Background: an optimization exercise with open tools, aiming at small area. Do not read the settings as production practice.
Function was checked by simulation only, so behaviour that the tests miss may differ from the original.
Some runs may be left out. An edit can pass the tests and still lose a function that they never use.

**config.mk**
```make
export PLATFORM = sky130hd
export DESIGN_NAME = firp
export DESIGN_NICKNAME = firp
export VERILOG_FILES = /design/flow/design.v
export SDC_FILE = /design/flow/constraint.sdc
export NUM_CORES = 4
export LEC_CHECK = 0
export CAP_MARGIN = 20
export CORE_MARGIN = 2
export CORE_UTILIZATION = 40
export SLEW_MARGIN = 20
```
**constraint.sdc**
```tcl
create_clock -name core_clock -period 20.0 [get_ports {clock}]
set_input_delay 4.0000 -clock core_clock [delete_from_list [all_inputs] [get_ports {clock}]]
set_output_delay 4.0000 -clock core_clock [all_outputs]
set_load 0.01 [all_outputs]
```
**design.v**
```verilog
`timescale 1ns / 1ps
module firp(
  input clock,
  input reset,
  output done,
  input start,
  input wire[15:0] input_sample,
  output [15:0] output_sample2);
parameter N = 19;
wire [15:0] coeffs[18:0];
reg [15:0] holderBefore[18:0];
integer i;
wire signed [16:0] saveSum;
wire signed [15:0] a,b;
wire [15:0] coeff;
wire signed [32:0] savemulti;
reg signed [32:0] final_acc;
wire signed [32:0] output_sample;
reg [3:0] j;
reg busy;
reg done_r;
reg [15:0] out_r;
wire [32:0] tmp;
    assign coeffs[0]=26;
    assign coeffs[1]=270;
    assign coeffs[2]=963;
    assign coeffs[3]=2424;
    assign coeffs[4]=4869;
    assign coeffs[5]=8259;
    assign coeffs[6]=12194;
    assign coeffs[7]=15948;
    assign coeffs[8]=18666;
    assign coeffs[9]=19660;
    assign coeffs[10]=18666;
    assign coeffs[11]=15948;
    assign coeffs[12]=12194;
	 assign coeffs[13]=8259;
	 assign coeffs[14]=4869;
	 assign coeffs[15]=2424;
	 assign coeffs[16]=963;
	 assign coeffs[17]=270;
	 assign coeffs[18]=26;
assign a = holderBefore[j];
assign b = (j == 4'd9) ? 16'd0 : holderBefore[5'd18 - j];
assign coeff = coeffs[j];
Adder A(.a(a),.b(b),.s(saveSum));
Adder2 B(.a(savemulti),.b(final_acc),.s(output_sample));
multiplier M(.b(saveSum),.a(coeff),.p(savemulti));
assign done = done_r;
always @(posedge clock or posedge reset)
begin
    if(reset)
        begin
				for(i=0;i<19;i=i+1) begin
					holderBefore[i] <= 0;
				end
				final_acc <= 0;
				j <= 0;
				busy <= 0;
				done_r <= 0;
				out_r <= 0;
        end
    else begin
        done_r <= 0;
        if(!busy) begin
            if(start) begin  
				for(i=18;i>0;i=i-1) begin
					holderBefore[i] <= holderBefore[i-1];
				end
                holderBefore[0]     <= input_sample;
                busy <= 1;
                j <= 0;
                final_acc <= 0;
            end
        end
		else begin
            final_acc <= output_sample;
            j <= j + 4'd1;
            if(j == 4'd9) begin
                busy <= 0;
                done_r <= 1;
                out_r <= tmp[32:17];
            end
		end
    end
end
assign tmp=RoundOuput(output_sample[32:0]);
assign output_sample2 = out_r;
function [32:0] RoundOuput;
		input reg [32:0] din;
		RoundOuput= ( din + 33'b0_0000_0000_0000_0001_0000_0000_0000_0000);
endfunction
endmodule
`timescale 1ns / 1ps
module Adder(input signed [15:0] a, input signed [15:0] b, output signed [16:0] s);
    assign s = a + b;
endmodule
module Adder2(input signed [32:0] a, input signed [32:0] b, output signed [32:0] s);
    assign s = a + b;
endmodule
module multiplier(input signed [16:0] b, input [15:0] a, output signed [32:0] p);
    assign p = b * $signed({1'b0, a});
endmodule
```
**run.sh**
```bash
#!/bin/bash
# synth_recipe.tcl (not shown) runs the flow's synth.tcl, then flattens the netlist and writes it again
# the make line also repeats each setting of config.mk as NAME=value (left out here)
make -C /OpenROAD-flow-scripts/flow DESIGN_CONFIG=/design/flow/config.mk WORK_HOME=/design/flow/orfs CLKGATE_MAP_FILE= SYNTH_SCRIPT=/design/flow/synth_recipe.tcl finish
```
run_1/class_map.png
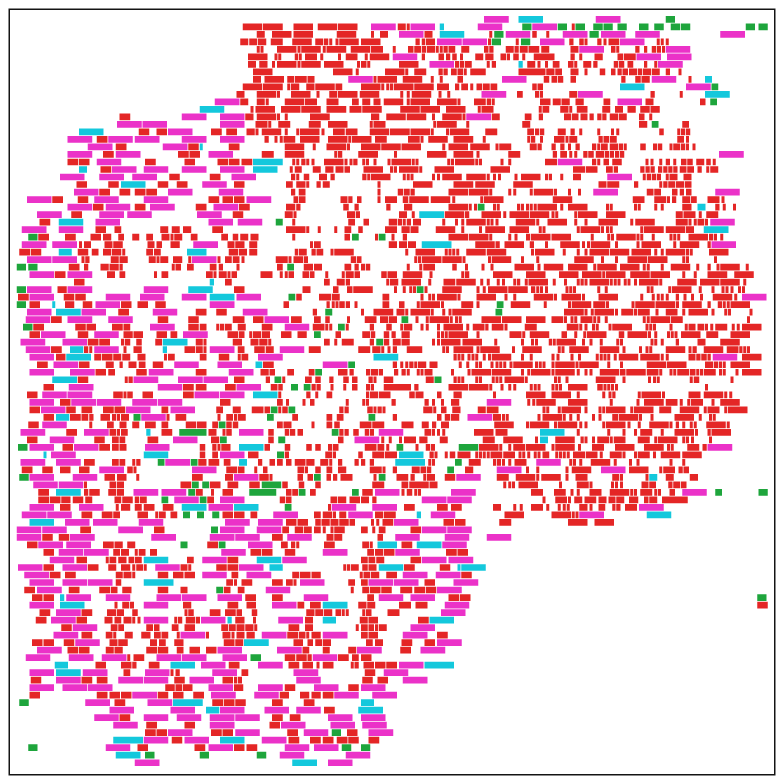
Key: cyan = clock drivers and dummy loads [cells 79, share of their area 4.9%]; red = remaining logic cells [cells 2412, share of their area 64%]; green = remaining buffers and delay cells [cells 96, share of their area 2.8%]; magenta = sequential cells [cells 359, share of their area 28%]

run_1/clock_wires.png
Scale bar: 100 µm.
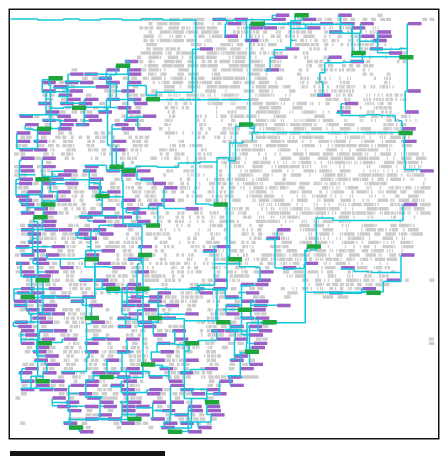
Key: cyan = clock wires [length 5880 µm]; green = clock-net drivers [count 43]; purple = flip-flops [count 359]
There are 44 routed clock nets.

run_1/ir_map.png
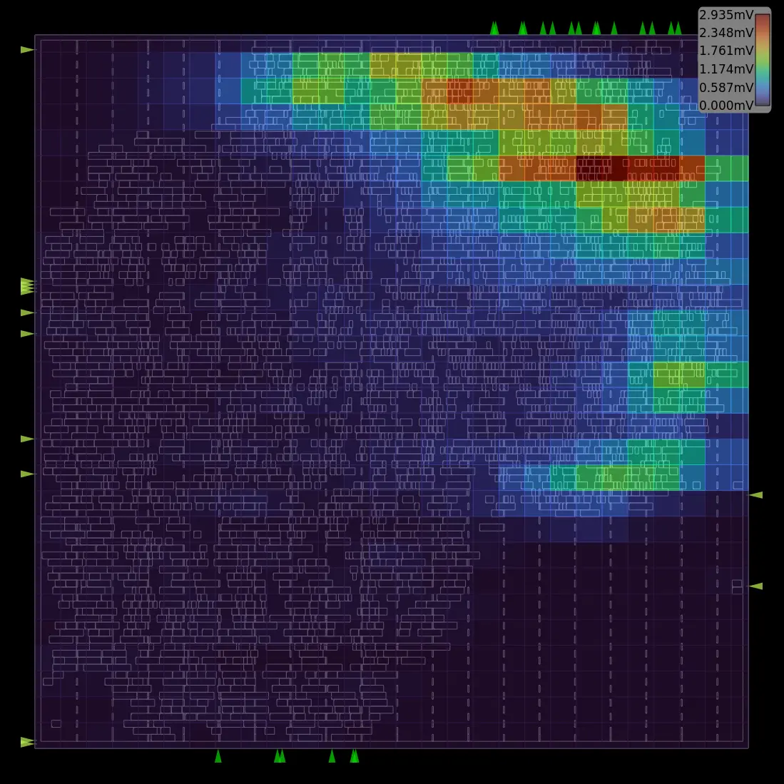

==> flow_metrics.py, run 1 <==
metrics = {
    "status": {
        "status": "no timing/DRC/antenna violations",
    },
    "logic_synthesis": {
        "synth_top_family_by_area": "adder cells",
        "yosysUniqueCellTypes": 79,
        "synth_edf_count": 0,
        "synth.avg_cell_area_um2": 10.08,
    },
    "placed_design": {
        "place_area_mm2": 0.03118,
        "place_inst": 3834,
        "dp_slack_ps": 6531,
    },
    "layout": {
        "reg_top3": "holderBefore (304), final_acc (33), out_r (16)",
        "fin_area_mm2": 0.03281,
        "clkbuf_count": 55,
        "inverters": 411,
        "clkCellAreaFrac": 0.04725,
        "mostFrequentLayoutCells": "inv_1, dfrtp_1, mux2_2",
    },
    "die": {
        "taps": 969,
        "die_h_um": 276.7,
    },
    "critical_path": {
        "reg2reg_to": "out_r[12]",
        "slowest_stage": "nor2b_1",
        "crit_path_start_kind": "register",
    },
    "global_routing": {
        "grt_antenna_before_repair": 0,
    },
    "cts": {
        "clockRootBuffer": "clkbuf_16",
        "hold_buffers": 0,
        "clockBufferDepth": 3,
        "htreeDepth": 2,
    },
    "route": {
        "via_count": 23290,
    },
    "sta": {
        "maxSlewHeadroom": 0.1112,
    },
}
run_1/m3.png
Scale bar: 100 µm.
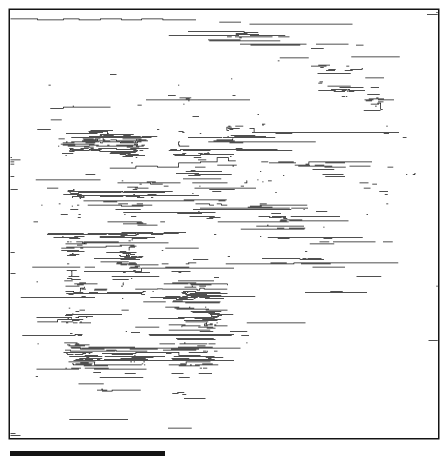

==> run 2: a larger rewrite; changed files in full <==
==> design.v <==
`timescale 1ns / 1ps
module firp(
  input clock,
  input reset,
  output done,
  input start,
  input wire [15:0] input_sample,
  output [15:0] output_sample2);
reg  [3:0]  ph;
reg         pend;      
reg         act;       
reg         last;      
reg         fresh;     
reg  [15:0] C;         
reg  [15:0] W [0:17];  
reg  [8:0]  cy;        
reg  [16:0] acc;       
wire win   = act | (pend & (ph == 4'd0));
wire ready = ~pend & ~act;
wire take  = start & ready;
wire is15  = (ph == 4'd15);
wire en = win & ~fresh;
wire z  = win & fresh & is15;
wire [17:0] t;
wire        c0 = win & C[ph];
genvar k;
generate
  for (k = 0; k < 18; k = k + 1) begin : g_tap
    assign t[k] = (W[k][0] & en) | z;
  end
endgenerate
wire [8:0] pa = {t[7:0], c0};
wire [8:0] pb = {t[9], t[10], t[11], t[12], t[13], t[14], t[15], t[16], t[17]};
wire [8:0] ps, pc;
genvar p;
generate
  for (p = 0; p < 9; p = p + 1) begin : g_pre
    fa3 u_pre (.a(pa[p]), .b(pb[p]), .c(cy[p]), .s(ps[p]), .co(pc[p]));
  end
endgenerate
wire       mid = t[8];
wire s1, c2;
ha2 u_s1 (.a(acc[1]), .b(ps[0]), .s(s1), .co(c2));
wire s3, c4;
fa3 u_s3 (.a(s1), .b(~ps[1]), .c(ps[5]), .s(s3), .co(c4));
wire s5, c6;
fa3 u_s5 (.a(acc[2]), .b(ps[2]), .c(ps[4]), .s(s5), .co(c6));
wire s7, c8;
ha2 u_s7 (.a(~ps[7]), .b(mid), .s(s7), .co(c8));
wire s9, c10;
fa3 u_s9 (.a(acc[3]), .b(ps[0]), .c(~ps[3]), .s(s9), .co(c10));
wire s11, c12;
fa3 u_s11 (.a(ps[8]), .b(mid), .c(last), .s(s11), .co(c12));
wire s13, c14;
fa3 u_s13 (.a(acc[4]), .b(ps[0]), .c(ps[1]), .s(s13), .co(c14));
wire s15, c16;
ha2 u_s15 (.a(ps[7]), .b(last), .s(s15), .co(c16));
wire s17, c18;
fa3 u_s17 (.a(acc[5]), .b(ps[6]), .c(~ps[8]), .s(s17), .co(c18));
wire s19, c20;
fa3 u_s19 (.a(acc[6]), .b(~ps[2]), .c(ps[5]), .s(s19), .co(c20));
wire s21, c22;
ha2 u_s21 (.a(acc[7]), .b(~ps[3]), .s(s21), .co(c22));
wire s23, c24;
ha2 u_s23 (.a(acc[8]), .b(ps[1]), .s(s23), .co(c24));
wire s25, c26;
fa3 u_s25 (.a(acc[9]), .b(ps[3]), .c(ps[4]), .s(s25), .co(c26));
wire s27, c28;
ha2 u_s27 (.a(acc[11]), .b(ps[3]), .s(s27), .co(c28));
wire s29, c30;
ha2 u_s29 (.a(acc[12]), .b(ps[4]), .s(s29), .co(c30));
wire s31, c32;
ha2 u_s31 (.a(acc[14]), .b(ps[6]), .s(s31), .co(c32));
wire s33, c34;
ha2 u_s33 (.a(acc[0]), .b(~ps[2]), .s(s33), .co(c34));
wire s35, c36;
fa3 u_s35 (.a(s3), .b(ps[6]), .c(ps[8]), .s(s35), .co(c36));
wire s37, c38;
fa3 u_s37 (.a(s5), .b(s7), .c(c2), .s(s37), .co(c38));
wire s39, c40;
fa3 u_s39 (.a(s9), .b(s11), .c(c6), .s(s39), .co(c40));
wire s41, c42;
fa3 u_s41 (.a(s13), .b(s15), .c(c10), .s(s41), .co(c42));
wire s43, c44;
fa3 u_s43 (.a(s17), .b(last), .c(c14), .s(s43), .co(c44));
wire s45, c46;
fa3 u_s45 (.a(s19), .b(ps[7]), .c(mid), .s(s45), .co(c46));
wire s47, c48;
fa3 u_s47 (.a(s21), .b(~ps[6]), .c(mid), .s(s47), .co(c48));
wire s49, c50;
fa3 u_s49 (.a(s23), .b(ps[4]), .c(ps[8]), .s(s49), .co(c50));
wire s51, c52;
fa3 u_s51 (.a(s25), .b(~ps[7]), .c(last), .s(s51), .co(c52));
wire s53, c54;
fa3 u_s53 (.a(acc[10]), .b(ps[2]), .c(mid), .s(s53), .co(c54));
wire s55, c56;
fa3 u_s55 (.a(s27), .b(ps[8]), .c(mid), .s(s55), .co(c56));
wire s57, c58;
fa3 u_s57 (.a(s29), .b(~ps[6]), .c(last), .s(s57), .co(c58));
wire s59, c60;
fa3 u_s59 (.a(acc[13]), .b(ps[5]), .c(last), .s(s59), .co(c60));
wire s61, c62;
fa3 u_s61 (.a(s31), .b(ps[7]), .c(ps[8]), .s(s61), .co(c62));
wire s63, c64;
ha2 u_s63 (.a(acc[15]), .b(last), .s(s63), .co(c64));
wire s65, c66;
ha2 u_s65 (.a(s33), .b(ps[4]), .s(s65), .co(c66));
wire s67, c68;
fa3 u_s67 (.a(s35), .b(last), .c(c34), .s(s67), .co(c68));
wire s69, c70;
fa3 u_s69 (.a(s37), .b(c4), .c(c36), .s(s69), .co(c70));
wire s71, c72;
fa3 u_s71 (.a(s39), .b(c8), .c(c38), .s(s71), .co(c72));
wire s73, c74;
fa3 u_s73 (.a(s41), .b(c12), .c(c40), .s(s73), .co(c74));
wire s75, c76;
fa3 u_s75 (.a(s43), .b(c16), .c(c42), .s(s75), .co(c76));
wire s77, c78;
fa3 u_s77 (.a(s45), .b(c18), .c(c44), .s(s77), .co(c78));
wire s79, c80;
fa3 u_s79 (.a(s47), .b(c20), .c(c46), .s(s79), .co(c80));
wire s81, c82;
fa3 u_s81 (.a(s49), .b(c22), .c(c48), .s(s81), .co(c82));
wire s83, c84;
fa3 u_s83 (.a(s51), .b(c24), .c(c50), .s(s83), .co(c84));
wire s85, c86;
fa3 u_s85 (.a(s53), .b(c26), .c(c52), .s(s85), .co(c86));
wire s87, c88;
fa3 u_s87 (.a(s55), .b(last), .c(c54), .s(s87), .co(c88));
wire s89, c90;
fa3 u_s89 (.a(s57), .b(c28), .c(c56), .s(s89), .co(c90));
wire s91, c92;
fa3 u_s91 (.a(s59), .b(c30), .c(c58), .s(s91), .co(c92));
wire s93, c94;
fa3 u_s93 (.a(s61), .b(mid), .c(c60), .s(s93), .co(c94));
wire s95, c96;
fa3 u_s95 (.a(s63), .b(c32), .c(c62), .s(s95), .co(c96));
wire s97, c98;
ha2 u_s97 (.a(acc[16]), .b(c64), .s(s97), .co(c98));
wire s99, c100;
ha2 u_s99 (.a(s65), .b(ps[5]), .s(s99), .co(c100));
wire s101, c102;
fa3 u_s101 (.a(s67), .b(c66), .c(c100), .s(s101), .co(c102));
wire s103, c104;
fa3 u_s103 (.a(s69), .b(c68), .c(c102), .s(s103), .co(c104));
wire s105, c106;
fa3 u_s105 (.a(s71), .b(c70), .c(c104), .s(s105), .co(c106));
wire s107, c108;
fa3 u_s107 (.a(s73), .b(c72), .c(c106), .s(s107), .co(c108));
wire s109, c110;
fa3 u_s109 (.a(s75), .b(c74), .c(c108), .s(s109), .co(c110));
wire s111, c112;
fa3 u_s111 (.a(s77), .b(c76), .c(c110), .s(s111), .co(c112));
wire s113, c114;
fa3 u_s113 (.a(s79), .b(c78), .c(c112), .s(s113), .co(c114));
wire s115, c116;
fa3 u_s115 (.a(s81), .b(c80), .c(c114), .s(s115), .co(c116));
wire s117, c118;
fa3 u_s117 (.a(s83), .b(c82), .c(c116), .s(s117), .co(c118));
wire s119, c120;
fa3 u_s119 (.a(s85), .b(c84), .c(c118), .s(s119), .co(c120));
wire s121, c122;
fa3 u_s121 (.a(s87), .b(c86), .c(c120), .s(s121), .co(c122));
wire s123, c124;
fa3 u_s123 (.a(s89), .b(c88), .c(c122), .s(s123), .co(c124));
wire s125, c126;
fa3 u_s125 (.a(s91), .b(c90), .c(c124), .s(s125), .co(c126));
wire s127, c128;
fa3 u_s127 (.a(s93), .b(c92), .c(c126), .s(s127), .co(c128));
wire s129, c130;
fa3 u_s129 (.a(s95), .b(c94), .c(c128), .s(s129), .co(c130));
wire s131, c132;
fa3 u_s131 (.a(s97), .b(c96), .c(c130), .s(s131), .co(c132));
wire s133, c134;
ha2 u_s133 (.a(c98), .b(c132), .s(s133), .co(c134));
wire [17:0] s = {s133, s131, s129, s127, s125, s123, s121, s119, s117, s115, s113, s111, s109, s107, s105, s103, s101, s99};
assign output_sample2 = s[16:1];
assign done = last;
integer i;
always @(posedge clock) begin
  for (i = 0; i < 18; i = i + 1)
    W[i] <= {win ? (i == 0 ? c0 : t[i-1]) : W[i][0], W[i][15:1]};
  cy  <= pc;
  acc <= win ? s[17:1] : 17'd4975;
  if (take) C <= {~input_sample[15], input_sample[14:0]};
end
always @(posedge clock or posedge reset) begin
  if (reset) begin
    ph    <= 4'd0;
    pend  <= 1'b0;
    act   <= 1'b0;
    last  <= 1'b0;
    fresh <= 1'b1;
  end else begin
    ph    <= ph + 4'd1;
    pend  <= take | (pend & (ph != 4'd0));
    act   <= win & ~is15;
    last  <= win & is15;
    if (win & is15) fresh <= 1'b0;
  end
end
endmodule
`timescale 1ns / 1ps
module fa3(input a, input b, input c, output s, output co);
    assign s  = a ^ b ^ c;
    assign co = (a & b) | (a & c) | (b & c);
endmodule
module ha2(input a, input b, output s, output co);
    assign s  = a ^ b;
    assign co = a & b;
endmodule
==> config.mk <==
export PLATFORM = sky130hd
export DESIGN_NAME = firp
export DESIGN_NICKNAME = firp
export VERILOG_FILES = /design/flow/design.v
export SDC_FILE = /design/flow/constraint.sdc
export NUM_CORES = 4
export LEC_CHECK = 0
export CAP_MARGIN = 20
export CORE_MARGIN = 2
export CORE_UTILIZATION = 40
export SLEW_MARGIN = 20
export SYNTH_HIERARCHICAL = 1
export SYNTH_MINIMUM_KEEP_SIZE = 0
run_2/m3.png
Scale bar: 50 µm.
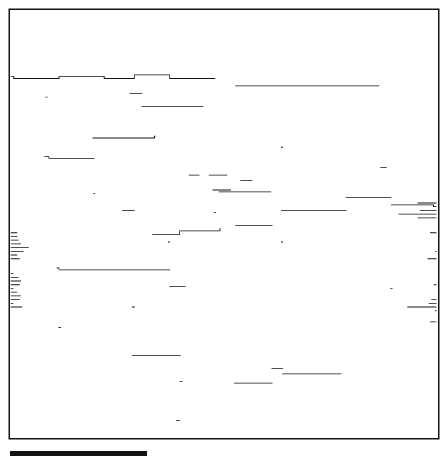
The longest straight run is 52.4 µm. The layer holds 4.4% of the routed length. 40 nets have wire on it. The wires run mostly horizontal.

run_2/congestion_map.png
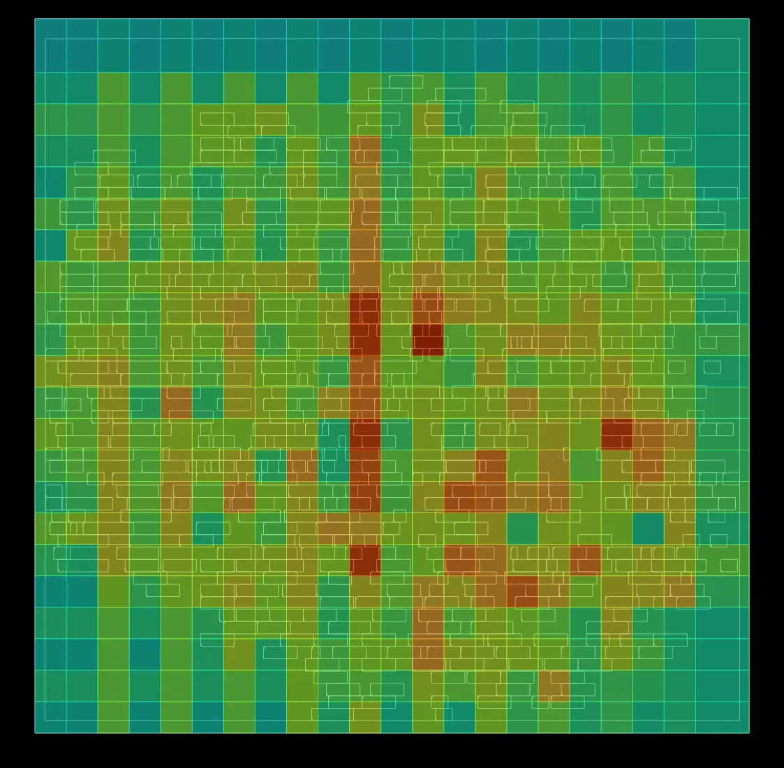
post-layout util: 0.4819
M1 GR Usage: 0.1604
WL per Instance: 13.88 µm
Total GRT Usage: 0.1095

==> flow_metrics.py, run 2 <==
metrics = {
    "critical_path": {
        "critPathArrivalTime_ps": 11800,
        "cp-endpoint": "output_sample2[15]",
        "slowest_stage": "fa_1",
        "timing.rr.start": "ph[0]",
        "crit_path_start_kind": "register",
        "reg2reg_to": "acc[16]",
        "path_class": "register to output pin",
    },
    "status": {
        "status": "no timing/DRC/antenna violations",
    },
    "global_routing": {
        "grt_antenna_before_repair": 0,
        "grt_start_max_net_pins": 38,
        "gr-usage-met2": 0.1598,
    },
    "cts": {
        "clockRootBuffer": "clkbuf_16",
        "clockBufferDepth": 3,
        "htreeDepth": 1,
        "hold_buffers": 0,
    },
    "layout": {
        "num-nonclk-buffers": 38,
        "multi_input_gates": 155,
        "inverters": 11,
        "syn_to_final_growth_pct": 17.74,
        "fin_area_mm2": 0.01098,
        "clkCellAreaFrac": 0.09848,
        "mostFrequentLayoutCells": "dfxtp_1, fa_1, clkdlybuf4s50_1",
        "clkbuf_count": 38,
        "layout_commonest_cell": "dfxtp_1",
        "nNetsFinal": 672,
        "reg_top3": "W (288), acc (17), C (16)",
        "multiInputGateArea_mm2": 0.002122,
    },
    "die": {
        "die-area_mm2": 0.02454,
        "die_h_um": 156.7,
        "taps": 313,
        "core_mm2": 0.02278,
        "num_io_pins": 36,
    },
    "logic_synthesis": {
        "yosysUniqueCellTypes": 29,
        "async_flop_share": 0.02367,
        "synth_top_family_by_area": "adder cells",
        "netlist.area_leader.share": 0.6743,
        "syn_nets": 631,
        "synth_compound_area_frac": 0.03731,
        "ys_ff_latch": 338,
        "synthXorXnorAreaFrac": 0.001879,
        "synth_edf_count": 16,
        "synth.avg_cell_area_um2": 17.46,
    },
    "placed_design": {
        "dp_slack_ps": 4722,
        "place_inst": 855,
        "place_area_mm2": 0.009889,
    },
    "route": {
        "drtAntennaViolNets": 0,
        "via_count": 3775,
        "wirelength_um": 12660,
    },
    "sta": {
        "clock_skew_ps": 14.91,
        "maxSlewHeadroom": 0.4174,
    },
}
run_2/ir_map.png
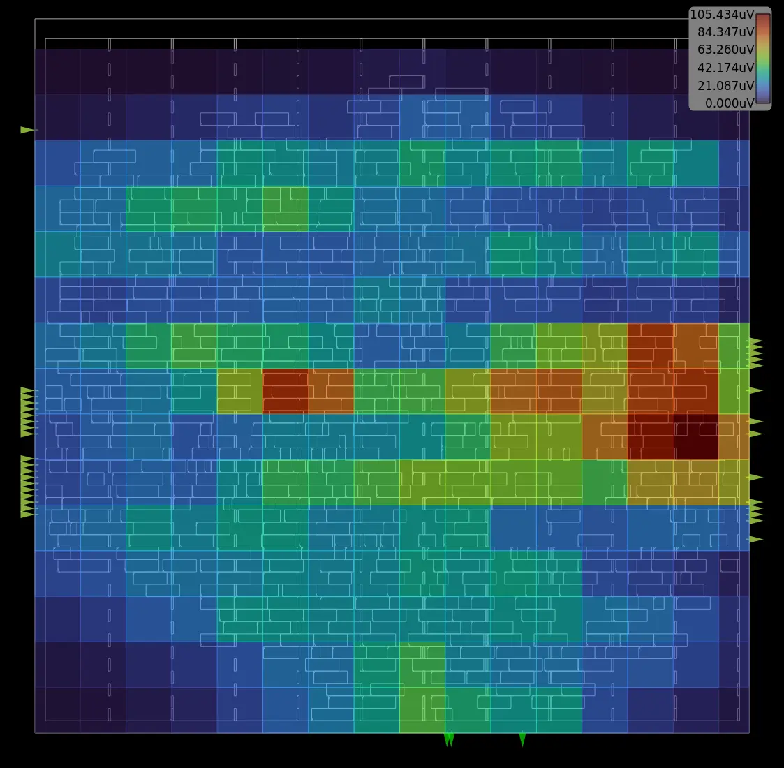

run_2/closeup.png
Scale bar: 10 µm. Region (27, 105) to (52, 130) µm. Cells in grey, sequential cells in the stronger grey; small squares are vias.
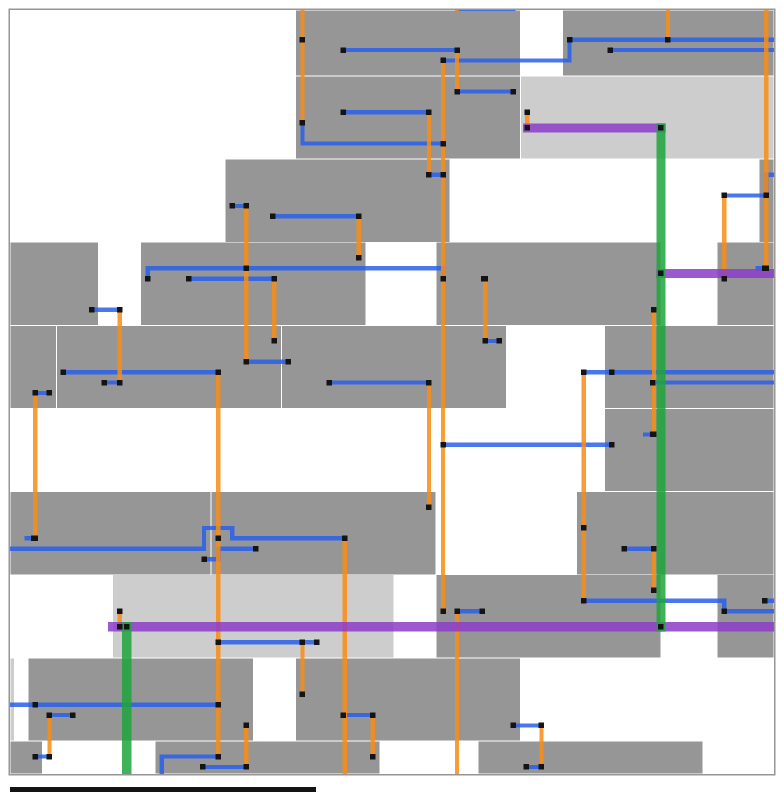

## Run 3: files that changed since run 2, shown whole
==> design.v <==
`timescale 1ns / 1ps
module firp(
  input clock,
  input reset,
  output done,
  input start,
  input wire [15:0] input_sample,
  output [15:0] output_sample2);
reg  [3:0]  ph;
reg         pend;      
reg         act;       
reg         last;      
reg         fresh;     
reg  [15:0] C;         
reg  [15:0] W [0:17];  
reg  [8:0]  cy;        
reg  [16:0] acc;       
wire win   = act | (pend & (ph == 4'd0));
wire ready = ~pend & ~act;
wire take  = start & ready;
wire is15  = (ph == 4'd15);
wire en = win & ~fresh;
wire z  = win & fresh & is15;
wire [17:0] t;
wire        c0 = win & C[ph];
genvar k;
generate
  for (k = 0; k < 18; k = k + 1) begin : g_tap
    assign t[k] = (W[k][0] & en) | z;
  end
endgenerate
wire [8:0] pa = {t[7:0], c0};
wire [8:0] pb = {t[9], t[10], t[11], t[12], t[13], t[14], t[15], t[16], t[17]};
wire [8:0] ps, pc;
genvar p;
generate
  for (p = 0; p < 9; p = p + 1) begin : g_pre
    fa3 u_pre (.a(pa[p]), .b(pb[p]), .c(cy[p]), .s(ps[p]), .co(pc[p]));
  end
endgenerate
wire       mid = t[8];
wire s4, c4;
fa3 u_4 (.a(acc[0]), .b(~ps[2]), .c(ps[4]), .s(s4), .co(c4));
wire s7, c7;
ha2 u_7 (.a(~ps[5]), .b(s4), .s(s7), .co(c7));
wire s14, c14;
fa3 u_14 (.a(acc[1]), .b(ps[0]), .c(~ps[1]), .s(s14), .co(c14));
wire s17, c17;
fa3 u_17 (.a(ps[6]), .b(ps[8]), .c(c4), .s(s17), .co(c17));
wire s20, c20;
fa3 u_20 (.a(s14), .b(c7), .c(s17), .s(s20), .co(c20));
wire s29, c29;
fa3 u_29 (.a(acc[2]), .b(ps[2]), .c(ps[4]), .s(s29), .co(c29));
wire s32, c32;
fa3 u_32 (.a(ps[5]), .b(~ps[7]), .c(~mid), .s(s32), .co(c32));
wire s35, c35;
fa3 u_35 (.a(c14), .b(s29), .c(s32), .s(s35), .co(c35));
wire s38, c38;
fa3 u_38 (.a(c17), .b(s35), .c(c20), .s(s38), .co(c38));
wire s45, c45;
fa3 u_45 (.a(acc[3]), .b(~ps[0]), .c(~ps[3]), .s(s45), .co(c45));
wire s48, c48;
fa3 u_48 (.a(ps[8]), .b(c29), .c(c32), .s(s48), .co(c48));
wire s51, c51;
fa3 u_51 (.a(s45), .b(c35), .c(s48), .s(s51), .co(c51));
wire s54, c54;
ha2 u_54 (.a(s51), .b(c38), .s(s54), .co(c54));
wire s60, c60;
fa3 u_60 (.a(acc[4]), .b(ps[1]), .c(ps[7]), .s(s60), .co(c60));
wire s63, c63;
fa3 u_63 (.a(mid), .b(c45), .c(s60), .s(s63), .co(c63));
wire s66, c66;
fa3 u_66 (.a(c48), .b(s63), .c(c51), .s(s66), .co(c66));
wire s69, c69;
ha2 u_69 (.a(s66), .b(c54), .s(s69), .co(c69));
wire s76, c76;
fa3 u_76 (.a(acc[5]), .b(ps[0]), .c(ps[6]), .s(s76), .co(c76));
wire s79, c79;
fa3 u_79 (.a(~ps[8]), .b(last), .c(c60), .s(s79), .co(c79));
wire s82, c82;
fa3 u_82 (.a(s76), .b(c63), .c(s79), .s(s82), .co(c82));
wire s85, c85;
fa3 u_85 (.a(s82), .b(c66), .c(c69), .s(s85), .co(c85));
wire s93, c93;
fa3 u_93 (.a(acc[6]), .b(~ps[2]), .c(ps[5]), .s(s93), .co(c93));
wire s96, c96;
fa3 u_96 (.a(ps[7]), .b(~mid), .c(c76), .s(s96), .co(c96));
wire s99, c99;
fa3 u_99 (.a(s93), .b(c79), .c(s96), .s(s99), .co(c99));
wire s102, c102;
fa3 u_102 (.a(c82), .b(s99), .c(c85), .s(s102), .co(c102));
wire s109, c109;
fa3 u_109 (.a(acc[7]), .b(~ps[3]), .c(~ps[6]), .s(s109), .co(c109));
wire s112, c112;
fa3 u_112 (.a(last), .b(c93), .c(s109), .s(s112), .co(c112));
wire s115, c115;
fa3 u_115 (.a(c96), .b(s112), .c(c99), .s(s115), .co(c115));
wire s118, c118;
ha2 u_118 (.a(s115), .b(c102), .s(s118), .co(c118));
wire s126, c126;
fa3 u_126 (.a(acc[8]), .b(ps[1]), .c(ps[4]), .s(s126), .co(c126));
wire s129, c129;
fa3 u_129 (.a(ps[8]), .b(mid), .c(last), .s(s129), .co(c129));
wire s132, c132;
fa3 u_132 (.a(c109), .b(s126), .c(s129), .s(s132), .co(c132));
wire s135, c135;
fa3 u_135 (.a(c112), .b(s132), .c(c115), .s(s135), .co(c135));
wire s138, c138;
ha2 u_138 (.a(s135), .b(c118), .s(s138), .co(c138));
wire s144, c144;
fa3 u_144 (.a(acc[9]), .b(ps[3]), .c(ps[4]), .s(s144), .co(c144));
wire s147, c147;
fa3 u_147 (.a(~ps[7]), .b(c126), .c(c129), .s(s147), .co(c147));
wire s150, c150;
fa3 u_150 (.a(s144), .b(c132), .c(s147), .s(s150), .co(c150));
wire s153, c153;
fa3 u_153 (.a(s150), .b(c135), .c(c138), .s(s153), .co(c153));
wire s159, c159;
fa3 u_159 (.a(acc[10]), .b(ps[2]), .c(~mid), .s(s159), .co(c159));
wire s162, c162;
fa3 u_162 (.a(c144), .b(s159), .c(c147), .s(s162), .co(c162));
wire s165, c165;
fa3 u_165 (.a(c150), .b(s162), .c(c153), .s(s165), .co(c165));
wire s171, c171;
fa3 u_171 (.a(acc[11]), .b(ps[3]), .c(ps[8]), .s(s171), .co(c171));
wire s174, c174;
fa3 u_174 (.a(c159), .b(s171), .c(c162), .s(s174), .co(c174));
wire s177, c177;
ha2 u_177 (.a(s174), .b(c165), .s(s177), .co(c177));
wire s184, c184;
fa3 u_184 (.a(acc[12]), .b(ps[4]), .c(~ps[6]), .s(s184), .co(c184));
wire s187, c187;
fa3 u_187 (.a(mid), .b(last), .c(c171), .s(s187), .co(c187));
wire s190, c190;
fa3 u_190 (.a(s184), .b(s187), .c(c174), .s(s190), .co(c190));
wire s193, c193;
ha2 u_193 (.a(s190), .b(c177), .s(s193), .co(c193));
wire s198, c198;
fa3 u_198 (.a(acc[13]), .b(ps[5]), .c(last), .s(s198), .co(c198));
wire s201, c201;
fa3 u_201 (.a(c184), .b(s198), .c(c187), .s(s201), .co(c201));
wire s204, c204;
fa3 u_204 (.a(s201), .b(c190), .c(c193), .s(s204), .co(c204));
wire s212, c212;
fa3 u_212 (.a(acc[14]), .b(ps[6]), .c(ps[7]), .s(s212), .co(c212));
wire s215, c215;
fa3 u_215 (.a(ps[8]), .b(mid), .c(c198), .s(s215), .co(c215));
wire s218, c218;
fa3 u_218 (.a(s212), .b(s215), .c(c201), .s(s218), .co(c218));
wire s221, c221;
ha2 u_221 (.a(s218), .b(c204), .s(s221), .co(c221));
wire s225, c225;
fa3 u_225 (.a(acc[15]), .b(last), .c(c212), .s(s225), .co(c225));
wire s228, c228;
fa3 u_228 (.a(c215), .b(s225), .c(c218), .s(s228), .co(c228));
wire s231, c231;
ha2 u_231 (.a(s228), .b(c221), .s(s231), .co(c231));
wire s234, c234;
fa3 u_234 (.a(acc[16]), .b(c225), .c(c228), .s(s234), .co(c234));
wire s237, c237;
ha2 u_237 (.a(s234), .b(c231), .s(s237), .co(c237));
wire s239 = c234 ^ c237;
wire [17:0] s = {s239, s237, s231, s221, s204, s193, s177, s165, s153, s138, s118, s102, s85, s69, s54, s38, s20, s7};
assign output_sample2 = s[16:1];
assign done = last;
integer i;
always @(posedge clock) begin
  for (i = 0; i < 18; i = i + 1)
    W[i] <= {win ? (i == 0 ? c0 : t[i-1]) : W[i][0], W[i][15:1]};
  cy  <= pc;
  acc <= win ? s[17:1] : 17'd6076;
  if (take) C <= {~input_sample[15], input_sample[14:0]};
end
always @(posedge clock or posedge reset) begin
  if (reset) begin
    ph    <= 4'd0;
    pend  <= 1'b0;
    act   <= 1'b0;
    last  <= 1'b0;
    fresh <= 1'b1;
  end else begin
    ph    <= ph + 4'd1;
    pend  <= take | (pend & (ph != 4'd0));
    act   <= win & ~is15;
    last  <= win & is15;
    if (win & is15) fresh <= 1'b0;
  end
end
endmodule
`timescale 1ns / 1ps
module fa3(input a, input b, input c, output s, output co);
    assign s  = a ^ b ^ c;
    assign co = (a & b) | (a & c) | (b & c);
endmodule
module ha2(input a, input b, output s, output co);
    assign s  = a ^ b;
    assign co = a & b;
endmodule
==> config.mk <==
export PLATFORM = sky130hd
export DESIGN_NAME = firp
export DESIGN_NICKNAME = firp
export VERILOG_FILES = /design/flow/design.v
export SDC_FILE = /design/flow/constraint.sdc
export NUM_CORES = 4
export LEC_CHECK = 0
export CAP_MARGIN = 20
export CORE_MARGIN = 2
export CORE_UTILIZATION = 65
export CTS_BUF_LIST = sky130_fd_sc_hd__clkbuf_16
export CTS_CLUSTER_DIAMETER = 150
export CTS_CLUSTER_SIZE = 32
export SLEW_MARGIN = 20
export SYNTH_HIERARCHICAL = 1
export SYNTH_MINIMUM_KEEP_SIZE = 0
run_3/closeup.png
Scale bar: 10 µm. Region (18, 80) to (43, 105) µm. Cells in grey, sequential cells in the stronger grey; small squares are vias.
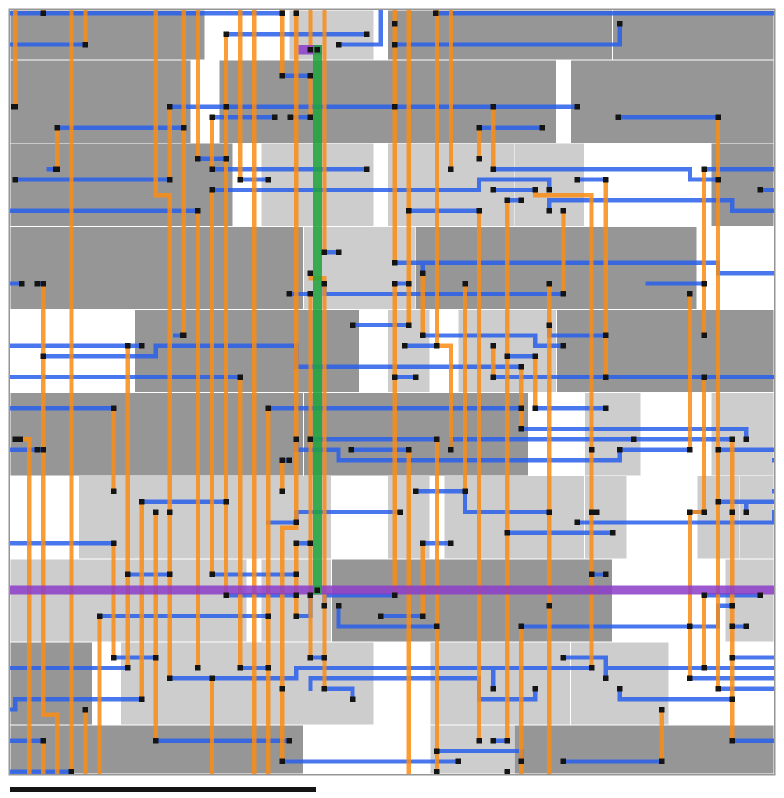
Key: orange = M2; green = M4; purple = M3; blue = M1
Sequential cells in the window: 16. 38 logic cells have their middle in the window. Netlist names of flops here include `W` (7), `C` (5), `ph` (4). Most frequent: dfxtp_1 (7), edfxtp_1 (5), dfrtp_1 (4).

run_3/class_map.png
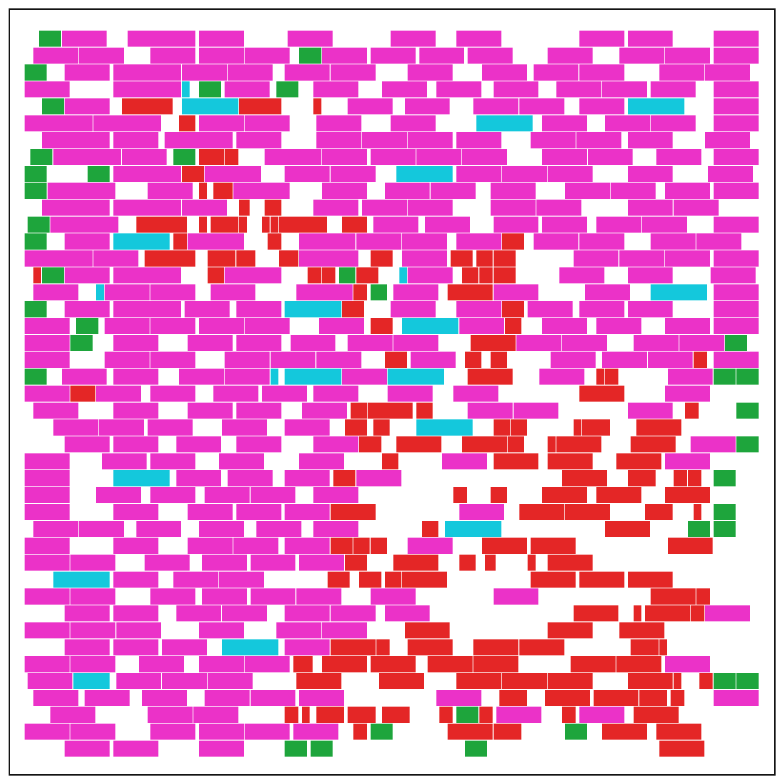
post-layout util: 0.7250
Final Cell Area: 0.01002 mm²
Seq/total area: 0.6951
Core ar.: 0.01383 mm²
Rows: 43

==> flow_metrics.py, run 3 <==
metrics = {
    "status": {
        "status": "no timing/DRC/antenna violations",
    },
    "critical_path": {
        "path_class": "register to output pin",
        "slowest_stage": "a31oi_4",
        "cp-endpoint": "output_sample2[15]",
        "critPathArrivalTime_ps": 9430,
        "reg2reg_to": "acc[15]",
        "timing.rr.start": "ph[0]",
    },
    "global_routing": {
        "met1_usage": 0.2589,
        "grt_usage": 0.1787,
        "grt_antenna_before_repair": 0,
        "gr-usage-met2": 0.2942,
        "grt_start_max_net_pins": 39,
    },
    "layout": {
        "clkCellAreaFrac": 0.04056,
        "multiInputGateArea_mm2": 0.002011,
        "clkbuf_count": 15,
        "layout_commonest_cell": "dfxtp_1",
        "reg_top3": "W (288), acc (17), C (16)",
        "syn_to_final_growth_pct": 9.021,
        "multi_input_gates": 150,
        "inverters": 13,
    },
    "die": {
        "num_io_pins": 36,
        "die_h_um": 122.9,
    },
    "route": {
        "wire_per_inst_um": 16.91,
        "drtAntennaViolNets": 0,
        "wirelength_um": 12480,
        "via_count": 3612,
    },
    "logic_synthesis": {
        "yosysUniqueCellTypes": 32,
        "syn_nets": 621,
        "synth_edf_count": 16,
        "netlist.area_leader.share": 0.6836,
        "async_flop_share": 0.02367,
    },
    "placed_design": {
        "dp_slack_ps": 7061,
        "place_inst": 718,
        "place_area_mm2": 0.009612,
    },
    "cts": {
        "hold_buffers": 0,
        "htreeDepth": 1,
        "clockBufferDepth": 3,
        "clockRootBuffer": "clkbuf_16",
    },
    "sta": {
        "clock_skew_ps": 14.76,
    },
}
run_3/ir_map.png
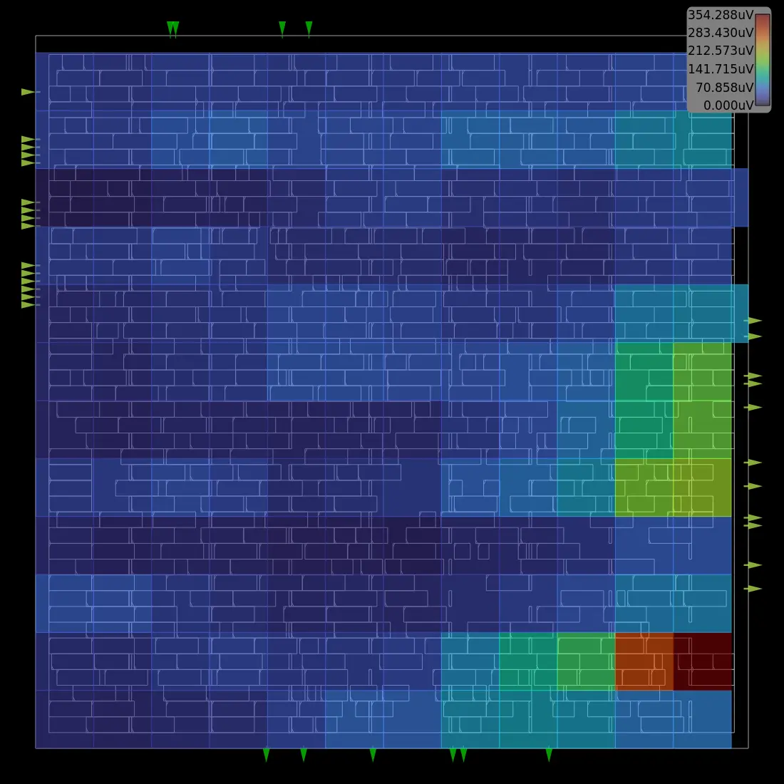

run_3/m3.png
Scale bar: 20 µm.
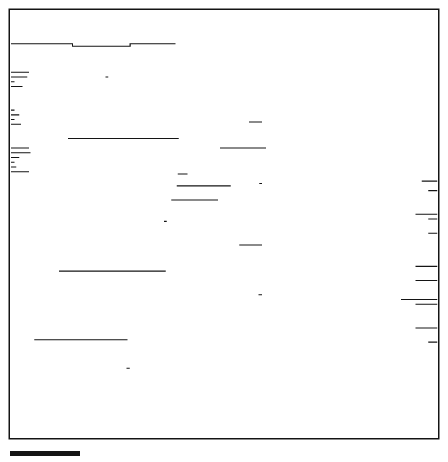

==> run 3 -> run 4 <==
--- a/config.mk
+++ b/config.mk
@@ -9,7 +9,7 @@
 export CORE_MARGIN = 2
 export CORE_UTILIZATION = 65
-export CTS_BUF_LIST = sky130_fd_sc_hd__clkbuf_16
-export CTS_CLUSTER_DIAMETER = 150
-export CTS_CLUSTER_SIZE = 32
+export CTS_BUF_LIST = sky130_fd_sc_hd__clkbuf_8
+export CTS_CLUSTER_DIAMETER = 100
+export CTS_CLUSTER_SIZE = 17
 export SLEW_MARGIN = 20
 export SYNTH_HIERARCHICAL = 1
run_4/m3.png
Scale bar: 20 µm.
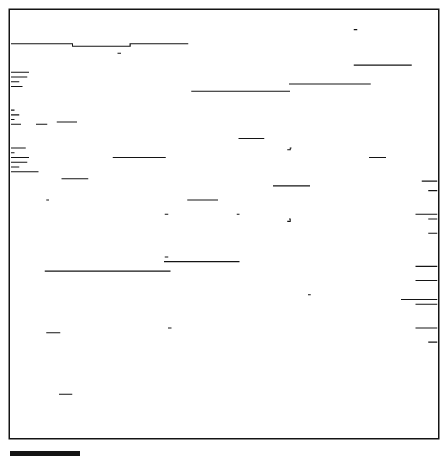
The longest straight run is 35.9 µm. The wires run mostly horizontal. 33 nets have wire on it. The layer holds 2.9% of the routed length. The layer carries 348 µm of wire.

run_4/closeup.png
Scale bar: 10 µm. Region (18, 80) to (43, 105) µm. Cells in grey, sequential cells in the stronger grey; small squares are vias.
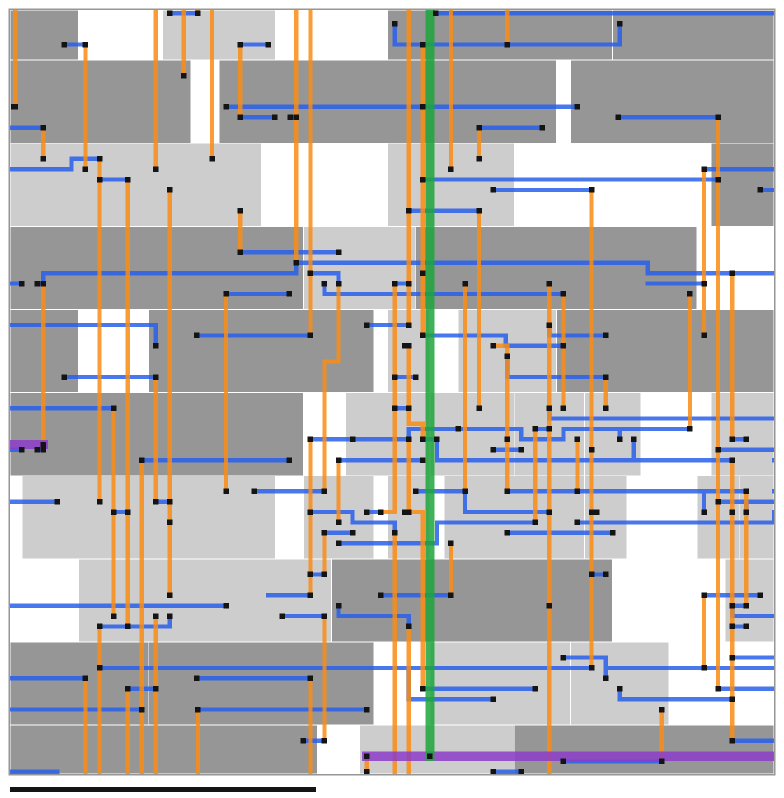

run_4/class_map.png
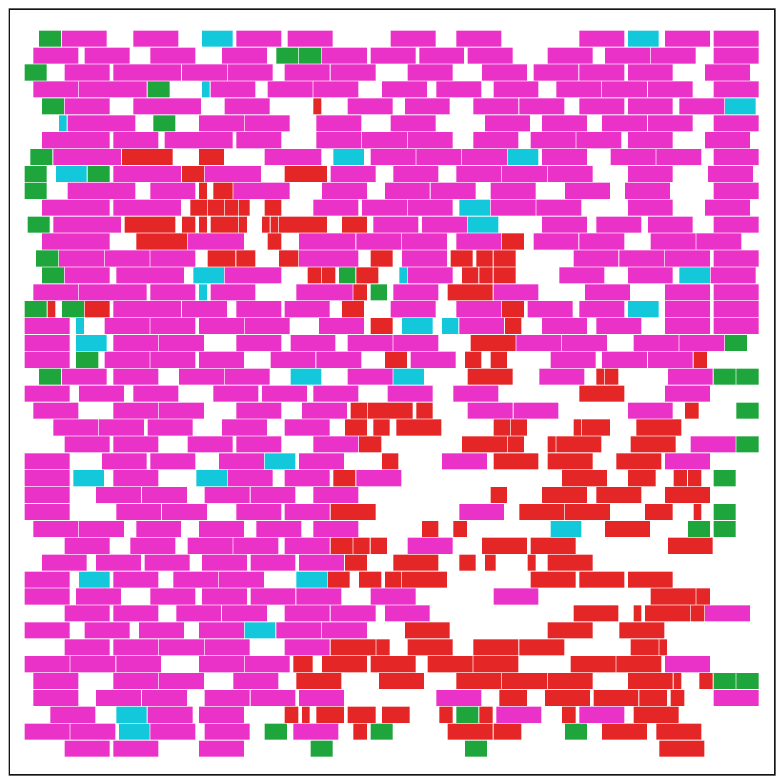
post-layout util: 0.7214
Seq/total area: 0.6986
Final Cell Area: 0.009975 mm²

==> flow_metrics.py, run 4 <==
metrics = {
    "die": {
        "die_h_um": 122.9,
        "num_io_pins": 36,
        "core_mm2": 0.01383,
    },
    "placed_design": {
        "place_inst": 718,
        "place_area_mm2": 0.009612,
    },
    "critical_path": {
        "cp-endpoint": "output_sample2[15]",
        "timing.rr.start": "ph[0]",
        "reg2reg_to": "acc[15]",
        "critPathArrivalTime_ps": 9450,
    },
    "layout": {
        "layout_commonest_cell": "dfxtp_1",
        "clkbuf_count": 24,
        "reg_top3": "W (288), acc (17), C (16)",
        "multiInputGateArea_mm2": 0.002011,
    },
    "global_routing": {
        "met1_usage": 0.2485,
        "gr-usage-met2": 0.2683,
        "grt_usage": 0.1713,
        "grt_start_max_net_pins": 39,
    },
    "status": {
        "status": "no timing/DRC/antenna violations",
    },
    "route": {
        "wirelength_um": 11800,
        "drtAntennaViolNets": 0,
        "via_count": 3636,
    },
    "logic_synthesis": {
        "netlist.area_leader.share": 0.6836,
    },
    "cts": {
        "hold_buffers": 0,
        "clockRootBuffer": "clkbuf_8",
        "htreeDepth": 1,
        "clockBufferDepth": 3,
    },
    "sta": {
        "clock_skew_ps": 26.34,
    },
}
==> run 4 -> run 5 <==
==> flow/run.sh (new file) <==
#!/bin/bash
# The standard layout (bash standard.sh) with two changes:
#  - ports get the smallest buffer (buf_1) instead of the delay buffer that
#    buffer_ports picks by default; every port is still buffered;
#  - clock tree: clkbuf_8 buffers, sink clusters of at most 20 flip-flops,
#    and no dummy loads.
# make's full output goes to flow_make.log here; each ORFS step also keeps its
# own log under orfs/logs/.
set -euo pipefail
export BUFFER_PORTS_ARGS="-buffer_cell sky130_fd_sc_hd__buf_1"
export CTS_ARGS="-sink_clustering_enable -repair_clock_nets -sink_clustering_size 20 -sink_clustering_max_diameter 100 -buf_list sky130_fd_sc_hd__clkbuf_8 -dont_use_dummy_load"
bash standard.sh > flow_make.log 2>&1
==> standard.sh (new file) <==
#!/bin/bash
# synth_recipe.tcl (not shown) runs the flow's synth.tcl, then flattens the netlist and writes it again
# the make line also repeats each setting of config.mk as NAME=value (left out here)
make -C /OpenROAD-flow-scripts/flow DESIGN_CONFIG=/design/flow/config.mk WORK_HOME=/design/flow/orfs CLKGATE_MAP_FILE= SYNTH_SCRIPT=/design/flow/synth_recipe.tcl "${@:-finish}"
--- a/config.mk
+++ b/config.mk
@@ -8,8 +8,5 @@
 export CAP_MARGIN = 20
 export CORE_MARGIN = 2
-export CORE_UTILIZATION = 65
-export CTS_BUF_LIST = sky130_fd_sc_hd__clkbuf_8
-export CTS_CLUSTER_DIAMETER = 100
-export CTS_CLUSTER_SIZE = 17
+export CORE_UTILIZATION = 85
 export SLEW_MARGIN = 20
 export SYNTH_HIERARCHICAL = 1
removed: run.sh
==> flow_metrics.py, run 5 <==
metrics = {
    "status": {
        "status": "stopped before the end",
        "failing_step": "detailed placement",
        "error": "Error: detail_place.tcl, 38 bad optional access",
    },
    "logic_synthesis": {
        "synth_most_common_cell": "dfxtp_1",
        "synth_ff_type": "dfxtp_1",
        "synth_top_cell_by_area": "dfxtp_1",
        "synth.mux.area_fraction": 0.01211,
        "yosysSeqAreaShare": 0.7578,
        "synthAdderAreaFrac": 0.1448,
        "syn_nets": 621,
        "synth.avg_cell_area_um2": 17.32,
        "yosysUniqueCellTypes": 32,
        "synth_compound_area_frac": 0.03810,
        "yosys-top-cells-count": "dfxtp_1, fa_1, a21o_1",
        "ys_ff_latch": 338,
        "synthXorXnorAreaFrac": 0.002858,
        "synth_top_family_by_area": "adder cells",
        "yosys-top-cells-area": "dfxtp_1, fa_1, edfxtp_1, dfrtp_1, a221o_1",
        "async_flop_share": 0.02367,
        "syn_area_mm2": 0.009195,
        "yosysWarnings": 8,
        "synthCells": 531,
        "netlist.area_leader.share": 0.6836,
        "synth_edf_count": 16,
        "synthSimpleGateAreaFrac": 0.01796,
    },
    "die": {
        "std_cell_rows": 37,
        "num_io_pins": 36,
        "die_h_um": 108.0,
        "die_x_um": 108.0,
    },
    "placed_design": {
        "port_buffers": 35,
        "gp_congestion": 0.7981,
    },
}
==> run 5 -> run 6 <==
==> flow/run.sh (replaced) <==
#!/bin/bash
# The standard layout (bash standard.sh) with two changes:
#  - ports get the smallest buffer (buf_1) instead of the delay buffer that
#    buffer_ports picks by default; every port is still buffered;
#  - clock tree: clkbuf_4 and clkbuf_8 buffers, sink clusters of at most 12 flip-flops,
#    and no dummy loads.
# make's full output goes to flow_make.log here; each ORFS step also keeps its
# own log under orfs/logs/.
set -euo pipefail
export BUFFER_PORTS_ARGS="-buffer_cell sky130_fd_sc_hd__buf_1"
export CTS_ARGS='-sink_clustering_enable -repair_clock_nets -sink_clustering_size 12 -sink_clustering_max_diameter 60 -buf_list {sky130_fd_sc_hd__clkbuf_4 sky130_fd_sc_hd__clkbuf_8} -dont_use_dummy_load'
bash standard.sh > flow_make.log 2>&1
--- a/config.mk
+++ b/config.mk
@@ -8,5 +8,5 @@
 export CAP_MARGIN = 20
 export CORE_MARGIN = 2
-export CORE_UTILIZATION = 85
+export CORE_UTILIZATION = 75
 export SLEW_MARGIN = 20
 export SYNTH_HIERARCHICAL = 1
run_6/congestion_map.png
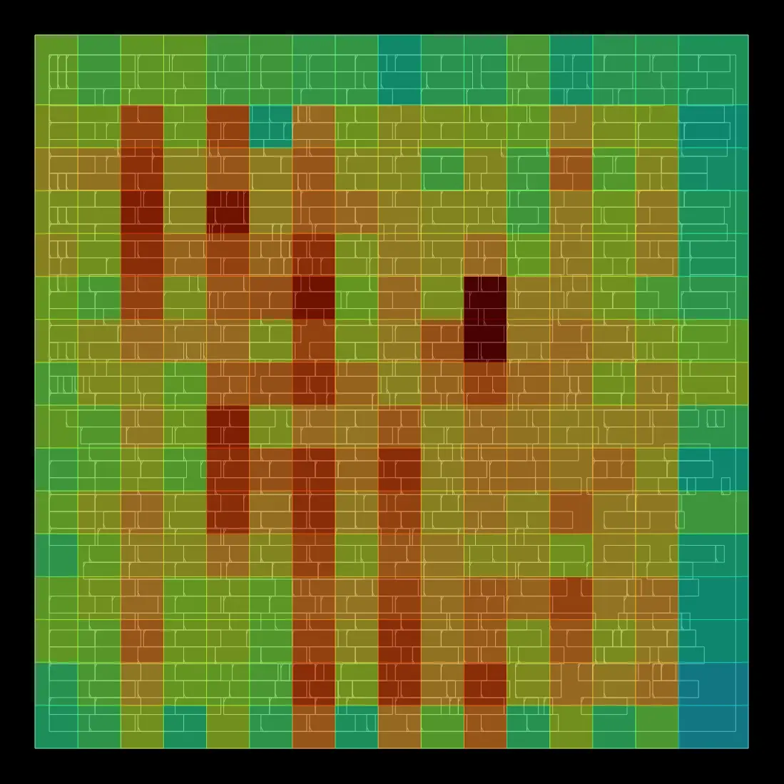
M1 GR Usage: 0.3446
WL per Instance: 22.34 µm
met3 Use GR: 0.05347
M2 GR Usage: 0.4552

run_6/clock_wires.png
Scale bar: 20 µm.
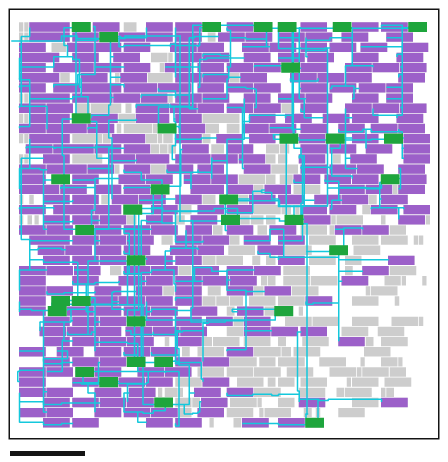
setup clock skew after layout: 23.56 ps

run_6/ir_map.png
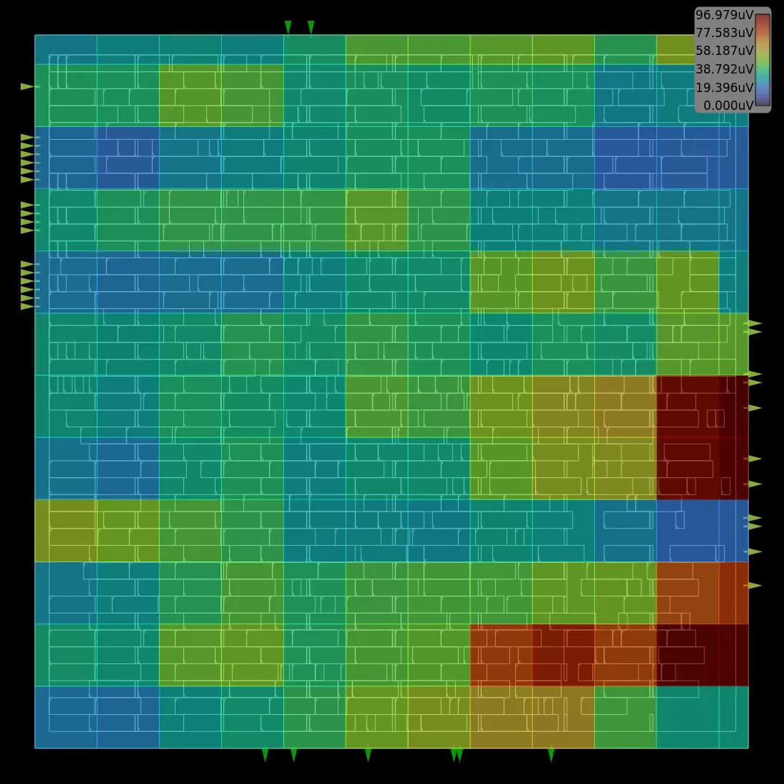

==> flow_metrics.py, run 6 <==
metrics = {
    "die": {
        "num_io_pins": 36,
        "die_h_um": 114.7,
        "core_mm2": 0.01201,
        "std_cell_rows": 40,
        "die_x_um": 114.7,
        "initial_utilization": 0.7655,
    },
    "cts": {
        "worst_skew_pair.late_latency_ps": 510,
        "clockRootBuffer": "clkbuf_8",
    },
    "status": {
        "status": "no timing/DRC/antenna violations",
    },
    "sta": {
        "setup_violations": 0,
        "hold_viol_final": 0,
        "drv_slew": 0,
    },
    "layout": {
        "post-route-util": 0.8203,
        "sh_seq_area": 0.7072,
        "fin_area_mm2": 0.009853,
        "layout_commonest_cell": "dfxtp_1",
        "seq_cells": 338,
    },
    "logic_synthesis": {
        "yosys-top-cells-area": "dfxtp_1, fa_1, edfxtp_1, dfrtp_1, a221o_1",
        "yosysWarnings": 8,
        "synth.avg_cell_area_um2": 17.32,
        "yosysUniqueCellTypes": 32,
        "synthCells": 531,
        "async_flop_share": 0.02367,
        "synth_ff_type": "dfxtp_1",
        "synth_top_cell_by_area": "dfxtp_1",
        "syn_area_mm2": 0.009195,
        "synthSimpleGateAreaFrac": 0.01796,
        "yosysSeqAreaShare": 0.7578,
        "synth_compound_area_frac": 0.03810,
        "synthXorXnorAreaFrac": 0.002858,
        "synth_top_family_by_area": "adder cells",
        "synthAdderAreaFrac": 0.1448,
        "synth_most_common_cell": "dfxtp_1",
        "syn_nets": 621,
        "synth.mux.area_fraction": 0.01211,
        "ys_ff_latch": 338,
        "yosys-top-cells-count": "dfxtp_1, fa_1, a21o_1",
        "netlist.area_leader.share": 0.6836,
        "synth_edf_count": 16,
    },
    "placed_design": {
        "gp_congestion": 0.8271,
        "port_buffers": 35,
        "dp_hpwl_um": 9640,
        "place_inst": 685,
    },
    "route": {
        "drc_errors": 0,
        "met1Wirelength_um": 6436,
    },
    "critical_path": {
        "slowest_stage": "fa_1",
        "worstSetupEndpointType": "output pin",
    },
    "global_routing": {
        "grt_pass1_vias": 4348,
    },
}
run_6/closeup.png
Scale bar: 10 µm. Region (16, 74) to (41, 99) µm. Cells in grey, sequential cells in the stronger grey; small squares are vias.
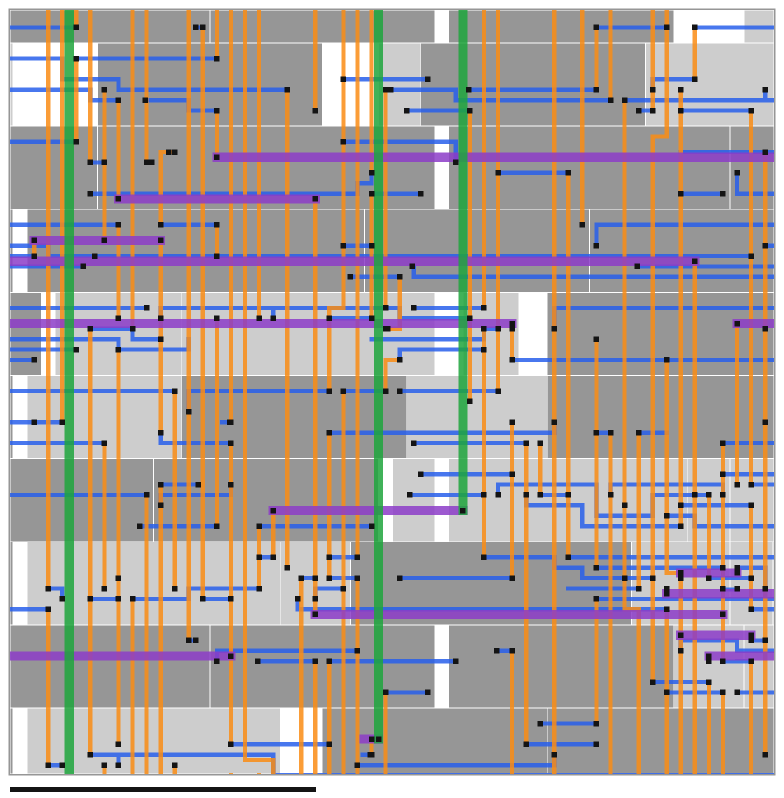

==> run 6 -> run 7 <==
==> flow/run.sh (replaced) <==
#!/bin/bash
# The standard layout (bash standard.sh) with two changes:
#  - ports get the smallest buffer (buf_1) instead of the delay buffer that
#    buffer_ports picks by default; every port is still buffered;
#  - clock tree: clkbuf_8 buffers, sink clusters of at most 17 flip-flops,
#    and no dummy loads.
# make's full output goes to flow_make.log here; each ORFS step also keeps its
# own log under orfs/logs/.
set -euo pipefail
export BUFFER_PORTS_ARGS="-buffer_cell sky130_fd_sc_hd__buf_1"
export CTS_ARGS="-sink_clustering_enable -repair_clock_nets -sink_clustering_size 17 -sink_clustering_max_diameter 100 -buf_list sky130_fd_sc_hd__clkbuf_8 -dont_use_dummy_load"
bash standard.sh > flow_make.log 2>&1
--- a/config.mk
+++ b/config.mk
@@ -8,5 +8,5 @@
 export CAP_MARGIN = 20
 export CORE_MARGIN = 2
-export CORE_UTILIZATION = 75
+export CORE_UTILIZATION = 65
 export SLEW_MARGIN = 20
 export SYNTH_HIERARCHICAL = 1
run_7/closeup.png
Scale bar: 10 µm. Region (18, 80) to (43, 105) µm. Cells in grey, sequential cells in the stronger grey; small squares are vias.
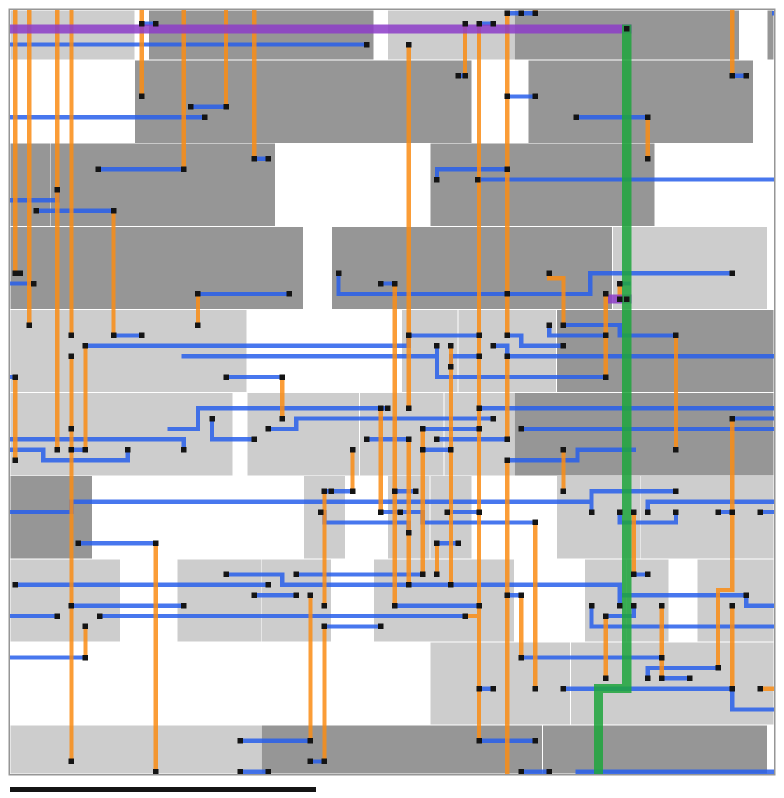

run_7/class_map.png
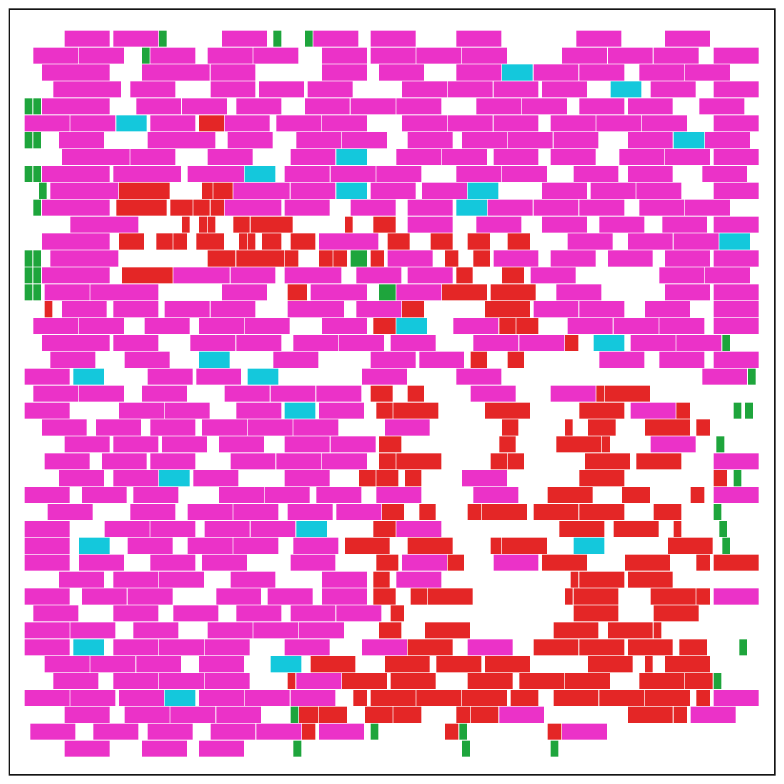
Seq/total area: 0.7172
post-layout util: 0.7027
Final Cell Area: 0.009716 mm²

run_7/ir_map.png
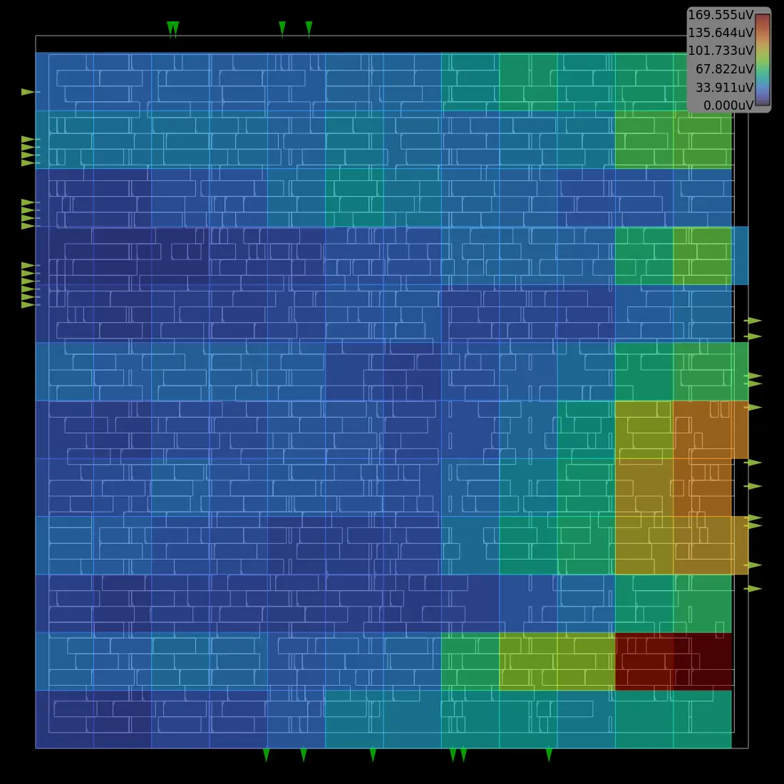

==> flow_metrics.py, run 7 <==
metrics = {
    "logic_synthesis": {
        "yosys-top-cells-area": "dfxtp_1, fa_1, edfxtp_1, dfrtp_1, a221o_1",
        "synthXorXnorAreaFrac": 0.002858,
        "synthSimpleGateAreaFrac": 0.01796,
        "synth.mux.area_fraction": 0.01211,
        "syn_nets": 621,
        "ys_ff_latch": 338,
        "synth_compound_area_frac": 0.03810,
        "yosysWarnings": 8,
        "synth_edf_count": 16,
        "synth_top_family_by_area": "adder cells",
    },
    "die": {
        "num_io_pins": 36,
        "std_cell_rows": 43,
    },
    "cts": {
        "clockRootBuffer": "clkbuf_8",
        "worst_skew_pair.late_latency_ps": 520,
    },
    "placed_design": {
        "port_buffers": 35,
    },
    "global_routing": {
        "gr-usage-met2": 0.2548,
        "grt_use_met3": 0.03044,
        "met1_usage": 0.2405,
    },
    "status": {
        "status": "no timing/DRC/antenna violations",
    },
    "critical_path": {
        "slowest_stage": "a31oi_4",
    },
    "route": {
        "met1Wirelength_um": 5576,
        "wire_per_inst_um": 15.41,
    },
    "sta": {
        "hold_viol_final": 0,
        "clock_skew_ps": 25.01,
    },
}
run_7/congestion_map.png
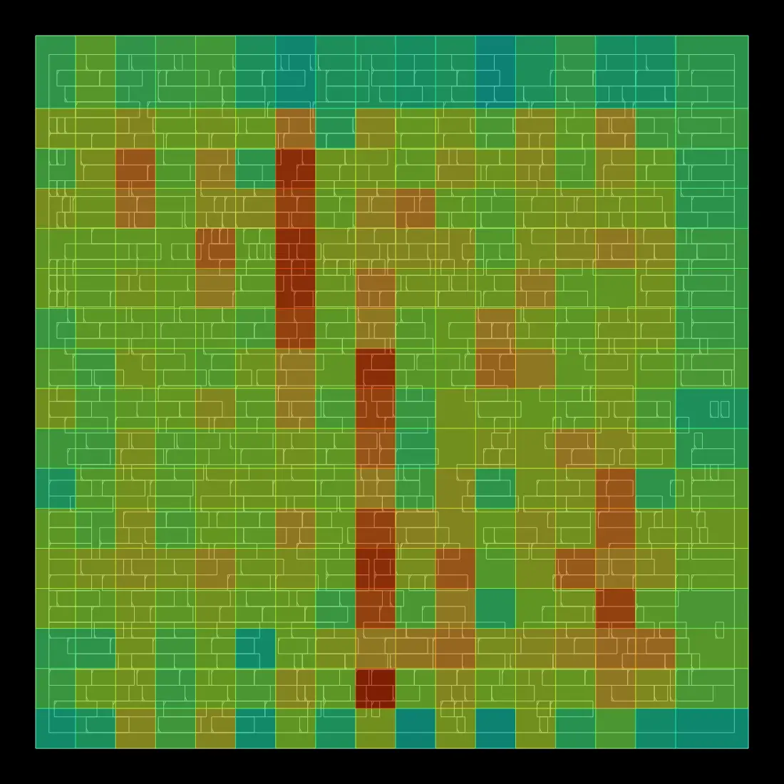

## Run 8: files that changed since run 7, shown whole
==> design.v <==
`timescale 1ns / 1ps
module firp(
  input clock,
  input reset,
  output done,
  input start,
  input wire [15:0] input_sample,
  output [15:0] output_sample2);
reg  [3:0]  ph;
reg         pend;      
reg         act;       
reg         last;      
reg         fresh;     
reg  [15:0] C;         
reg  [15:0] W [0:17];  
reg  [8:0]  cy;        
reg  [16:0] acc;       
wire win   = act | (pend & (ph == 4'd0));
wire ready = ~pend & ~act;
wire take  = start & ready;
wire is15  = (ph == 4'd15);
wire en = win & ~fresh;
wire z  = win & fresh & is15;
wire [17:0] t;
wire        c0 = win & C[ph];
genvar k;
generate
  for (k = 0; k < 18; k = k + 1) begin : g_tap
    assign t[k] = (W[k][0] & en) | z;
  end
endgenerate
wire [8:0] pa = {t[7:0], c0};
wire [8:0] pb = {t[9], t[10], t[11], t[12], t[13], t[14], t[15], t[16], t[17]};
wire [8:0] ps, pc;
genvar p;
generate
  for (p = 0; p < 9; p = p + 1) begin : g_pre
    fa3 u_pre (.a(pa[p]), .b(pb[p]), .c(cy[p]), .s(ps[p]), .co(pc[p]));
  end
endgenerate
wire       mid = t[8];
wire s4, c4;
fa3 u_4 (.a(acc[0]), .b(~ps[2]), .c(ps[4]), .s(s4), .co(c4));
wire s7, c7;
ha2 u_7 (.a(~ps[5]), .b(s4), .s(s7), .co(c7));
wire s14, c14;
fa3 u_14 (.a(acc[1]), .b(ps[0]), .c(~ps[1]), .s(s14), .co(c14));
wire s17, c17;
fa3 u_17 (.a(ps[6]), .b(ps[8]), .c(c4), .s(s17), .co(c17));
wire s20, c20;
fa3 u_20 (.a(s14), .b(c7), .c(s17), .s(s20), .co(c20));
wire s29, c29;
fa3 u_29 (.a(acc[2]), .b(ps[2]), .c(ps[4]), .s(s29), .co(c29));
wire s32, c32;
fa3 u_32 (.a(ps[5]), .b(~ps[7]), .c(~mid), .s(s32), .co(c32));
wire s35, c35;
fa3 u_35 (.a(c14), .b(s29), .c(s32), .s(s35), .co(c35));
wire s38, c38;
fa3 u_38 (.a(c17), .b(s35), .c(c20), .s(s38), .co(c38));
wire s45, c45;
fa3 u_45 (.a(acc[3]), .b(ps[0]), .c(~ps[3]), .s(s45), .co(c45));
wire s48, c48;
fa3 u_48 (.a(~ps[8]), .b(c29), .c(c32), .s(s48), .co(c48));
wire s51, c51;
fa3 u_51 (.a(s45), .b(c35), .c(s48), .s(s51), .co(c51));
wire s54, c54;
ha2 u_54 (.a(s51), .b(c38), .s(s54), .co(c54));
wire s62, c62;
fa3 u_62 (.a(acc[4]), .b(ps[0]), .c(ps[1]), .s(s62), .co(c62));
wire s65, c65;
fa3 u_65 (.a(ps[7]), .b(~ps[8]), .c(mid), .s(s65), .co(c65));
wire s68, c68;
fa3 u_68 (.a(c45), .b(s62), .c(s65), .s(s68), .co(c68));
wire s71, c71;
fa3 u_71 (.a(c48), .b(s68), .c(c51), .s(s71), .co(c71));
wire s74, c74;
ha2 u_74 (.a(s71), .b(c54), .s(s74), .co(c74));
wire s78, c78;
fa3 u_78 (.a(acc[5]), .b(~ps[6]), .c(c62), .s(s78), .co(c78));
wire s81, c81;
fa3 u_81 (.a(c65), .b(c68), .c(s78), .s(s81), .co(c81));
wire s84, c84;
fa3 u_84 (.a(s81), .b(c71), .c(c74), .s(s84), .co(c84));
wire s93, c93;
fa3 u_93 (.a(acc[6]), .b(~ps[2]), .c(ps[5]), .s(s93), .co(c93));
wire s96, c96;
fa3 u_96 (.a(~ps[6]), .b(ps[7]), .c(~mid), .s(s96), .co(c96));
wire s99, c99;
fa3 u_99 (.a(s93), .b(s96), .c(c78), .s(s99), .co(c99));
wire s102, c102;
fa3 u_102 (.a(c81), .b(s99), .c(c84), .s(s102), .co(c102));
wire s107, c107;
fa3 u_107 (.a(acc[7]), .b(~ps[3]), .c(c93), .s(s107), .co(c107));
wire s110, c110;
fa3 u_110 (.a(c96), .b(s107), .c(c99), .s(s110), .co(c110));
wire s113, c113;
ha2 u_113 (.a(s110), .b(c102), .s(s113), .co(c113));
wire s120, c120;
fa3 u_120 (.a(acc[8]), .b(ps[1]), .c(~ps[4]), .s(s120), .co(c120));
wire s123, c123;
fa3 u_123 (.a(ps[8]), .b(mid), .c(s120), .s(s123), .co(c123));
wire s126, c126;
fa3 u_126 (.a(c107), .b(s123), .c(c110), .s(s126), .co(c126));
wire s129, c129;
ha2 u_129 (.a(s126), .b(c113), .s(s129), .co(c129));
wire s134, c134;
fa3 u_134 (.a(acc[9]), .b(ps[3]), .c(~ps[7]), .s(s134), .co(c134));
wire s137, c137;
fa3 u_137 (.a(c120), .b(s134), .c(c123), .s(s137), .co(c137));
wire s140, c140;
fa3 u_140 (.a(s137), .b(c126), .c(c129), .s(s140), .co(c140));
wire s147, c147;
fa3 u_147 (.a(acc[10]), .b(ps[2]), .c(ps[4]), .s(s147), .co(c147));
wire s150, c150;
fa3 u_150 (.a(~mid), .b(c134), .c(s147), .s(s150), .co(c150));
wire s153, c153;
fa3 u_153 (.a(s150), .b(c137), .c(c140), .s(s153), .co(c153));
wire s159, c159;
fa3 u_159 (.a(acc[11]), .b(~ps[3]), .c(ps[8]), .s(s159), .co(c159));
wire s162, c162;
fa3 u_162 (.a(c147), .b(s159), .c(c150), .s(s162), .co(c162));
wire s165, c165;
ha2 u_165 (.a(s162), .b(c153), .s(s165), .co(c165));
wire s172, c172;
fa3 u_172 (.a(acc[12]), .b(ps[3]), .c(ps[4]), .s(s172), .co(c172));
wire s175, c175;
fa3 u_175 (.a(ps[6]), .b(mid), .c(c159), .s(s175), .co(c175));
wire s178, c178;
fa3 u_178 (.a(s172), .b(s175), .c(c162), .s(s178), .co(c178));
wire s181, c181;
ha2 u_181 (.a(s178), .b(c165), .s(s181), .co(c181));
wire s186, c186;
fa3 u_186 (.a(acc[13]), .b(ps[5]), .c(~ps[6]), .s(s186), .co(c186));
wire s189, c189;
fa3 u_189 (.a(c172), .b(s186), .c(c175), .s(s189), .co(c189));
wire s192, c192;
fa3 u_192 (.a(s189), .b(c178), .c(c181), .s(s192), .co(c192));
wire s200, c200;
fa3 u_200 (.a(acc[14]), .b(~ps[6]), .c(ps[7]), .s(s200), .co(c200));
wire s203, c203;
fa3 u_203 (.a(ps[8]), .b(mid), .c(c186), .s(s203), .co(c203));
wire s206, c206;
fa3 u_206 (.a(s200), .b(s203), .c(c189), .s(s206), .co(c206));
wire s209, c209;
ha2 u_209 (.a(s206), .b(c192), .s(s209), .co(c209));
wire s213, c213;
fa3 u_213 (.a(acc[15]), .b(ps[6]), .c(c200), .s(s213), .co(c213));
wire s216, c216;
fa3 u_216 (.a(c203), .b(s213), .c(c206), .s(s216), .co(c216));
wire s219, c219;
ha2 u_219 (.a(s216), .b(c209), .s(s219), .co(c219));
wire s222, c222;
fa3 u_222 (.a(acc[16]), .b(c213), .c(c216), .s(s222), .co(c222));
wire s225, c225;
ha2 u_225 (.a(s222), .b(c219), .s(s225), .co(c225));
wire s227 = c222 ^ c225;
wire [17:0] s = {s227, s225, s219, s209, s192, s181, s165, s153, s140, s129, s113, s102, s84, s74, s54, s38, s20, s7};
assign output_sample2 = s[16:1];
assign done = last;
integer i;
always @(posedge clock) begin
  for (i = 0; i < 18; i = i + 1)
    W[i] <= {win ? (i == 0 ? c0 : t[i-1]) : W[i][0], W[i][15:1]};
  cy  <= pc;
  acc <= win ? s[17:1] : 17'd28812;
  if (take) C <= {~input_sample[15], input_sample[14:0]};
end
always @(posedge clock or posedge reset) begin
  if (reset) begin
    ph    <= 4'd0;
    pend  <= 1'b0;
    act   <= 1'b0;
    last  <= 1'b0;
    fresh <= 1'b1;
  end else begin
    ph    <= ph + 4'd1;
    pend  <= take | (pend & (ph != 4'd0));
    act   <= win & ~is15;
    last  <= win & is15;
    if (win & is15) fresh <= 1'b0;
  end
end
endmodule
`timescale 1ns / 1ps
module fa3(input a, input b, input c, output s, output co);
    assign s  = a ^ b ^ c;
    assign co = (a & b) | (a & c) | (b & c);
endmodule
module ha2(input a, input b, output s, output co);
    assign s  = a ^ b;
    assign co = a & b;
endmodule
run_8/congestion_map.png
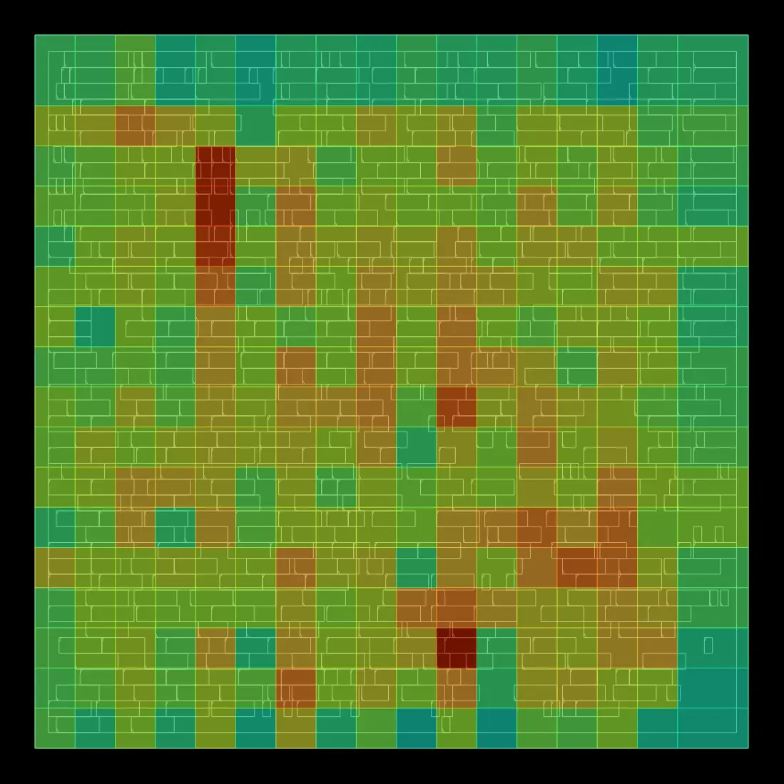
WL per Instance: 15.14 µm
Total GRT Usage: 0.1602
met3 Use GR: 0.03067
layer with the highest usage: met2

run_8/closeup.png
Scale bar: 10 µm. Region (18, 79) to (43, 104) µm. Cells in grey, sequential cells in the stronger grey; small squares are vias.
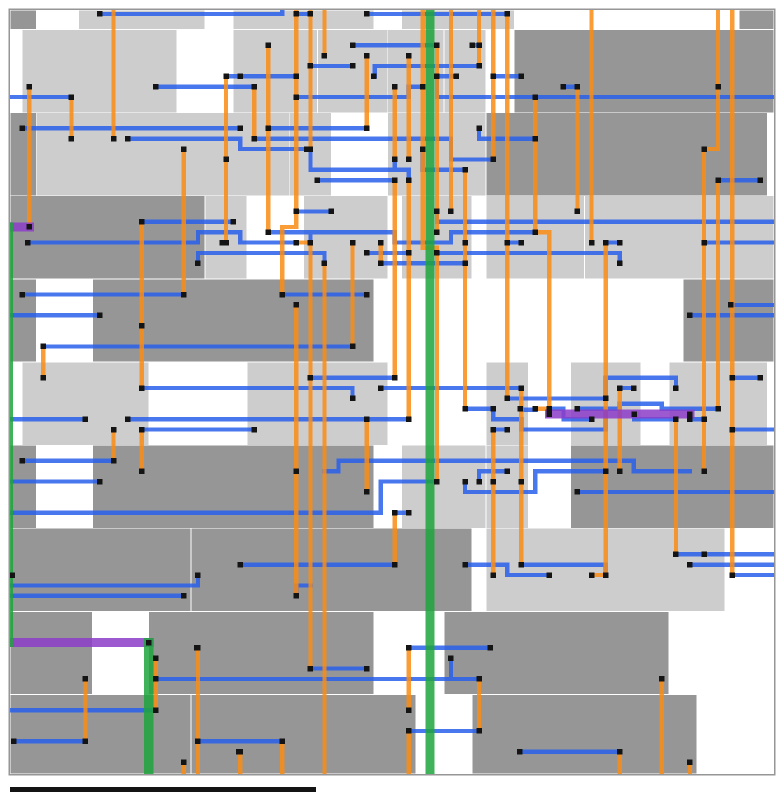
Key: purple = M3; orange = M2; blue = M1; green = M4
Netlist names of flops here include `W` (7), `ph` (4). Sequential cells in the window: 13. 34 logic cells have their middle in the window. Most frequent: dfxtp_1 (7), dfrtp_1 (6), inv_1 (3).

==> flow_metrics.py, run 8 <==
metrics = {
    "layout": {
        "fin_area_mm2": 0.009656,
        "post-route-util": 0.6983,
        "sh_seq_area": 0.7217,
    },
    "cts": {
        "worst_skew_pair.late_latency_ps": 520,
        "clockRootBuffer": "clkbuf_8",
    },
    "critical_path": {
        "slowest_stage": "a31oi_4",
    },
    "route": {
        "met1Wirelength_um": 5464,
        "via_count": 3567,
    },
    "logic_synthesis": {
        "yosysWarnings": 8,
        "synth.mux.area_fraction": 0.01219,
        "synth_top_family_by_area": "adder cells",
        "synth_compound_area_frac": 0.03835,
        "synthXorXnorAreaFrac": 0.002876,
        "synth_edf_count": 16,
        "netlist.area_leader.share": 0.6881,
        "ys_ff_latch": 338,
    },
    "sta": {
        "clock_skew_ps": 17.32,
    },
    "die": {
        "std_cell_rows": 43,
        "num_io_pins": 36,
    },
    "global_routing": {
        "met1_usage": 0.2377,
        "gr-usage-met2": 0.2424,
        "grt_pass1_vias": 3682,
    },
    "status": {
        "status": "no timing/DRC/antenna violations",
    },
    "placed_design": {
        "port_buffers": 35,
    },
}
run_8/clock_wires.png
Scale bar: 20 µm.
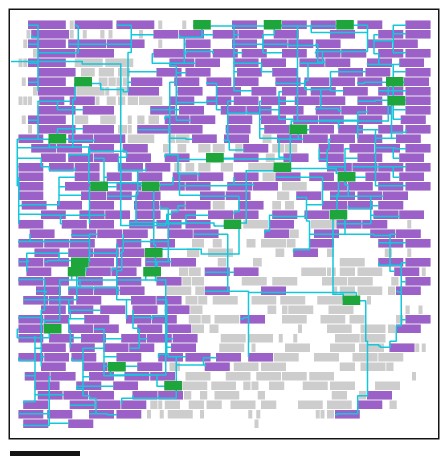
Key: cyan = clock wires [length 2790 µm]; purple = flip-flops [count 338]; green = clock-net drivers [count 23]
Position of the flops: all over the die. There are 24 routed clock nets.

run_8/ir_map.png
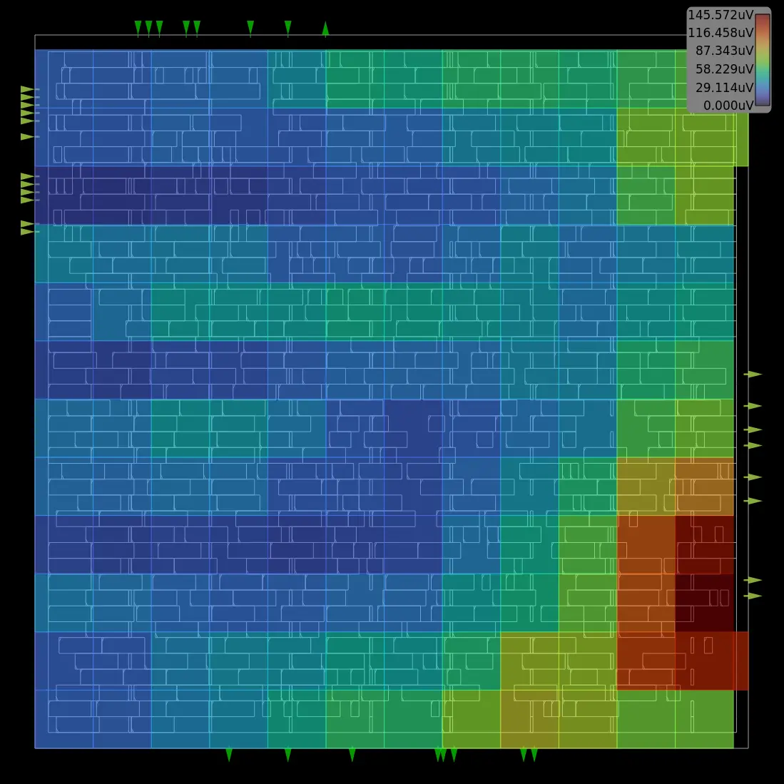

==> run 8 -> run 9 <==
==> flow/run.sh (replaced) <==
#!/bin/bash
# The standard layout (bash standard.sh) with two changes:
#  - ports get the smallest buffer (buf_1) instead of the delay buffer that
#    buffer_ports picks by default; every port is still buffered;
#  - clock tree: clkbuf_8 buffers, sink clusters of at most 18 flip-flops,
#    and no dummy loads.
# make's full output goes to flow_make.log here; each ORFS step also keeps its
# own log under orfs/logs/.
set -euo pipefail
export BUFFER_PORTS_ARGS="-buffer_cell sky130_fd_sc_hd__buf_1"
export CTS_ARGS="-sink_clustering_enable -repair_clock_nets -sink_clustering_size 18 -sink_clustering_max_diameter 100 -buf_list sky130_fd_sc_hd__clkbuf_8 -dont_use_dummy_load"
bash standard.sh > flow_make.log 2>&1
--- a/config.mk
+++ b/config.mk
@@ -8,5 +8,5 @@
 export CAP_MARGIN = 20
 export CORE_MARGIN = 2
-export CORE_UTILIZATION = 65
+export CORE_UTILIZATION = 70
 export SLEW_MARGIN = 20
 export SYNTH_HIERARCHICAL = 1
run_9/ir_map.png
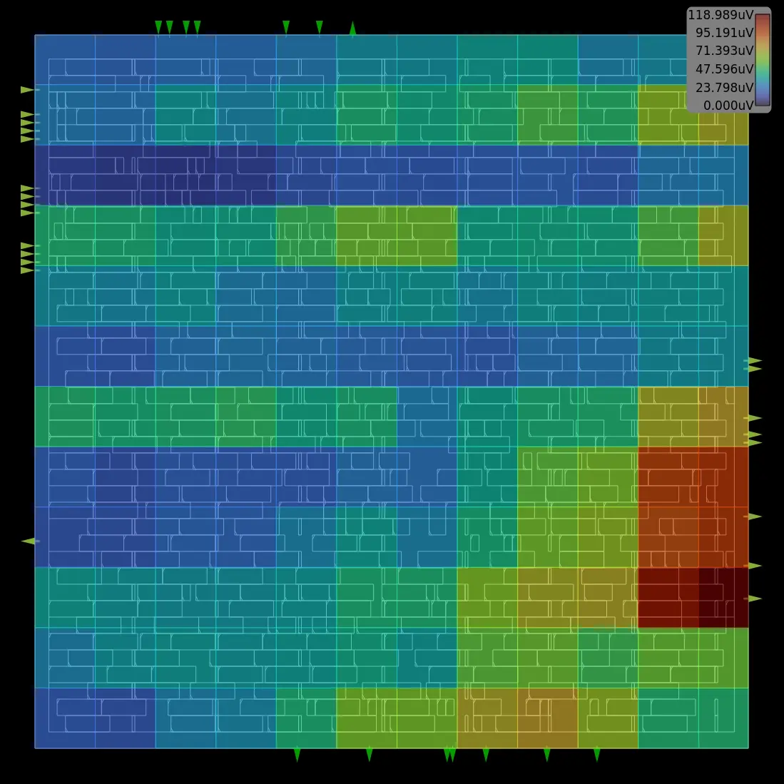

run_9/clock_wires.png
Scale bar: 20 µm.
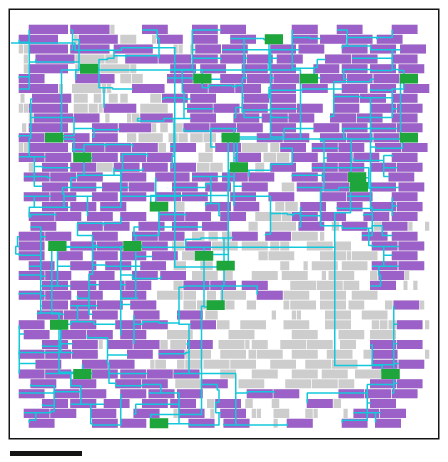
Key: cyan = clock wires [length 2850 µm]; green = clock-net drivers [count 22]; purple = flip-flops [count 338]
Position of the flops: all over the die.

==> flow_metrics.py, run 9 <==
metrics = {
    "sta": {
        "fin_crit_sh": 0.6597,
        "clock_skew_ps": 36.29,
        "setup_slack_ps": 6806,
    },
    "logic_synthesis": {
        "yosysWarnings": 8,
        "yosysSeqAreaShare": 0.7628,
        "synth_top_family_by_area": "adder cells",
        "synth_most_common_cell": "dfxtp_1",
        "synth.avg_cell_area_um2": 17.30,
        "netlist.area_leader.share": 0.6881,
        "synth_edf_count": 16,
        "synthXorXnorAreaFrac": 0.002876,
        "ys_ff_latch": 338,
        "synth_compound_area_frac": 0.03835,
    },
    "cts": {
        "clock_sinks": 338,
        "worst_skew_pair.late_latency_ps": 530,
        "clockRootBuffer": "clkbuf_8",
        "hold_buffers": 0,
        "numCtsBuffers": 22,
    },
    "global_routing": {
        "met1_usage": 0.2607,
        "grt_use_met3": 0.03330,
        "grt_pass1_vias": 3826,
        "gr-usage-met2": 0.2876,
        "grt_usage": 0.1827,
        "grt_busiest_layer": "met2",
    },
    "route": {
        "wire_per_inst_um": 16.20,
        "drtAntennaViolNets": 0,
        "via_per_inst": 4.875,
        "via_count": 3554,
    },
    "layout": {
        "drive_above_1_share": 0.07181,
        "dominant_cells": "sequential cells",
        "sh_seq_area": 0.7234,
        "fin_area_mm2": 0.009632,
        "post-route-util": 0.7601,
    },
    "die": {
        "std_cell_rows": 41,
        "num_io_pins": 36,
        "core_mm2": 0.01267,
    },
    "critical_path": {
        "reg2reg_depth": 26,
        "crit_path_start_kind": "register",
        "cp-endpoint": "output_sample2[15]",
        "slowest_stage": "a31oi_4",
    },
    "placed_design": {
        "place_inst": 707,
        "port_buffers": 35,
        "place_area_mm2": 0.009323,
    },
    "status": {
        "status": "no timing/DRC/antenna violations",
    },
}
run_9/class_map.png
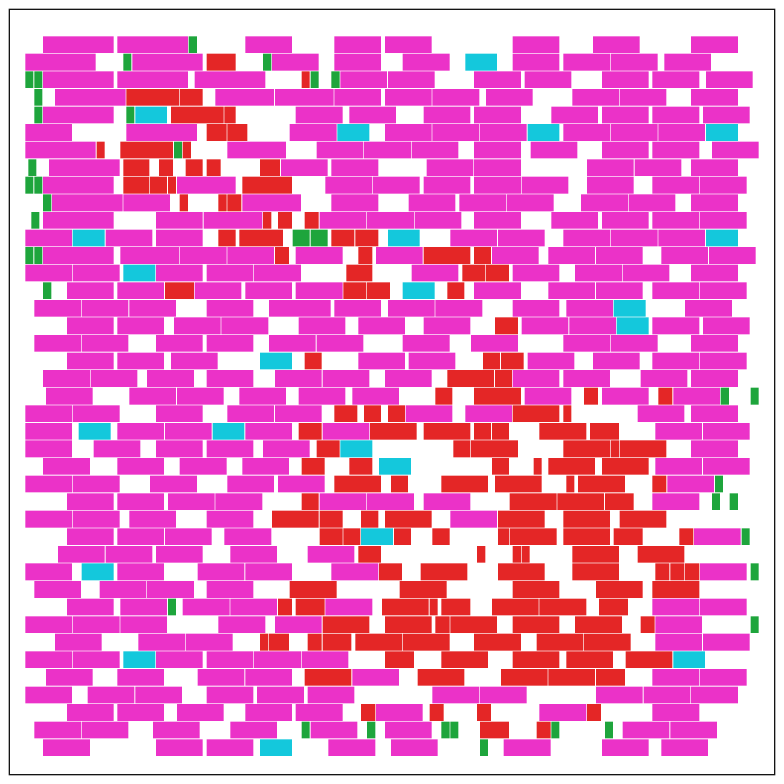
Key: magenta = sequential cells [cells 338, share of their area 74%]; cyan = clock-net drivers [cells 22, share of their area 3.2%]; red = remaining logic cells [cells 160, share of their area 21%]; green = remaining buffers and delay cells [cells 37, share of their area 1.6%]

run_9/closeup.png
Scale bar: 10 µm. Region (17, 76) to (42, 101) µm. Cells in grey, sequential cells in the stronger grey; small squares are vias.
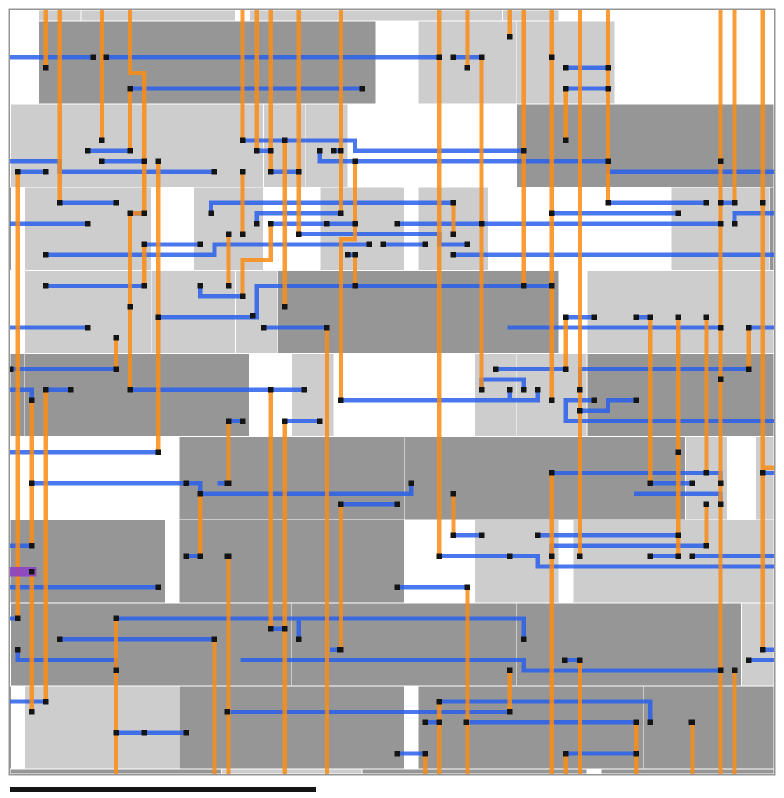

--- run 10 (changed files replaced; the others as in run 9) ---
==> design.v <==
`timescale 1ns / 1ps
module firp(
  input clock,
  input reset,
  output done,
  input start,
  input wire [15:0] input_sample,
  output [15:0] output_sample2);
reg  [3:0]  ph;
reg         pend;      
reg         act;       
reg         fresh;     
reg  [15:0] C;         
reg  [15:0] W [0:17];  
reg  [8:0]  cyn;       
reg  [16:0] acc;       
wire ph0   = (ph == 4'd0);
wire last  = act & ph0;                   
wire win   = (act & ~ph0) | (pend & ph0);
wire ready = ~pend & (~act | ph0);
wire take  = start & ready;
wire is15  = (ph == 4'd15);
wire en = win & ~fresh;
wire z  = win & fresh & is15;
wire [17:0] t;
wire        c0 = win & C[ph];
genvar k;
generate
  for (k = 0; k < 18; k = k + 1) begin : g_tap
    assign t[k] = (W[k][0] & en) | z;
  end
endgenerate
wire [17:0] tn  = ~t;
wire        c0n = ~c0;
wire [8:0] pa = {tn[7:0], c0n};
wire [8:0] pb = {tn[9], tn[10], tn[11], tn[12], tn[13], tn[14], tn[15], tn[16], tn[17]};
wire [8:0] psn, pcn;
genvar p;
generate
  for (p = 0; p < 9; p = p + 1) begin : g_pre
    fa3 u_pre (.a(pa[p]), .b(pb[p]), .c(cyn[p]), .s(psn[p]), .co(pcn[p]));
  end
endgenerate
wire [8:0] ps   = ~psn;
wire       midn = tn[8];
wire       mid  = ~midn;
wire s4, c4;
fa3 u_4 (.a(acc[0]), .b(psn[2]), .c(ps[4]), .s(s4), .co(c4));
wire s7, c7;
ha2 u_7 (.a(psn[5]), .b(s4), .s(s7), .co(c7));
wire s14, c14;
fa3 u_14 (.a(acc[1]), .b(ps[0]), .c(psn[1]), .s(s14), .co(c14));
wire s17, c17;
fa3 u_17 (.a(ps[6]), .b(ps[8]), .c(c4), .s(s17), .co(c17));
wire s20, c20;
fa3 u_20 (.a(s14), .b(c7), .c(s17), .s(s20), .co(c20));
wire s29, c29;
fa3 u_29 (.a(acc[2]), .b(ps[2]), .c(ps[4]), .s(s29), .co(c29));
wire s32, c32;
fa3 u_32 (.a(ps[5]), .b(psn[7]), .c(midn), .s(s32), .co(c32));
wire s35, c35;
fa3 u_35 (.a(c14), .b(s29), .c(s32), .s(s35), .co(c35));
wire s38, c38;
fa3 u_38 (.a(c17), .b(s35), .c(c20), .s(s38), .co(c38));
wire s45, c45;
fa3 u_45 (.a(acc[3]), .b(ps[0]), .c(psn[3]), .s(s45), .co(c45));
wire s48, c48;
fa3 u_48 (.a(psn[8]), .b(c29), .c(c32), .s(s48), .co(c48));
wire s51, c51;
fa3 u_51 (.a(s45), .b(c35), .c(s48), .s(s51), .co(c51));
wire s54, c54;
ha2 u_54 (.a(s51), .b(c38), .s(s54), .co(c54));
wire s62, c62;
fa3 u_62 (.a(acc[4]), .b(ps[0]), .c(ps[1]), .s(s62), .co(c62));
wire s65, c65;
fa3 u_65 (.a(ps[7]), .b(psn[8]), .c(mid), .s(s65), .co(c65));
wire s68, c68;
fa3 u_68 (.a(c45), .b(s62), .c(s65), .s(s68), .co(c68));
wire s71, c71;
fa3 u_71 (.a(c48), .b(s68), .c(c51), .s(s71), .co(c71));
wire s74, c74;
ha2 u_74 (.a(s71), .b(c54), .s(s74), .co(c74));
wire s78, c78;
fa3 u_78 (.a(acc[5]), .b(psn[6]), .c(c62), .s(s78), .co(c78));
wire s81, c81;
fa3 u_81 (.a(c65), .b(c68), .c(s78), .s(s81), .co(c81));
wire s84, c84;
fa3 u_84 (.a(s81), .b(c71), .c(c74), .s(s84), .co(c84));
wire s93, c93;
fa3 u_93 (.a(acc[6]), .b(psn[2]), .c(ps[5]), .s(s93), .co(c93));
wire s96, c96;
fa3 u_96 (.a(psn[6]), .b(ps[7]), .c(midn), .s(s96), .co(c96));
wire s99, c99;
fa3 u_99 (.a(s93), .b(s96), .c(c78), .s(s99), .co(c99));
wire s102, c102;
fa3 u_102 (.a(c81), .b(s99), .c(c84), .s(s102), .co(c102));
wire s107, c107;
fa3 u_107 (.a(acc[7]), .b(psn[3]), .c(c93), .s(s107), .co(c107));
wire s110, c110;
fa3 u_110 (.a(c96), .b(s107), .c(c99), .s(s110), .co(c110));
wire s113, c113;
ha2 u_113 (.a(s110), .b(c102), .s(s113), .co(c113));
wire s120, c120;
fa3 u_120 (.a(acc[8]), .b(ps[1]), .c(psn[4]), .s(s120), .co(c120));
wire s123, c123;
fa3 u_123 (.a(ps[8]), .b(mid), .c(s120), .s(s123), .co(c123));
wire s126, c126;
fa3 u_126 (.a(c107), .b(s123), .c(c110), .s(s126), .co(c126));
wire s129, c129;
ha2 u_129 (.a(s126), .b(c113), .s(s129), .co(c129));
wire s134, c134;
fa3 u_134 (.a(acc[9]), .b(ps[3]), .c(psn[7]), .s(s134), .co(c134));
wire s137, c137;
fa3 u_137 (.a(c120), .b(s134), .c(c123), .s(s137), .co(c137));
wire s140, c140;
fa3 u_140 (.a(s137), .b(c126), .c(c129), .s(s140), .co(c140));
wire s147, c147;
fa3 u_147 (.a(acc[10]), .b(ps[2]), .c(ps[4]), .s(s147), .co(c147));
wire s150, c150;
fa3 u_150 (.a(midn), .b(c134), .c(s147), .s(s150), .co(c150));
wire s153, c153;
fa3 u_153 (.a(s150), .b(c137), .c(c140), .s(s153), .co(c153));
wire s159, c159;
fa3 u_159 (.a(acc[11]), .b(psn[3]), .c(ps[8]), .s(s159), .co(c159));
wire s162, c162;
fa3 u_162 (.a(c147), .b(s159), .c(c150), .s(s162), .co(c162));
wire s165, c165;
ha2 u_165 (.a(s162), .b(c153), .s(s165), .co(c165));
wire s172, c172;
fa3 u_172 (.a(acc[12]), .b(ps[3]), .c(ps[4]), .s(s172), .co(c172));
wire s175, c175;
fa3 u_175 (.a(ps[6]), .b(mid), .c(c159), .s(s175), .co(c175));
wire s178, c178;
fa3 u_178 (.a(s172), .b(s175), .c(c162), .s(s178), .co(c178));
wire s181, c181;
ha2 u_181 (.a(s178), .b(c165), .s(s181), .co(c181));
wire s186, c186;
fa3 u_186 (.a(acc[13]), .b(ps[5]), .c(psn[6]), .s(s186), .co(c186));
wire s189, c189;
fa3 u_189 (.a(c172), .b(s186), .c(c175), .s(s189), .co(c189));
wire s192, c192;
fa3 u_192 (.a(s189), .b(c178), .c(c181), .s(s192), .co(c192));
wire s200, c200;
fa3 u_200 (.a(acc[14]), .b(psn[6]), .c(ps[7]), .s(s200), .co(c200));
wire s203, c203;
fa3 u_203 (.a(ps[8]), .b(mid), .c(c186), .s(s203), .co(c203));
wire s206, c206;
fa3 u_206 (.a(s200), .b(s203), .c(c189), .s(s206), .co(c206));
wire s209, c209;
ha2 u_209 (.a(s206), .b(c192), .s(s209), .co(c209));
wire s213, c213;
fa3 u_213 (.a(acc[15]), .b(ps[6]), .c(c200), .s(s213), .co(c213));
wire s216, c216;
fa3 u_216 (.a(c203), .b(s213), .c(c206), .s(s216), .co(c216));
wire s219, c219;
ha2 u_219 (.a(s216), .b(c209), .s(s219), .co(c219));
wire s222, c222;
fa3 u_222 (.a(acc[16]), .b(c213), .c(c216), .s(s222), .co(c222));
wire s225, c225;
ha2 u_225 (.a(s222), .b(c219), .s(s225), .co(c225));
wire s227 = c222 ^ c225;
wire [17:0] s = {s227, s225, s219, s209, s192, s181, s165, s153, s140, s129, s113, s102, s84, s74, s54, s38, s20, s7};
assign output_sample2 = s[16:1];
assign done = last;
integer i;
always @(posedge clock) begin
  for (i = 0; i < 18; i = i + 1)
    W[i] <= {win ? (i == 0 ? c0 : t[i-1]) : W[i][0], W[i][15:1]};
  cyn <= pcn;
  acc <= win ? s[17:1] : 17'd28812;
  if (take) C <= {~input_sample[15], input_sample[14:0]};
end
always @(posedge clock or posedge reset) begin
  if (reset) begin
    ph    <= 4'd0;
    pend  <= 1'b0;
    act   <= 1'b0;
    fresh <= 1'b1;
  end else begin
    ph    <= ph + 4'd1;
    pend  <= take | (pend & ~ph0);
    act   <= win;
    if (win & is15) fresh <= 1'b0;
  end
end
endmodule
`timescale 1ns / 1ps
module fa3(input a, input b, input c, output s, output co);
    assign s  = a ^ b ^ c;
    assign co = (a & b) | (a & c) | (b & c);
endmodule
module ha2(input a, input b, output s, output co);
    assign s  = a ^ b;
    assign co = a & b;
endmodule
run_10/closeup.png
Scale bar: 10 µm. Region (17, 76) to (42, 101) µm. Cells in grey, sequential cells in the stronger grey; small squares are vias.
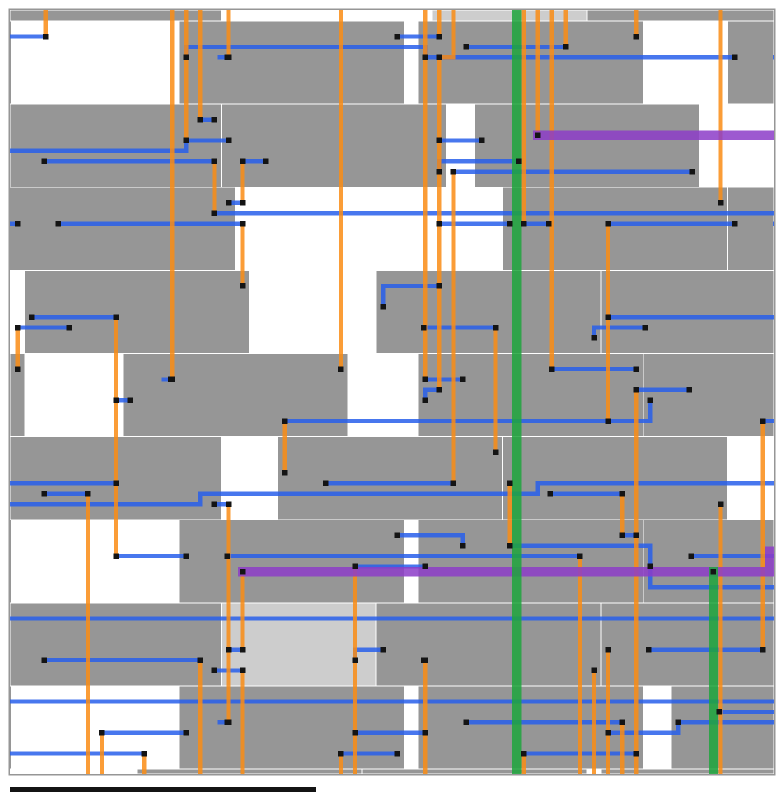

run_10/congestion_map.png
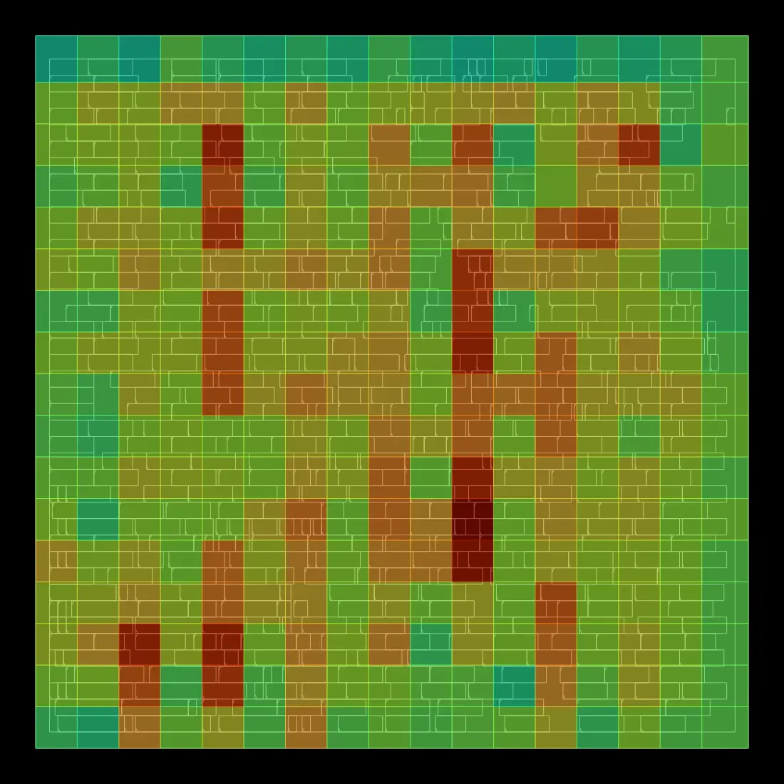
post-layout util: 0.7582
M1 GR Usage: 0.2778

==> flow_metrics.py, run 10 <==
metrics = {
    "route": {
        "via_per_inst": 4.984,
        "wire_per_inst_um": 17.34,
        "drtAntennaViolNets": 0,
        "via_count": 3648,
    },
    "cts": {
        "hold_buffers": 0,
        "worst_skew_pair.late_latency_ps": 550,
        "clock_sinks": 337,
        "clockRootBuffer": "clkbuf_8",
        "numCtsBuffers": 22,
    },
    "global_routing": {
        "gr-usage-met2": 0.3165,
        "grt_pass1_vias": 4075,
        "grt_busiest_layer": "met2",
        "grt_use_met3": 0.03973,
        "grt_usage": 0.1981,
    },
    "layout": {
        "drive_above_1_share": 0.07500,
        "sh_seq_area": 0.7227,
        "fin_area_mm2": 0.009607,
    },
    "placed_design": {
        "dp_slack_ps": 7144,
        "place_inst": 709,
        "place_area_mm2": 0.009276,
        "port_buffers": 35,
    },
    "die": {
        "core_mm2": 0.01267,
        "num_io_pins": 36,
    },
    "logic_synthesis": {
        "synth_top_family_by_area": "adder cells",
        "synth_most_common_cell": "dfxtp_1",
        "ys_ff_latch": 337,
        "synth_edf_count": 16,
        "synth.avg_cell_area_um2": 17.30,
        "netlist.area_leader.share": 0.6895,
        "synth_compound_area_frac": 0.03294,
        "synthXorXnorAreaFrac": 0.002882,
        "yosysWarnings": 8,
    },
    "critical_path": {
        "slowest_stage": "fa_1",
        "crit_path_start_kind": "register",
        "reg2reg_depth": 25,
    },
    "worst_hold_path": {
        "min-delay-start": "W[0][8]",
    },
    "sta": {
        "setup_slack_ps": 7021,
        "clock_skew_ps": 50.13,
        "fin_crit_sh": 0.6490,
    },
    "status": {
        "status": "no timing/DRC/antenna violations",
    },
}
run_10/ir_map.png
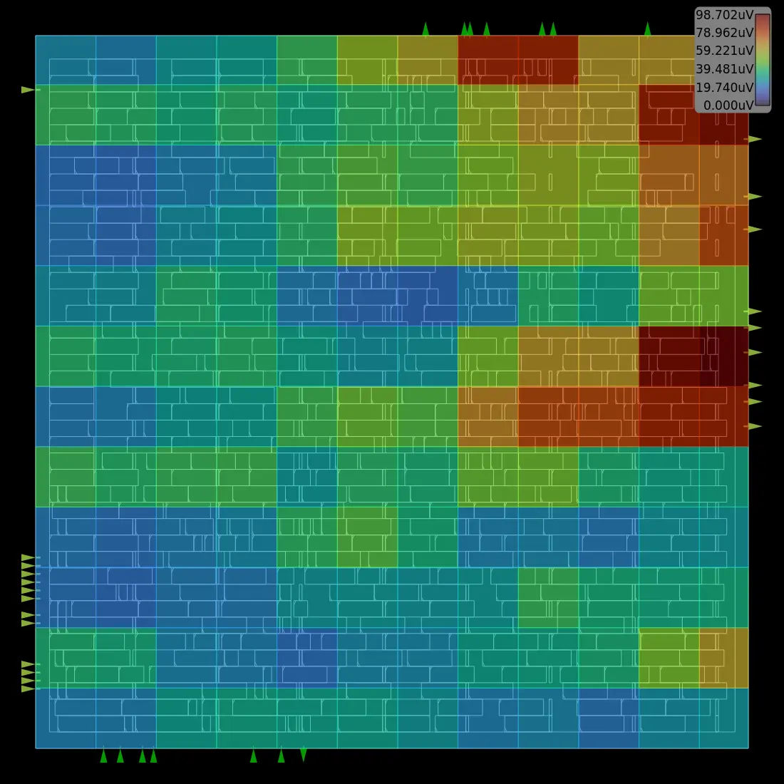

run_10/m3.png
Scale bar: 20 µm.
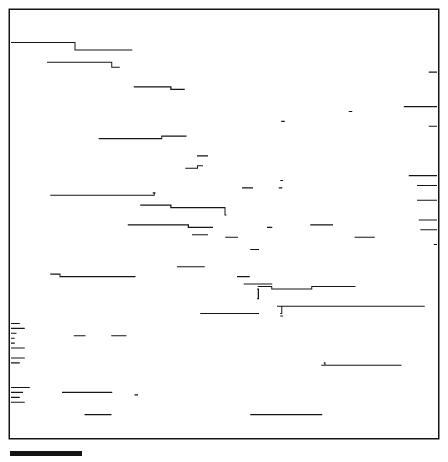

==> run 10 -> run 11 <==
==> flow/run.sh (replaced) <==
#!/bin/bash
# The standard layout (bash standard.sh) with two changes:
#  - ports get the smallest buffer (buf_1) instead of the delay buffer that
#    buffer_ports picks by default; every port is still buffered;
#  - clock tree: clkbuf_8 buffers, sink clusters of at most 19 flip-flops,
#    and no dummy loads.
# make's full output goes to flow_make.log here; each ORFS step also keeps its
# own log under orfs/logs/.
set -euo pipefail
export BUFFER_PORTS_ARGS="-buffer_cell sky130_fd_sc_hd__buf_1"
export CTS_ARGS="-sink_clustering_enable -repair_clock_nets -sink_clustering_size 19 -sink_clustering_max_diameter 100 -buf_list sky130_fd_sc_hd__clkbuf_8 -dont_use_dummy_load"
bash standard.sh > flow_make.log 2>&1
run_11/m3.png
Scale bar: 20 µm.
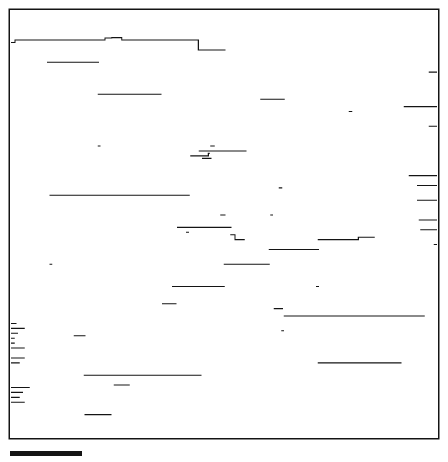
The longest straight run is 38.6 µm. The layer holds 3.4% of the routed length. 35 nets have wire on it. The layer carries 426 µm of wire. The wires run mostly horizontal.

run_11/congestion_map.png
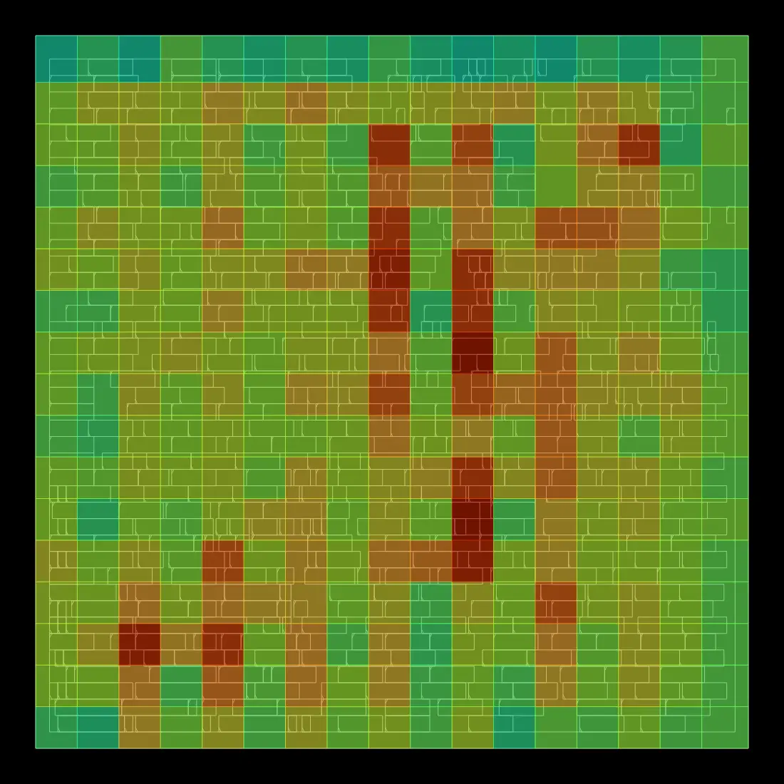
met3 Use GR: 0.03295
Total GRT Usage: 0.1953

==> flow_metrics.py, run 11 <==
metrics = {
    "status": {
        "status": "no timing/DRC/antenna violations",
    },
    "global_routing": {
        "met1_usage": 0.2808,
        "grt_pass1_vias": 4025,
        "gr-usage-met2": 0.3150,
        "grt_busiest_layer": "met2",
    },
    "logic_synthesis": {
        "synthXorXnorAreaFrac": 0.002882,
        "synth_top_cell_by_area": "dfxtp_1",
        "ys_ff_latch": 337,
        "synthCells": 527,
        "synth_most_common_cell": "dfxtp_1",
        "yosysWarnings": 8,
        "netlist.area_leader.share": 0.6895,
        "synth.avg_cell_area_um2": 17.30,
        "synth_edf_count": 16,
        "synth_top_family_by_area": "adder cells",
        "synth_compound_area_frac": 0.03294,
    },
    "cts": {
        "clockRootBuffer": "clkbuf_8",
        "clock_sinks": 337,
        "worst_skew_pair.late_latency_ps": 530,
        "hold_buffers": 0,
        "numCtsBuffers": 21,
    },
    "critical_path": {
        "worstPathRequired_ps": 16000,
        "crit_path_start_kind": "register",
        "path_class": "register to output pin",
        "reg2reg_depth": 25,
        "slowest_stage": "fa_1",
        "critPathArrivalTime_ps": 8960,
    },
    "die": {
        "std_cell_rows": 41,
        "num_io_pins": 36,
        "core_mm2": 0.01267,
    },
    "route": {
        "drtAntennaViolNets": 0,
        "wire_per_inst_um": 16.92,
        "via_per_inst": 4.929,
    },
    "sta": {
        "clock_skew_ps": 43.03,
        "setup_slack_ps": 7041,
    },
    "layout": {
        "fin_area_mm2": 0.009593,
        "antenna_cells": 0,
        "sh_seq_area": 0.7238,
        "drive_above_1_share": 0.07335,
        "post-route-util": 0.7571,
    },
    "placed_design": {
        "place_inst": 709,
        "port_buffers": 35,
    },
    "worst_hold_path": {
        "hold_depth": 0,
    },
    "job": {
        "maxCapViolations": 0,
    },
}
run_11/clock_wires.png
Scale bar: 20 µm.
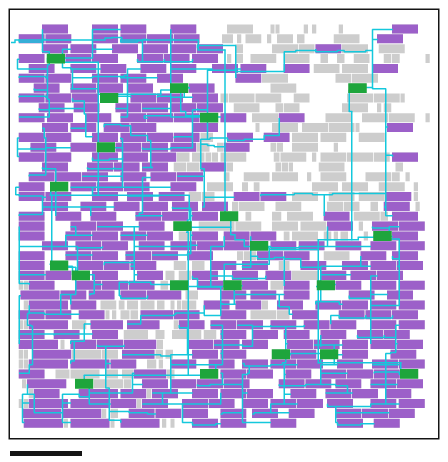
Key: green = clock-net drivers [count 21]; cyan = clock wires [length 2740 µm]; purple = flip-flops [count 337]
Position of the flops: all over the die. There are 22 routed clock nets.


==> layout pictures side by side <==
Routing congestion map.
picture 1
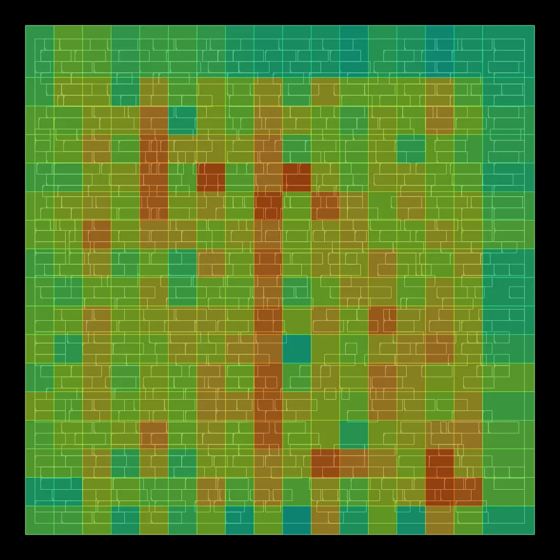
picture 2
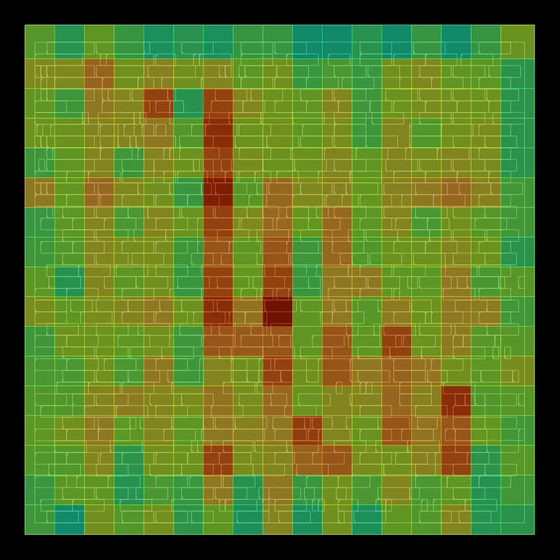
picture 3
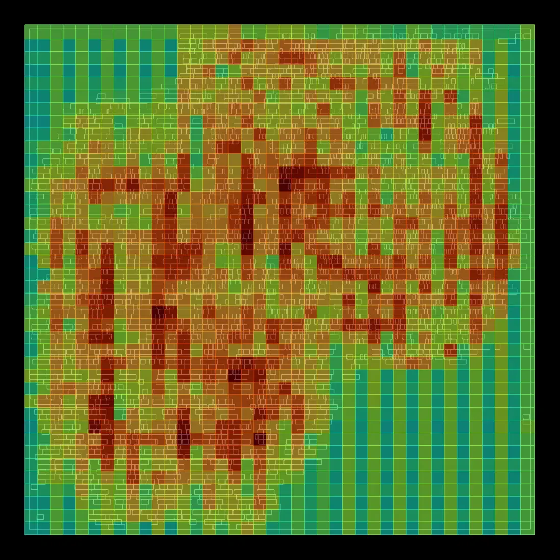
Picture 1 comes from run 4.
Picture 2 comes from run 9.
Picture 3 comes from run 1.
Of these, most wire per cell: picture 3
Of these, highest track usage: picture 3

==> afterwards: timing with drivers on the ports <==
The flow's constraints put no driver on any port. The routed layouts listed below were extracted and timed again, unchanged, in two steps. Step 1 assumes that a clkbuf_16 drives the clock port and a buf_2 every other input. Step 2 adds t to the input delays and takes it off the output delays; t is the mean of the earliest and latest rising clock arrival at the registers after step 1. Input paths then give back, and output paths get back, about the clock's delay inside the block. Slacks: ideal ports / drivers / drivers and shift; pairs: ideal ports / drivers.
run | t (ns) | setup slack, ns | worst hold slack (ns) | worst register clock-pin slew, ns | worst data-port slew with drivers (ns)
run 1 | 0.664 | 6.122 / 6.122 / 6.122 | 0.480 / 0.480 / 0.480 | 0.07 / 0.07 | 0.04
run 2 | 0.593 | 4.197 / 4.155 / 4.748 | 0.319 / 0.319 / 0.319 | 0.07 / 0.07 | 0.03
run 3 | 0.517 | 6.565 / 6.523 / 7.040 | 0.324 / 0.324 / 0.324 | 0.12 / 0.12 | 0.04
run 4 | 0.567 | 6.546 / 6.510 / 7.076 | 0.319 / 0.319 / 0.319 | 0.12 / 0.12 | 0.04
run 6 | 0.538 | 7.014 / 6.976 / 7.514 | 0.318 / 0.318 / 0.318 | 0.08 / 0.08 | 0.04
run 7 | 0.544 | 6.958 / 6.920 / 7.464 | 0.318 / 0.318 / 0.318 | 0.12 / 0.12 | 0.03
run 8 | 0.546 | 6.954 / 6.917 / 7.463 | 0.324 / 0.324 / 0.324 | 0.11 / 0.11 | 0.03
run 9 | 0.551 | 6.806 / 6.766 / 7.317 | 0.315 / 0.315 / 0.315 | 0.11 / 0.11 | 0.04
run 10 | 0.559 | 7.021 / 6.985 / 7.544 | 0.312 / 0.312 / 0.312 | 0.11 / 0.11 | 0.04
run 11 | 0.544 | 7.041 / 7.005 / 7.549 | 0.318 / 0.318 / 0.318 | 0.12 / 0.12 | 0.04
After both steps setup and hold are still met in every run listed.
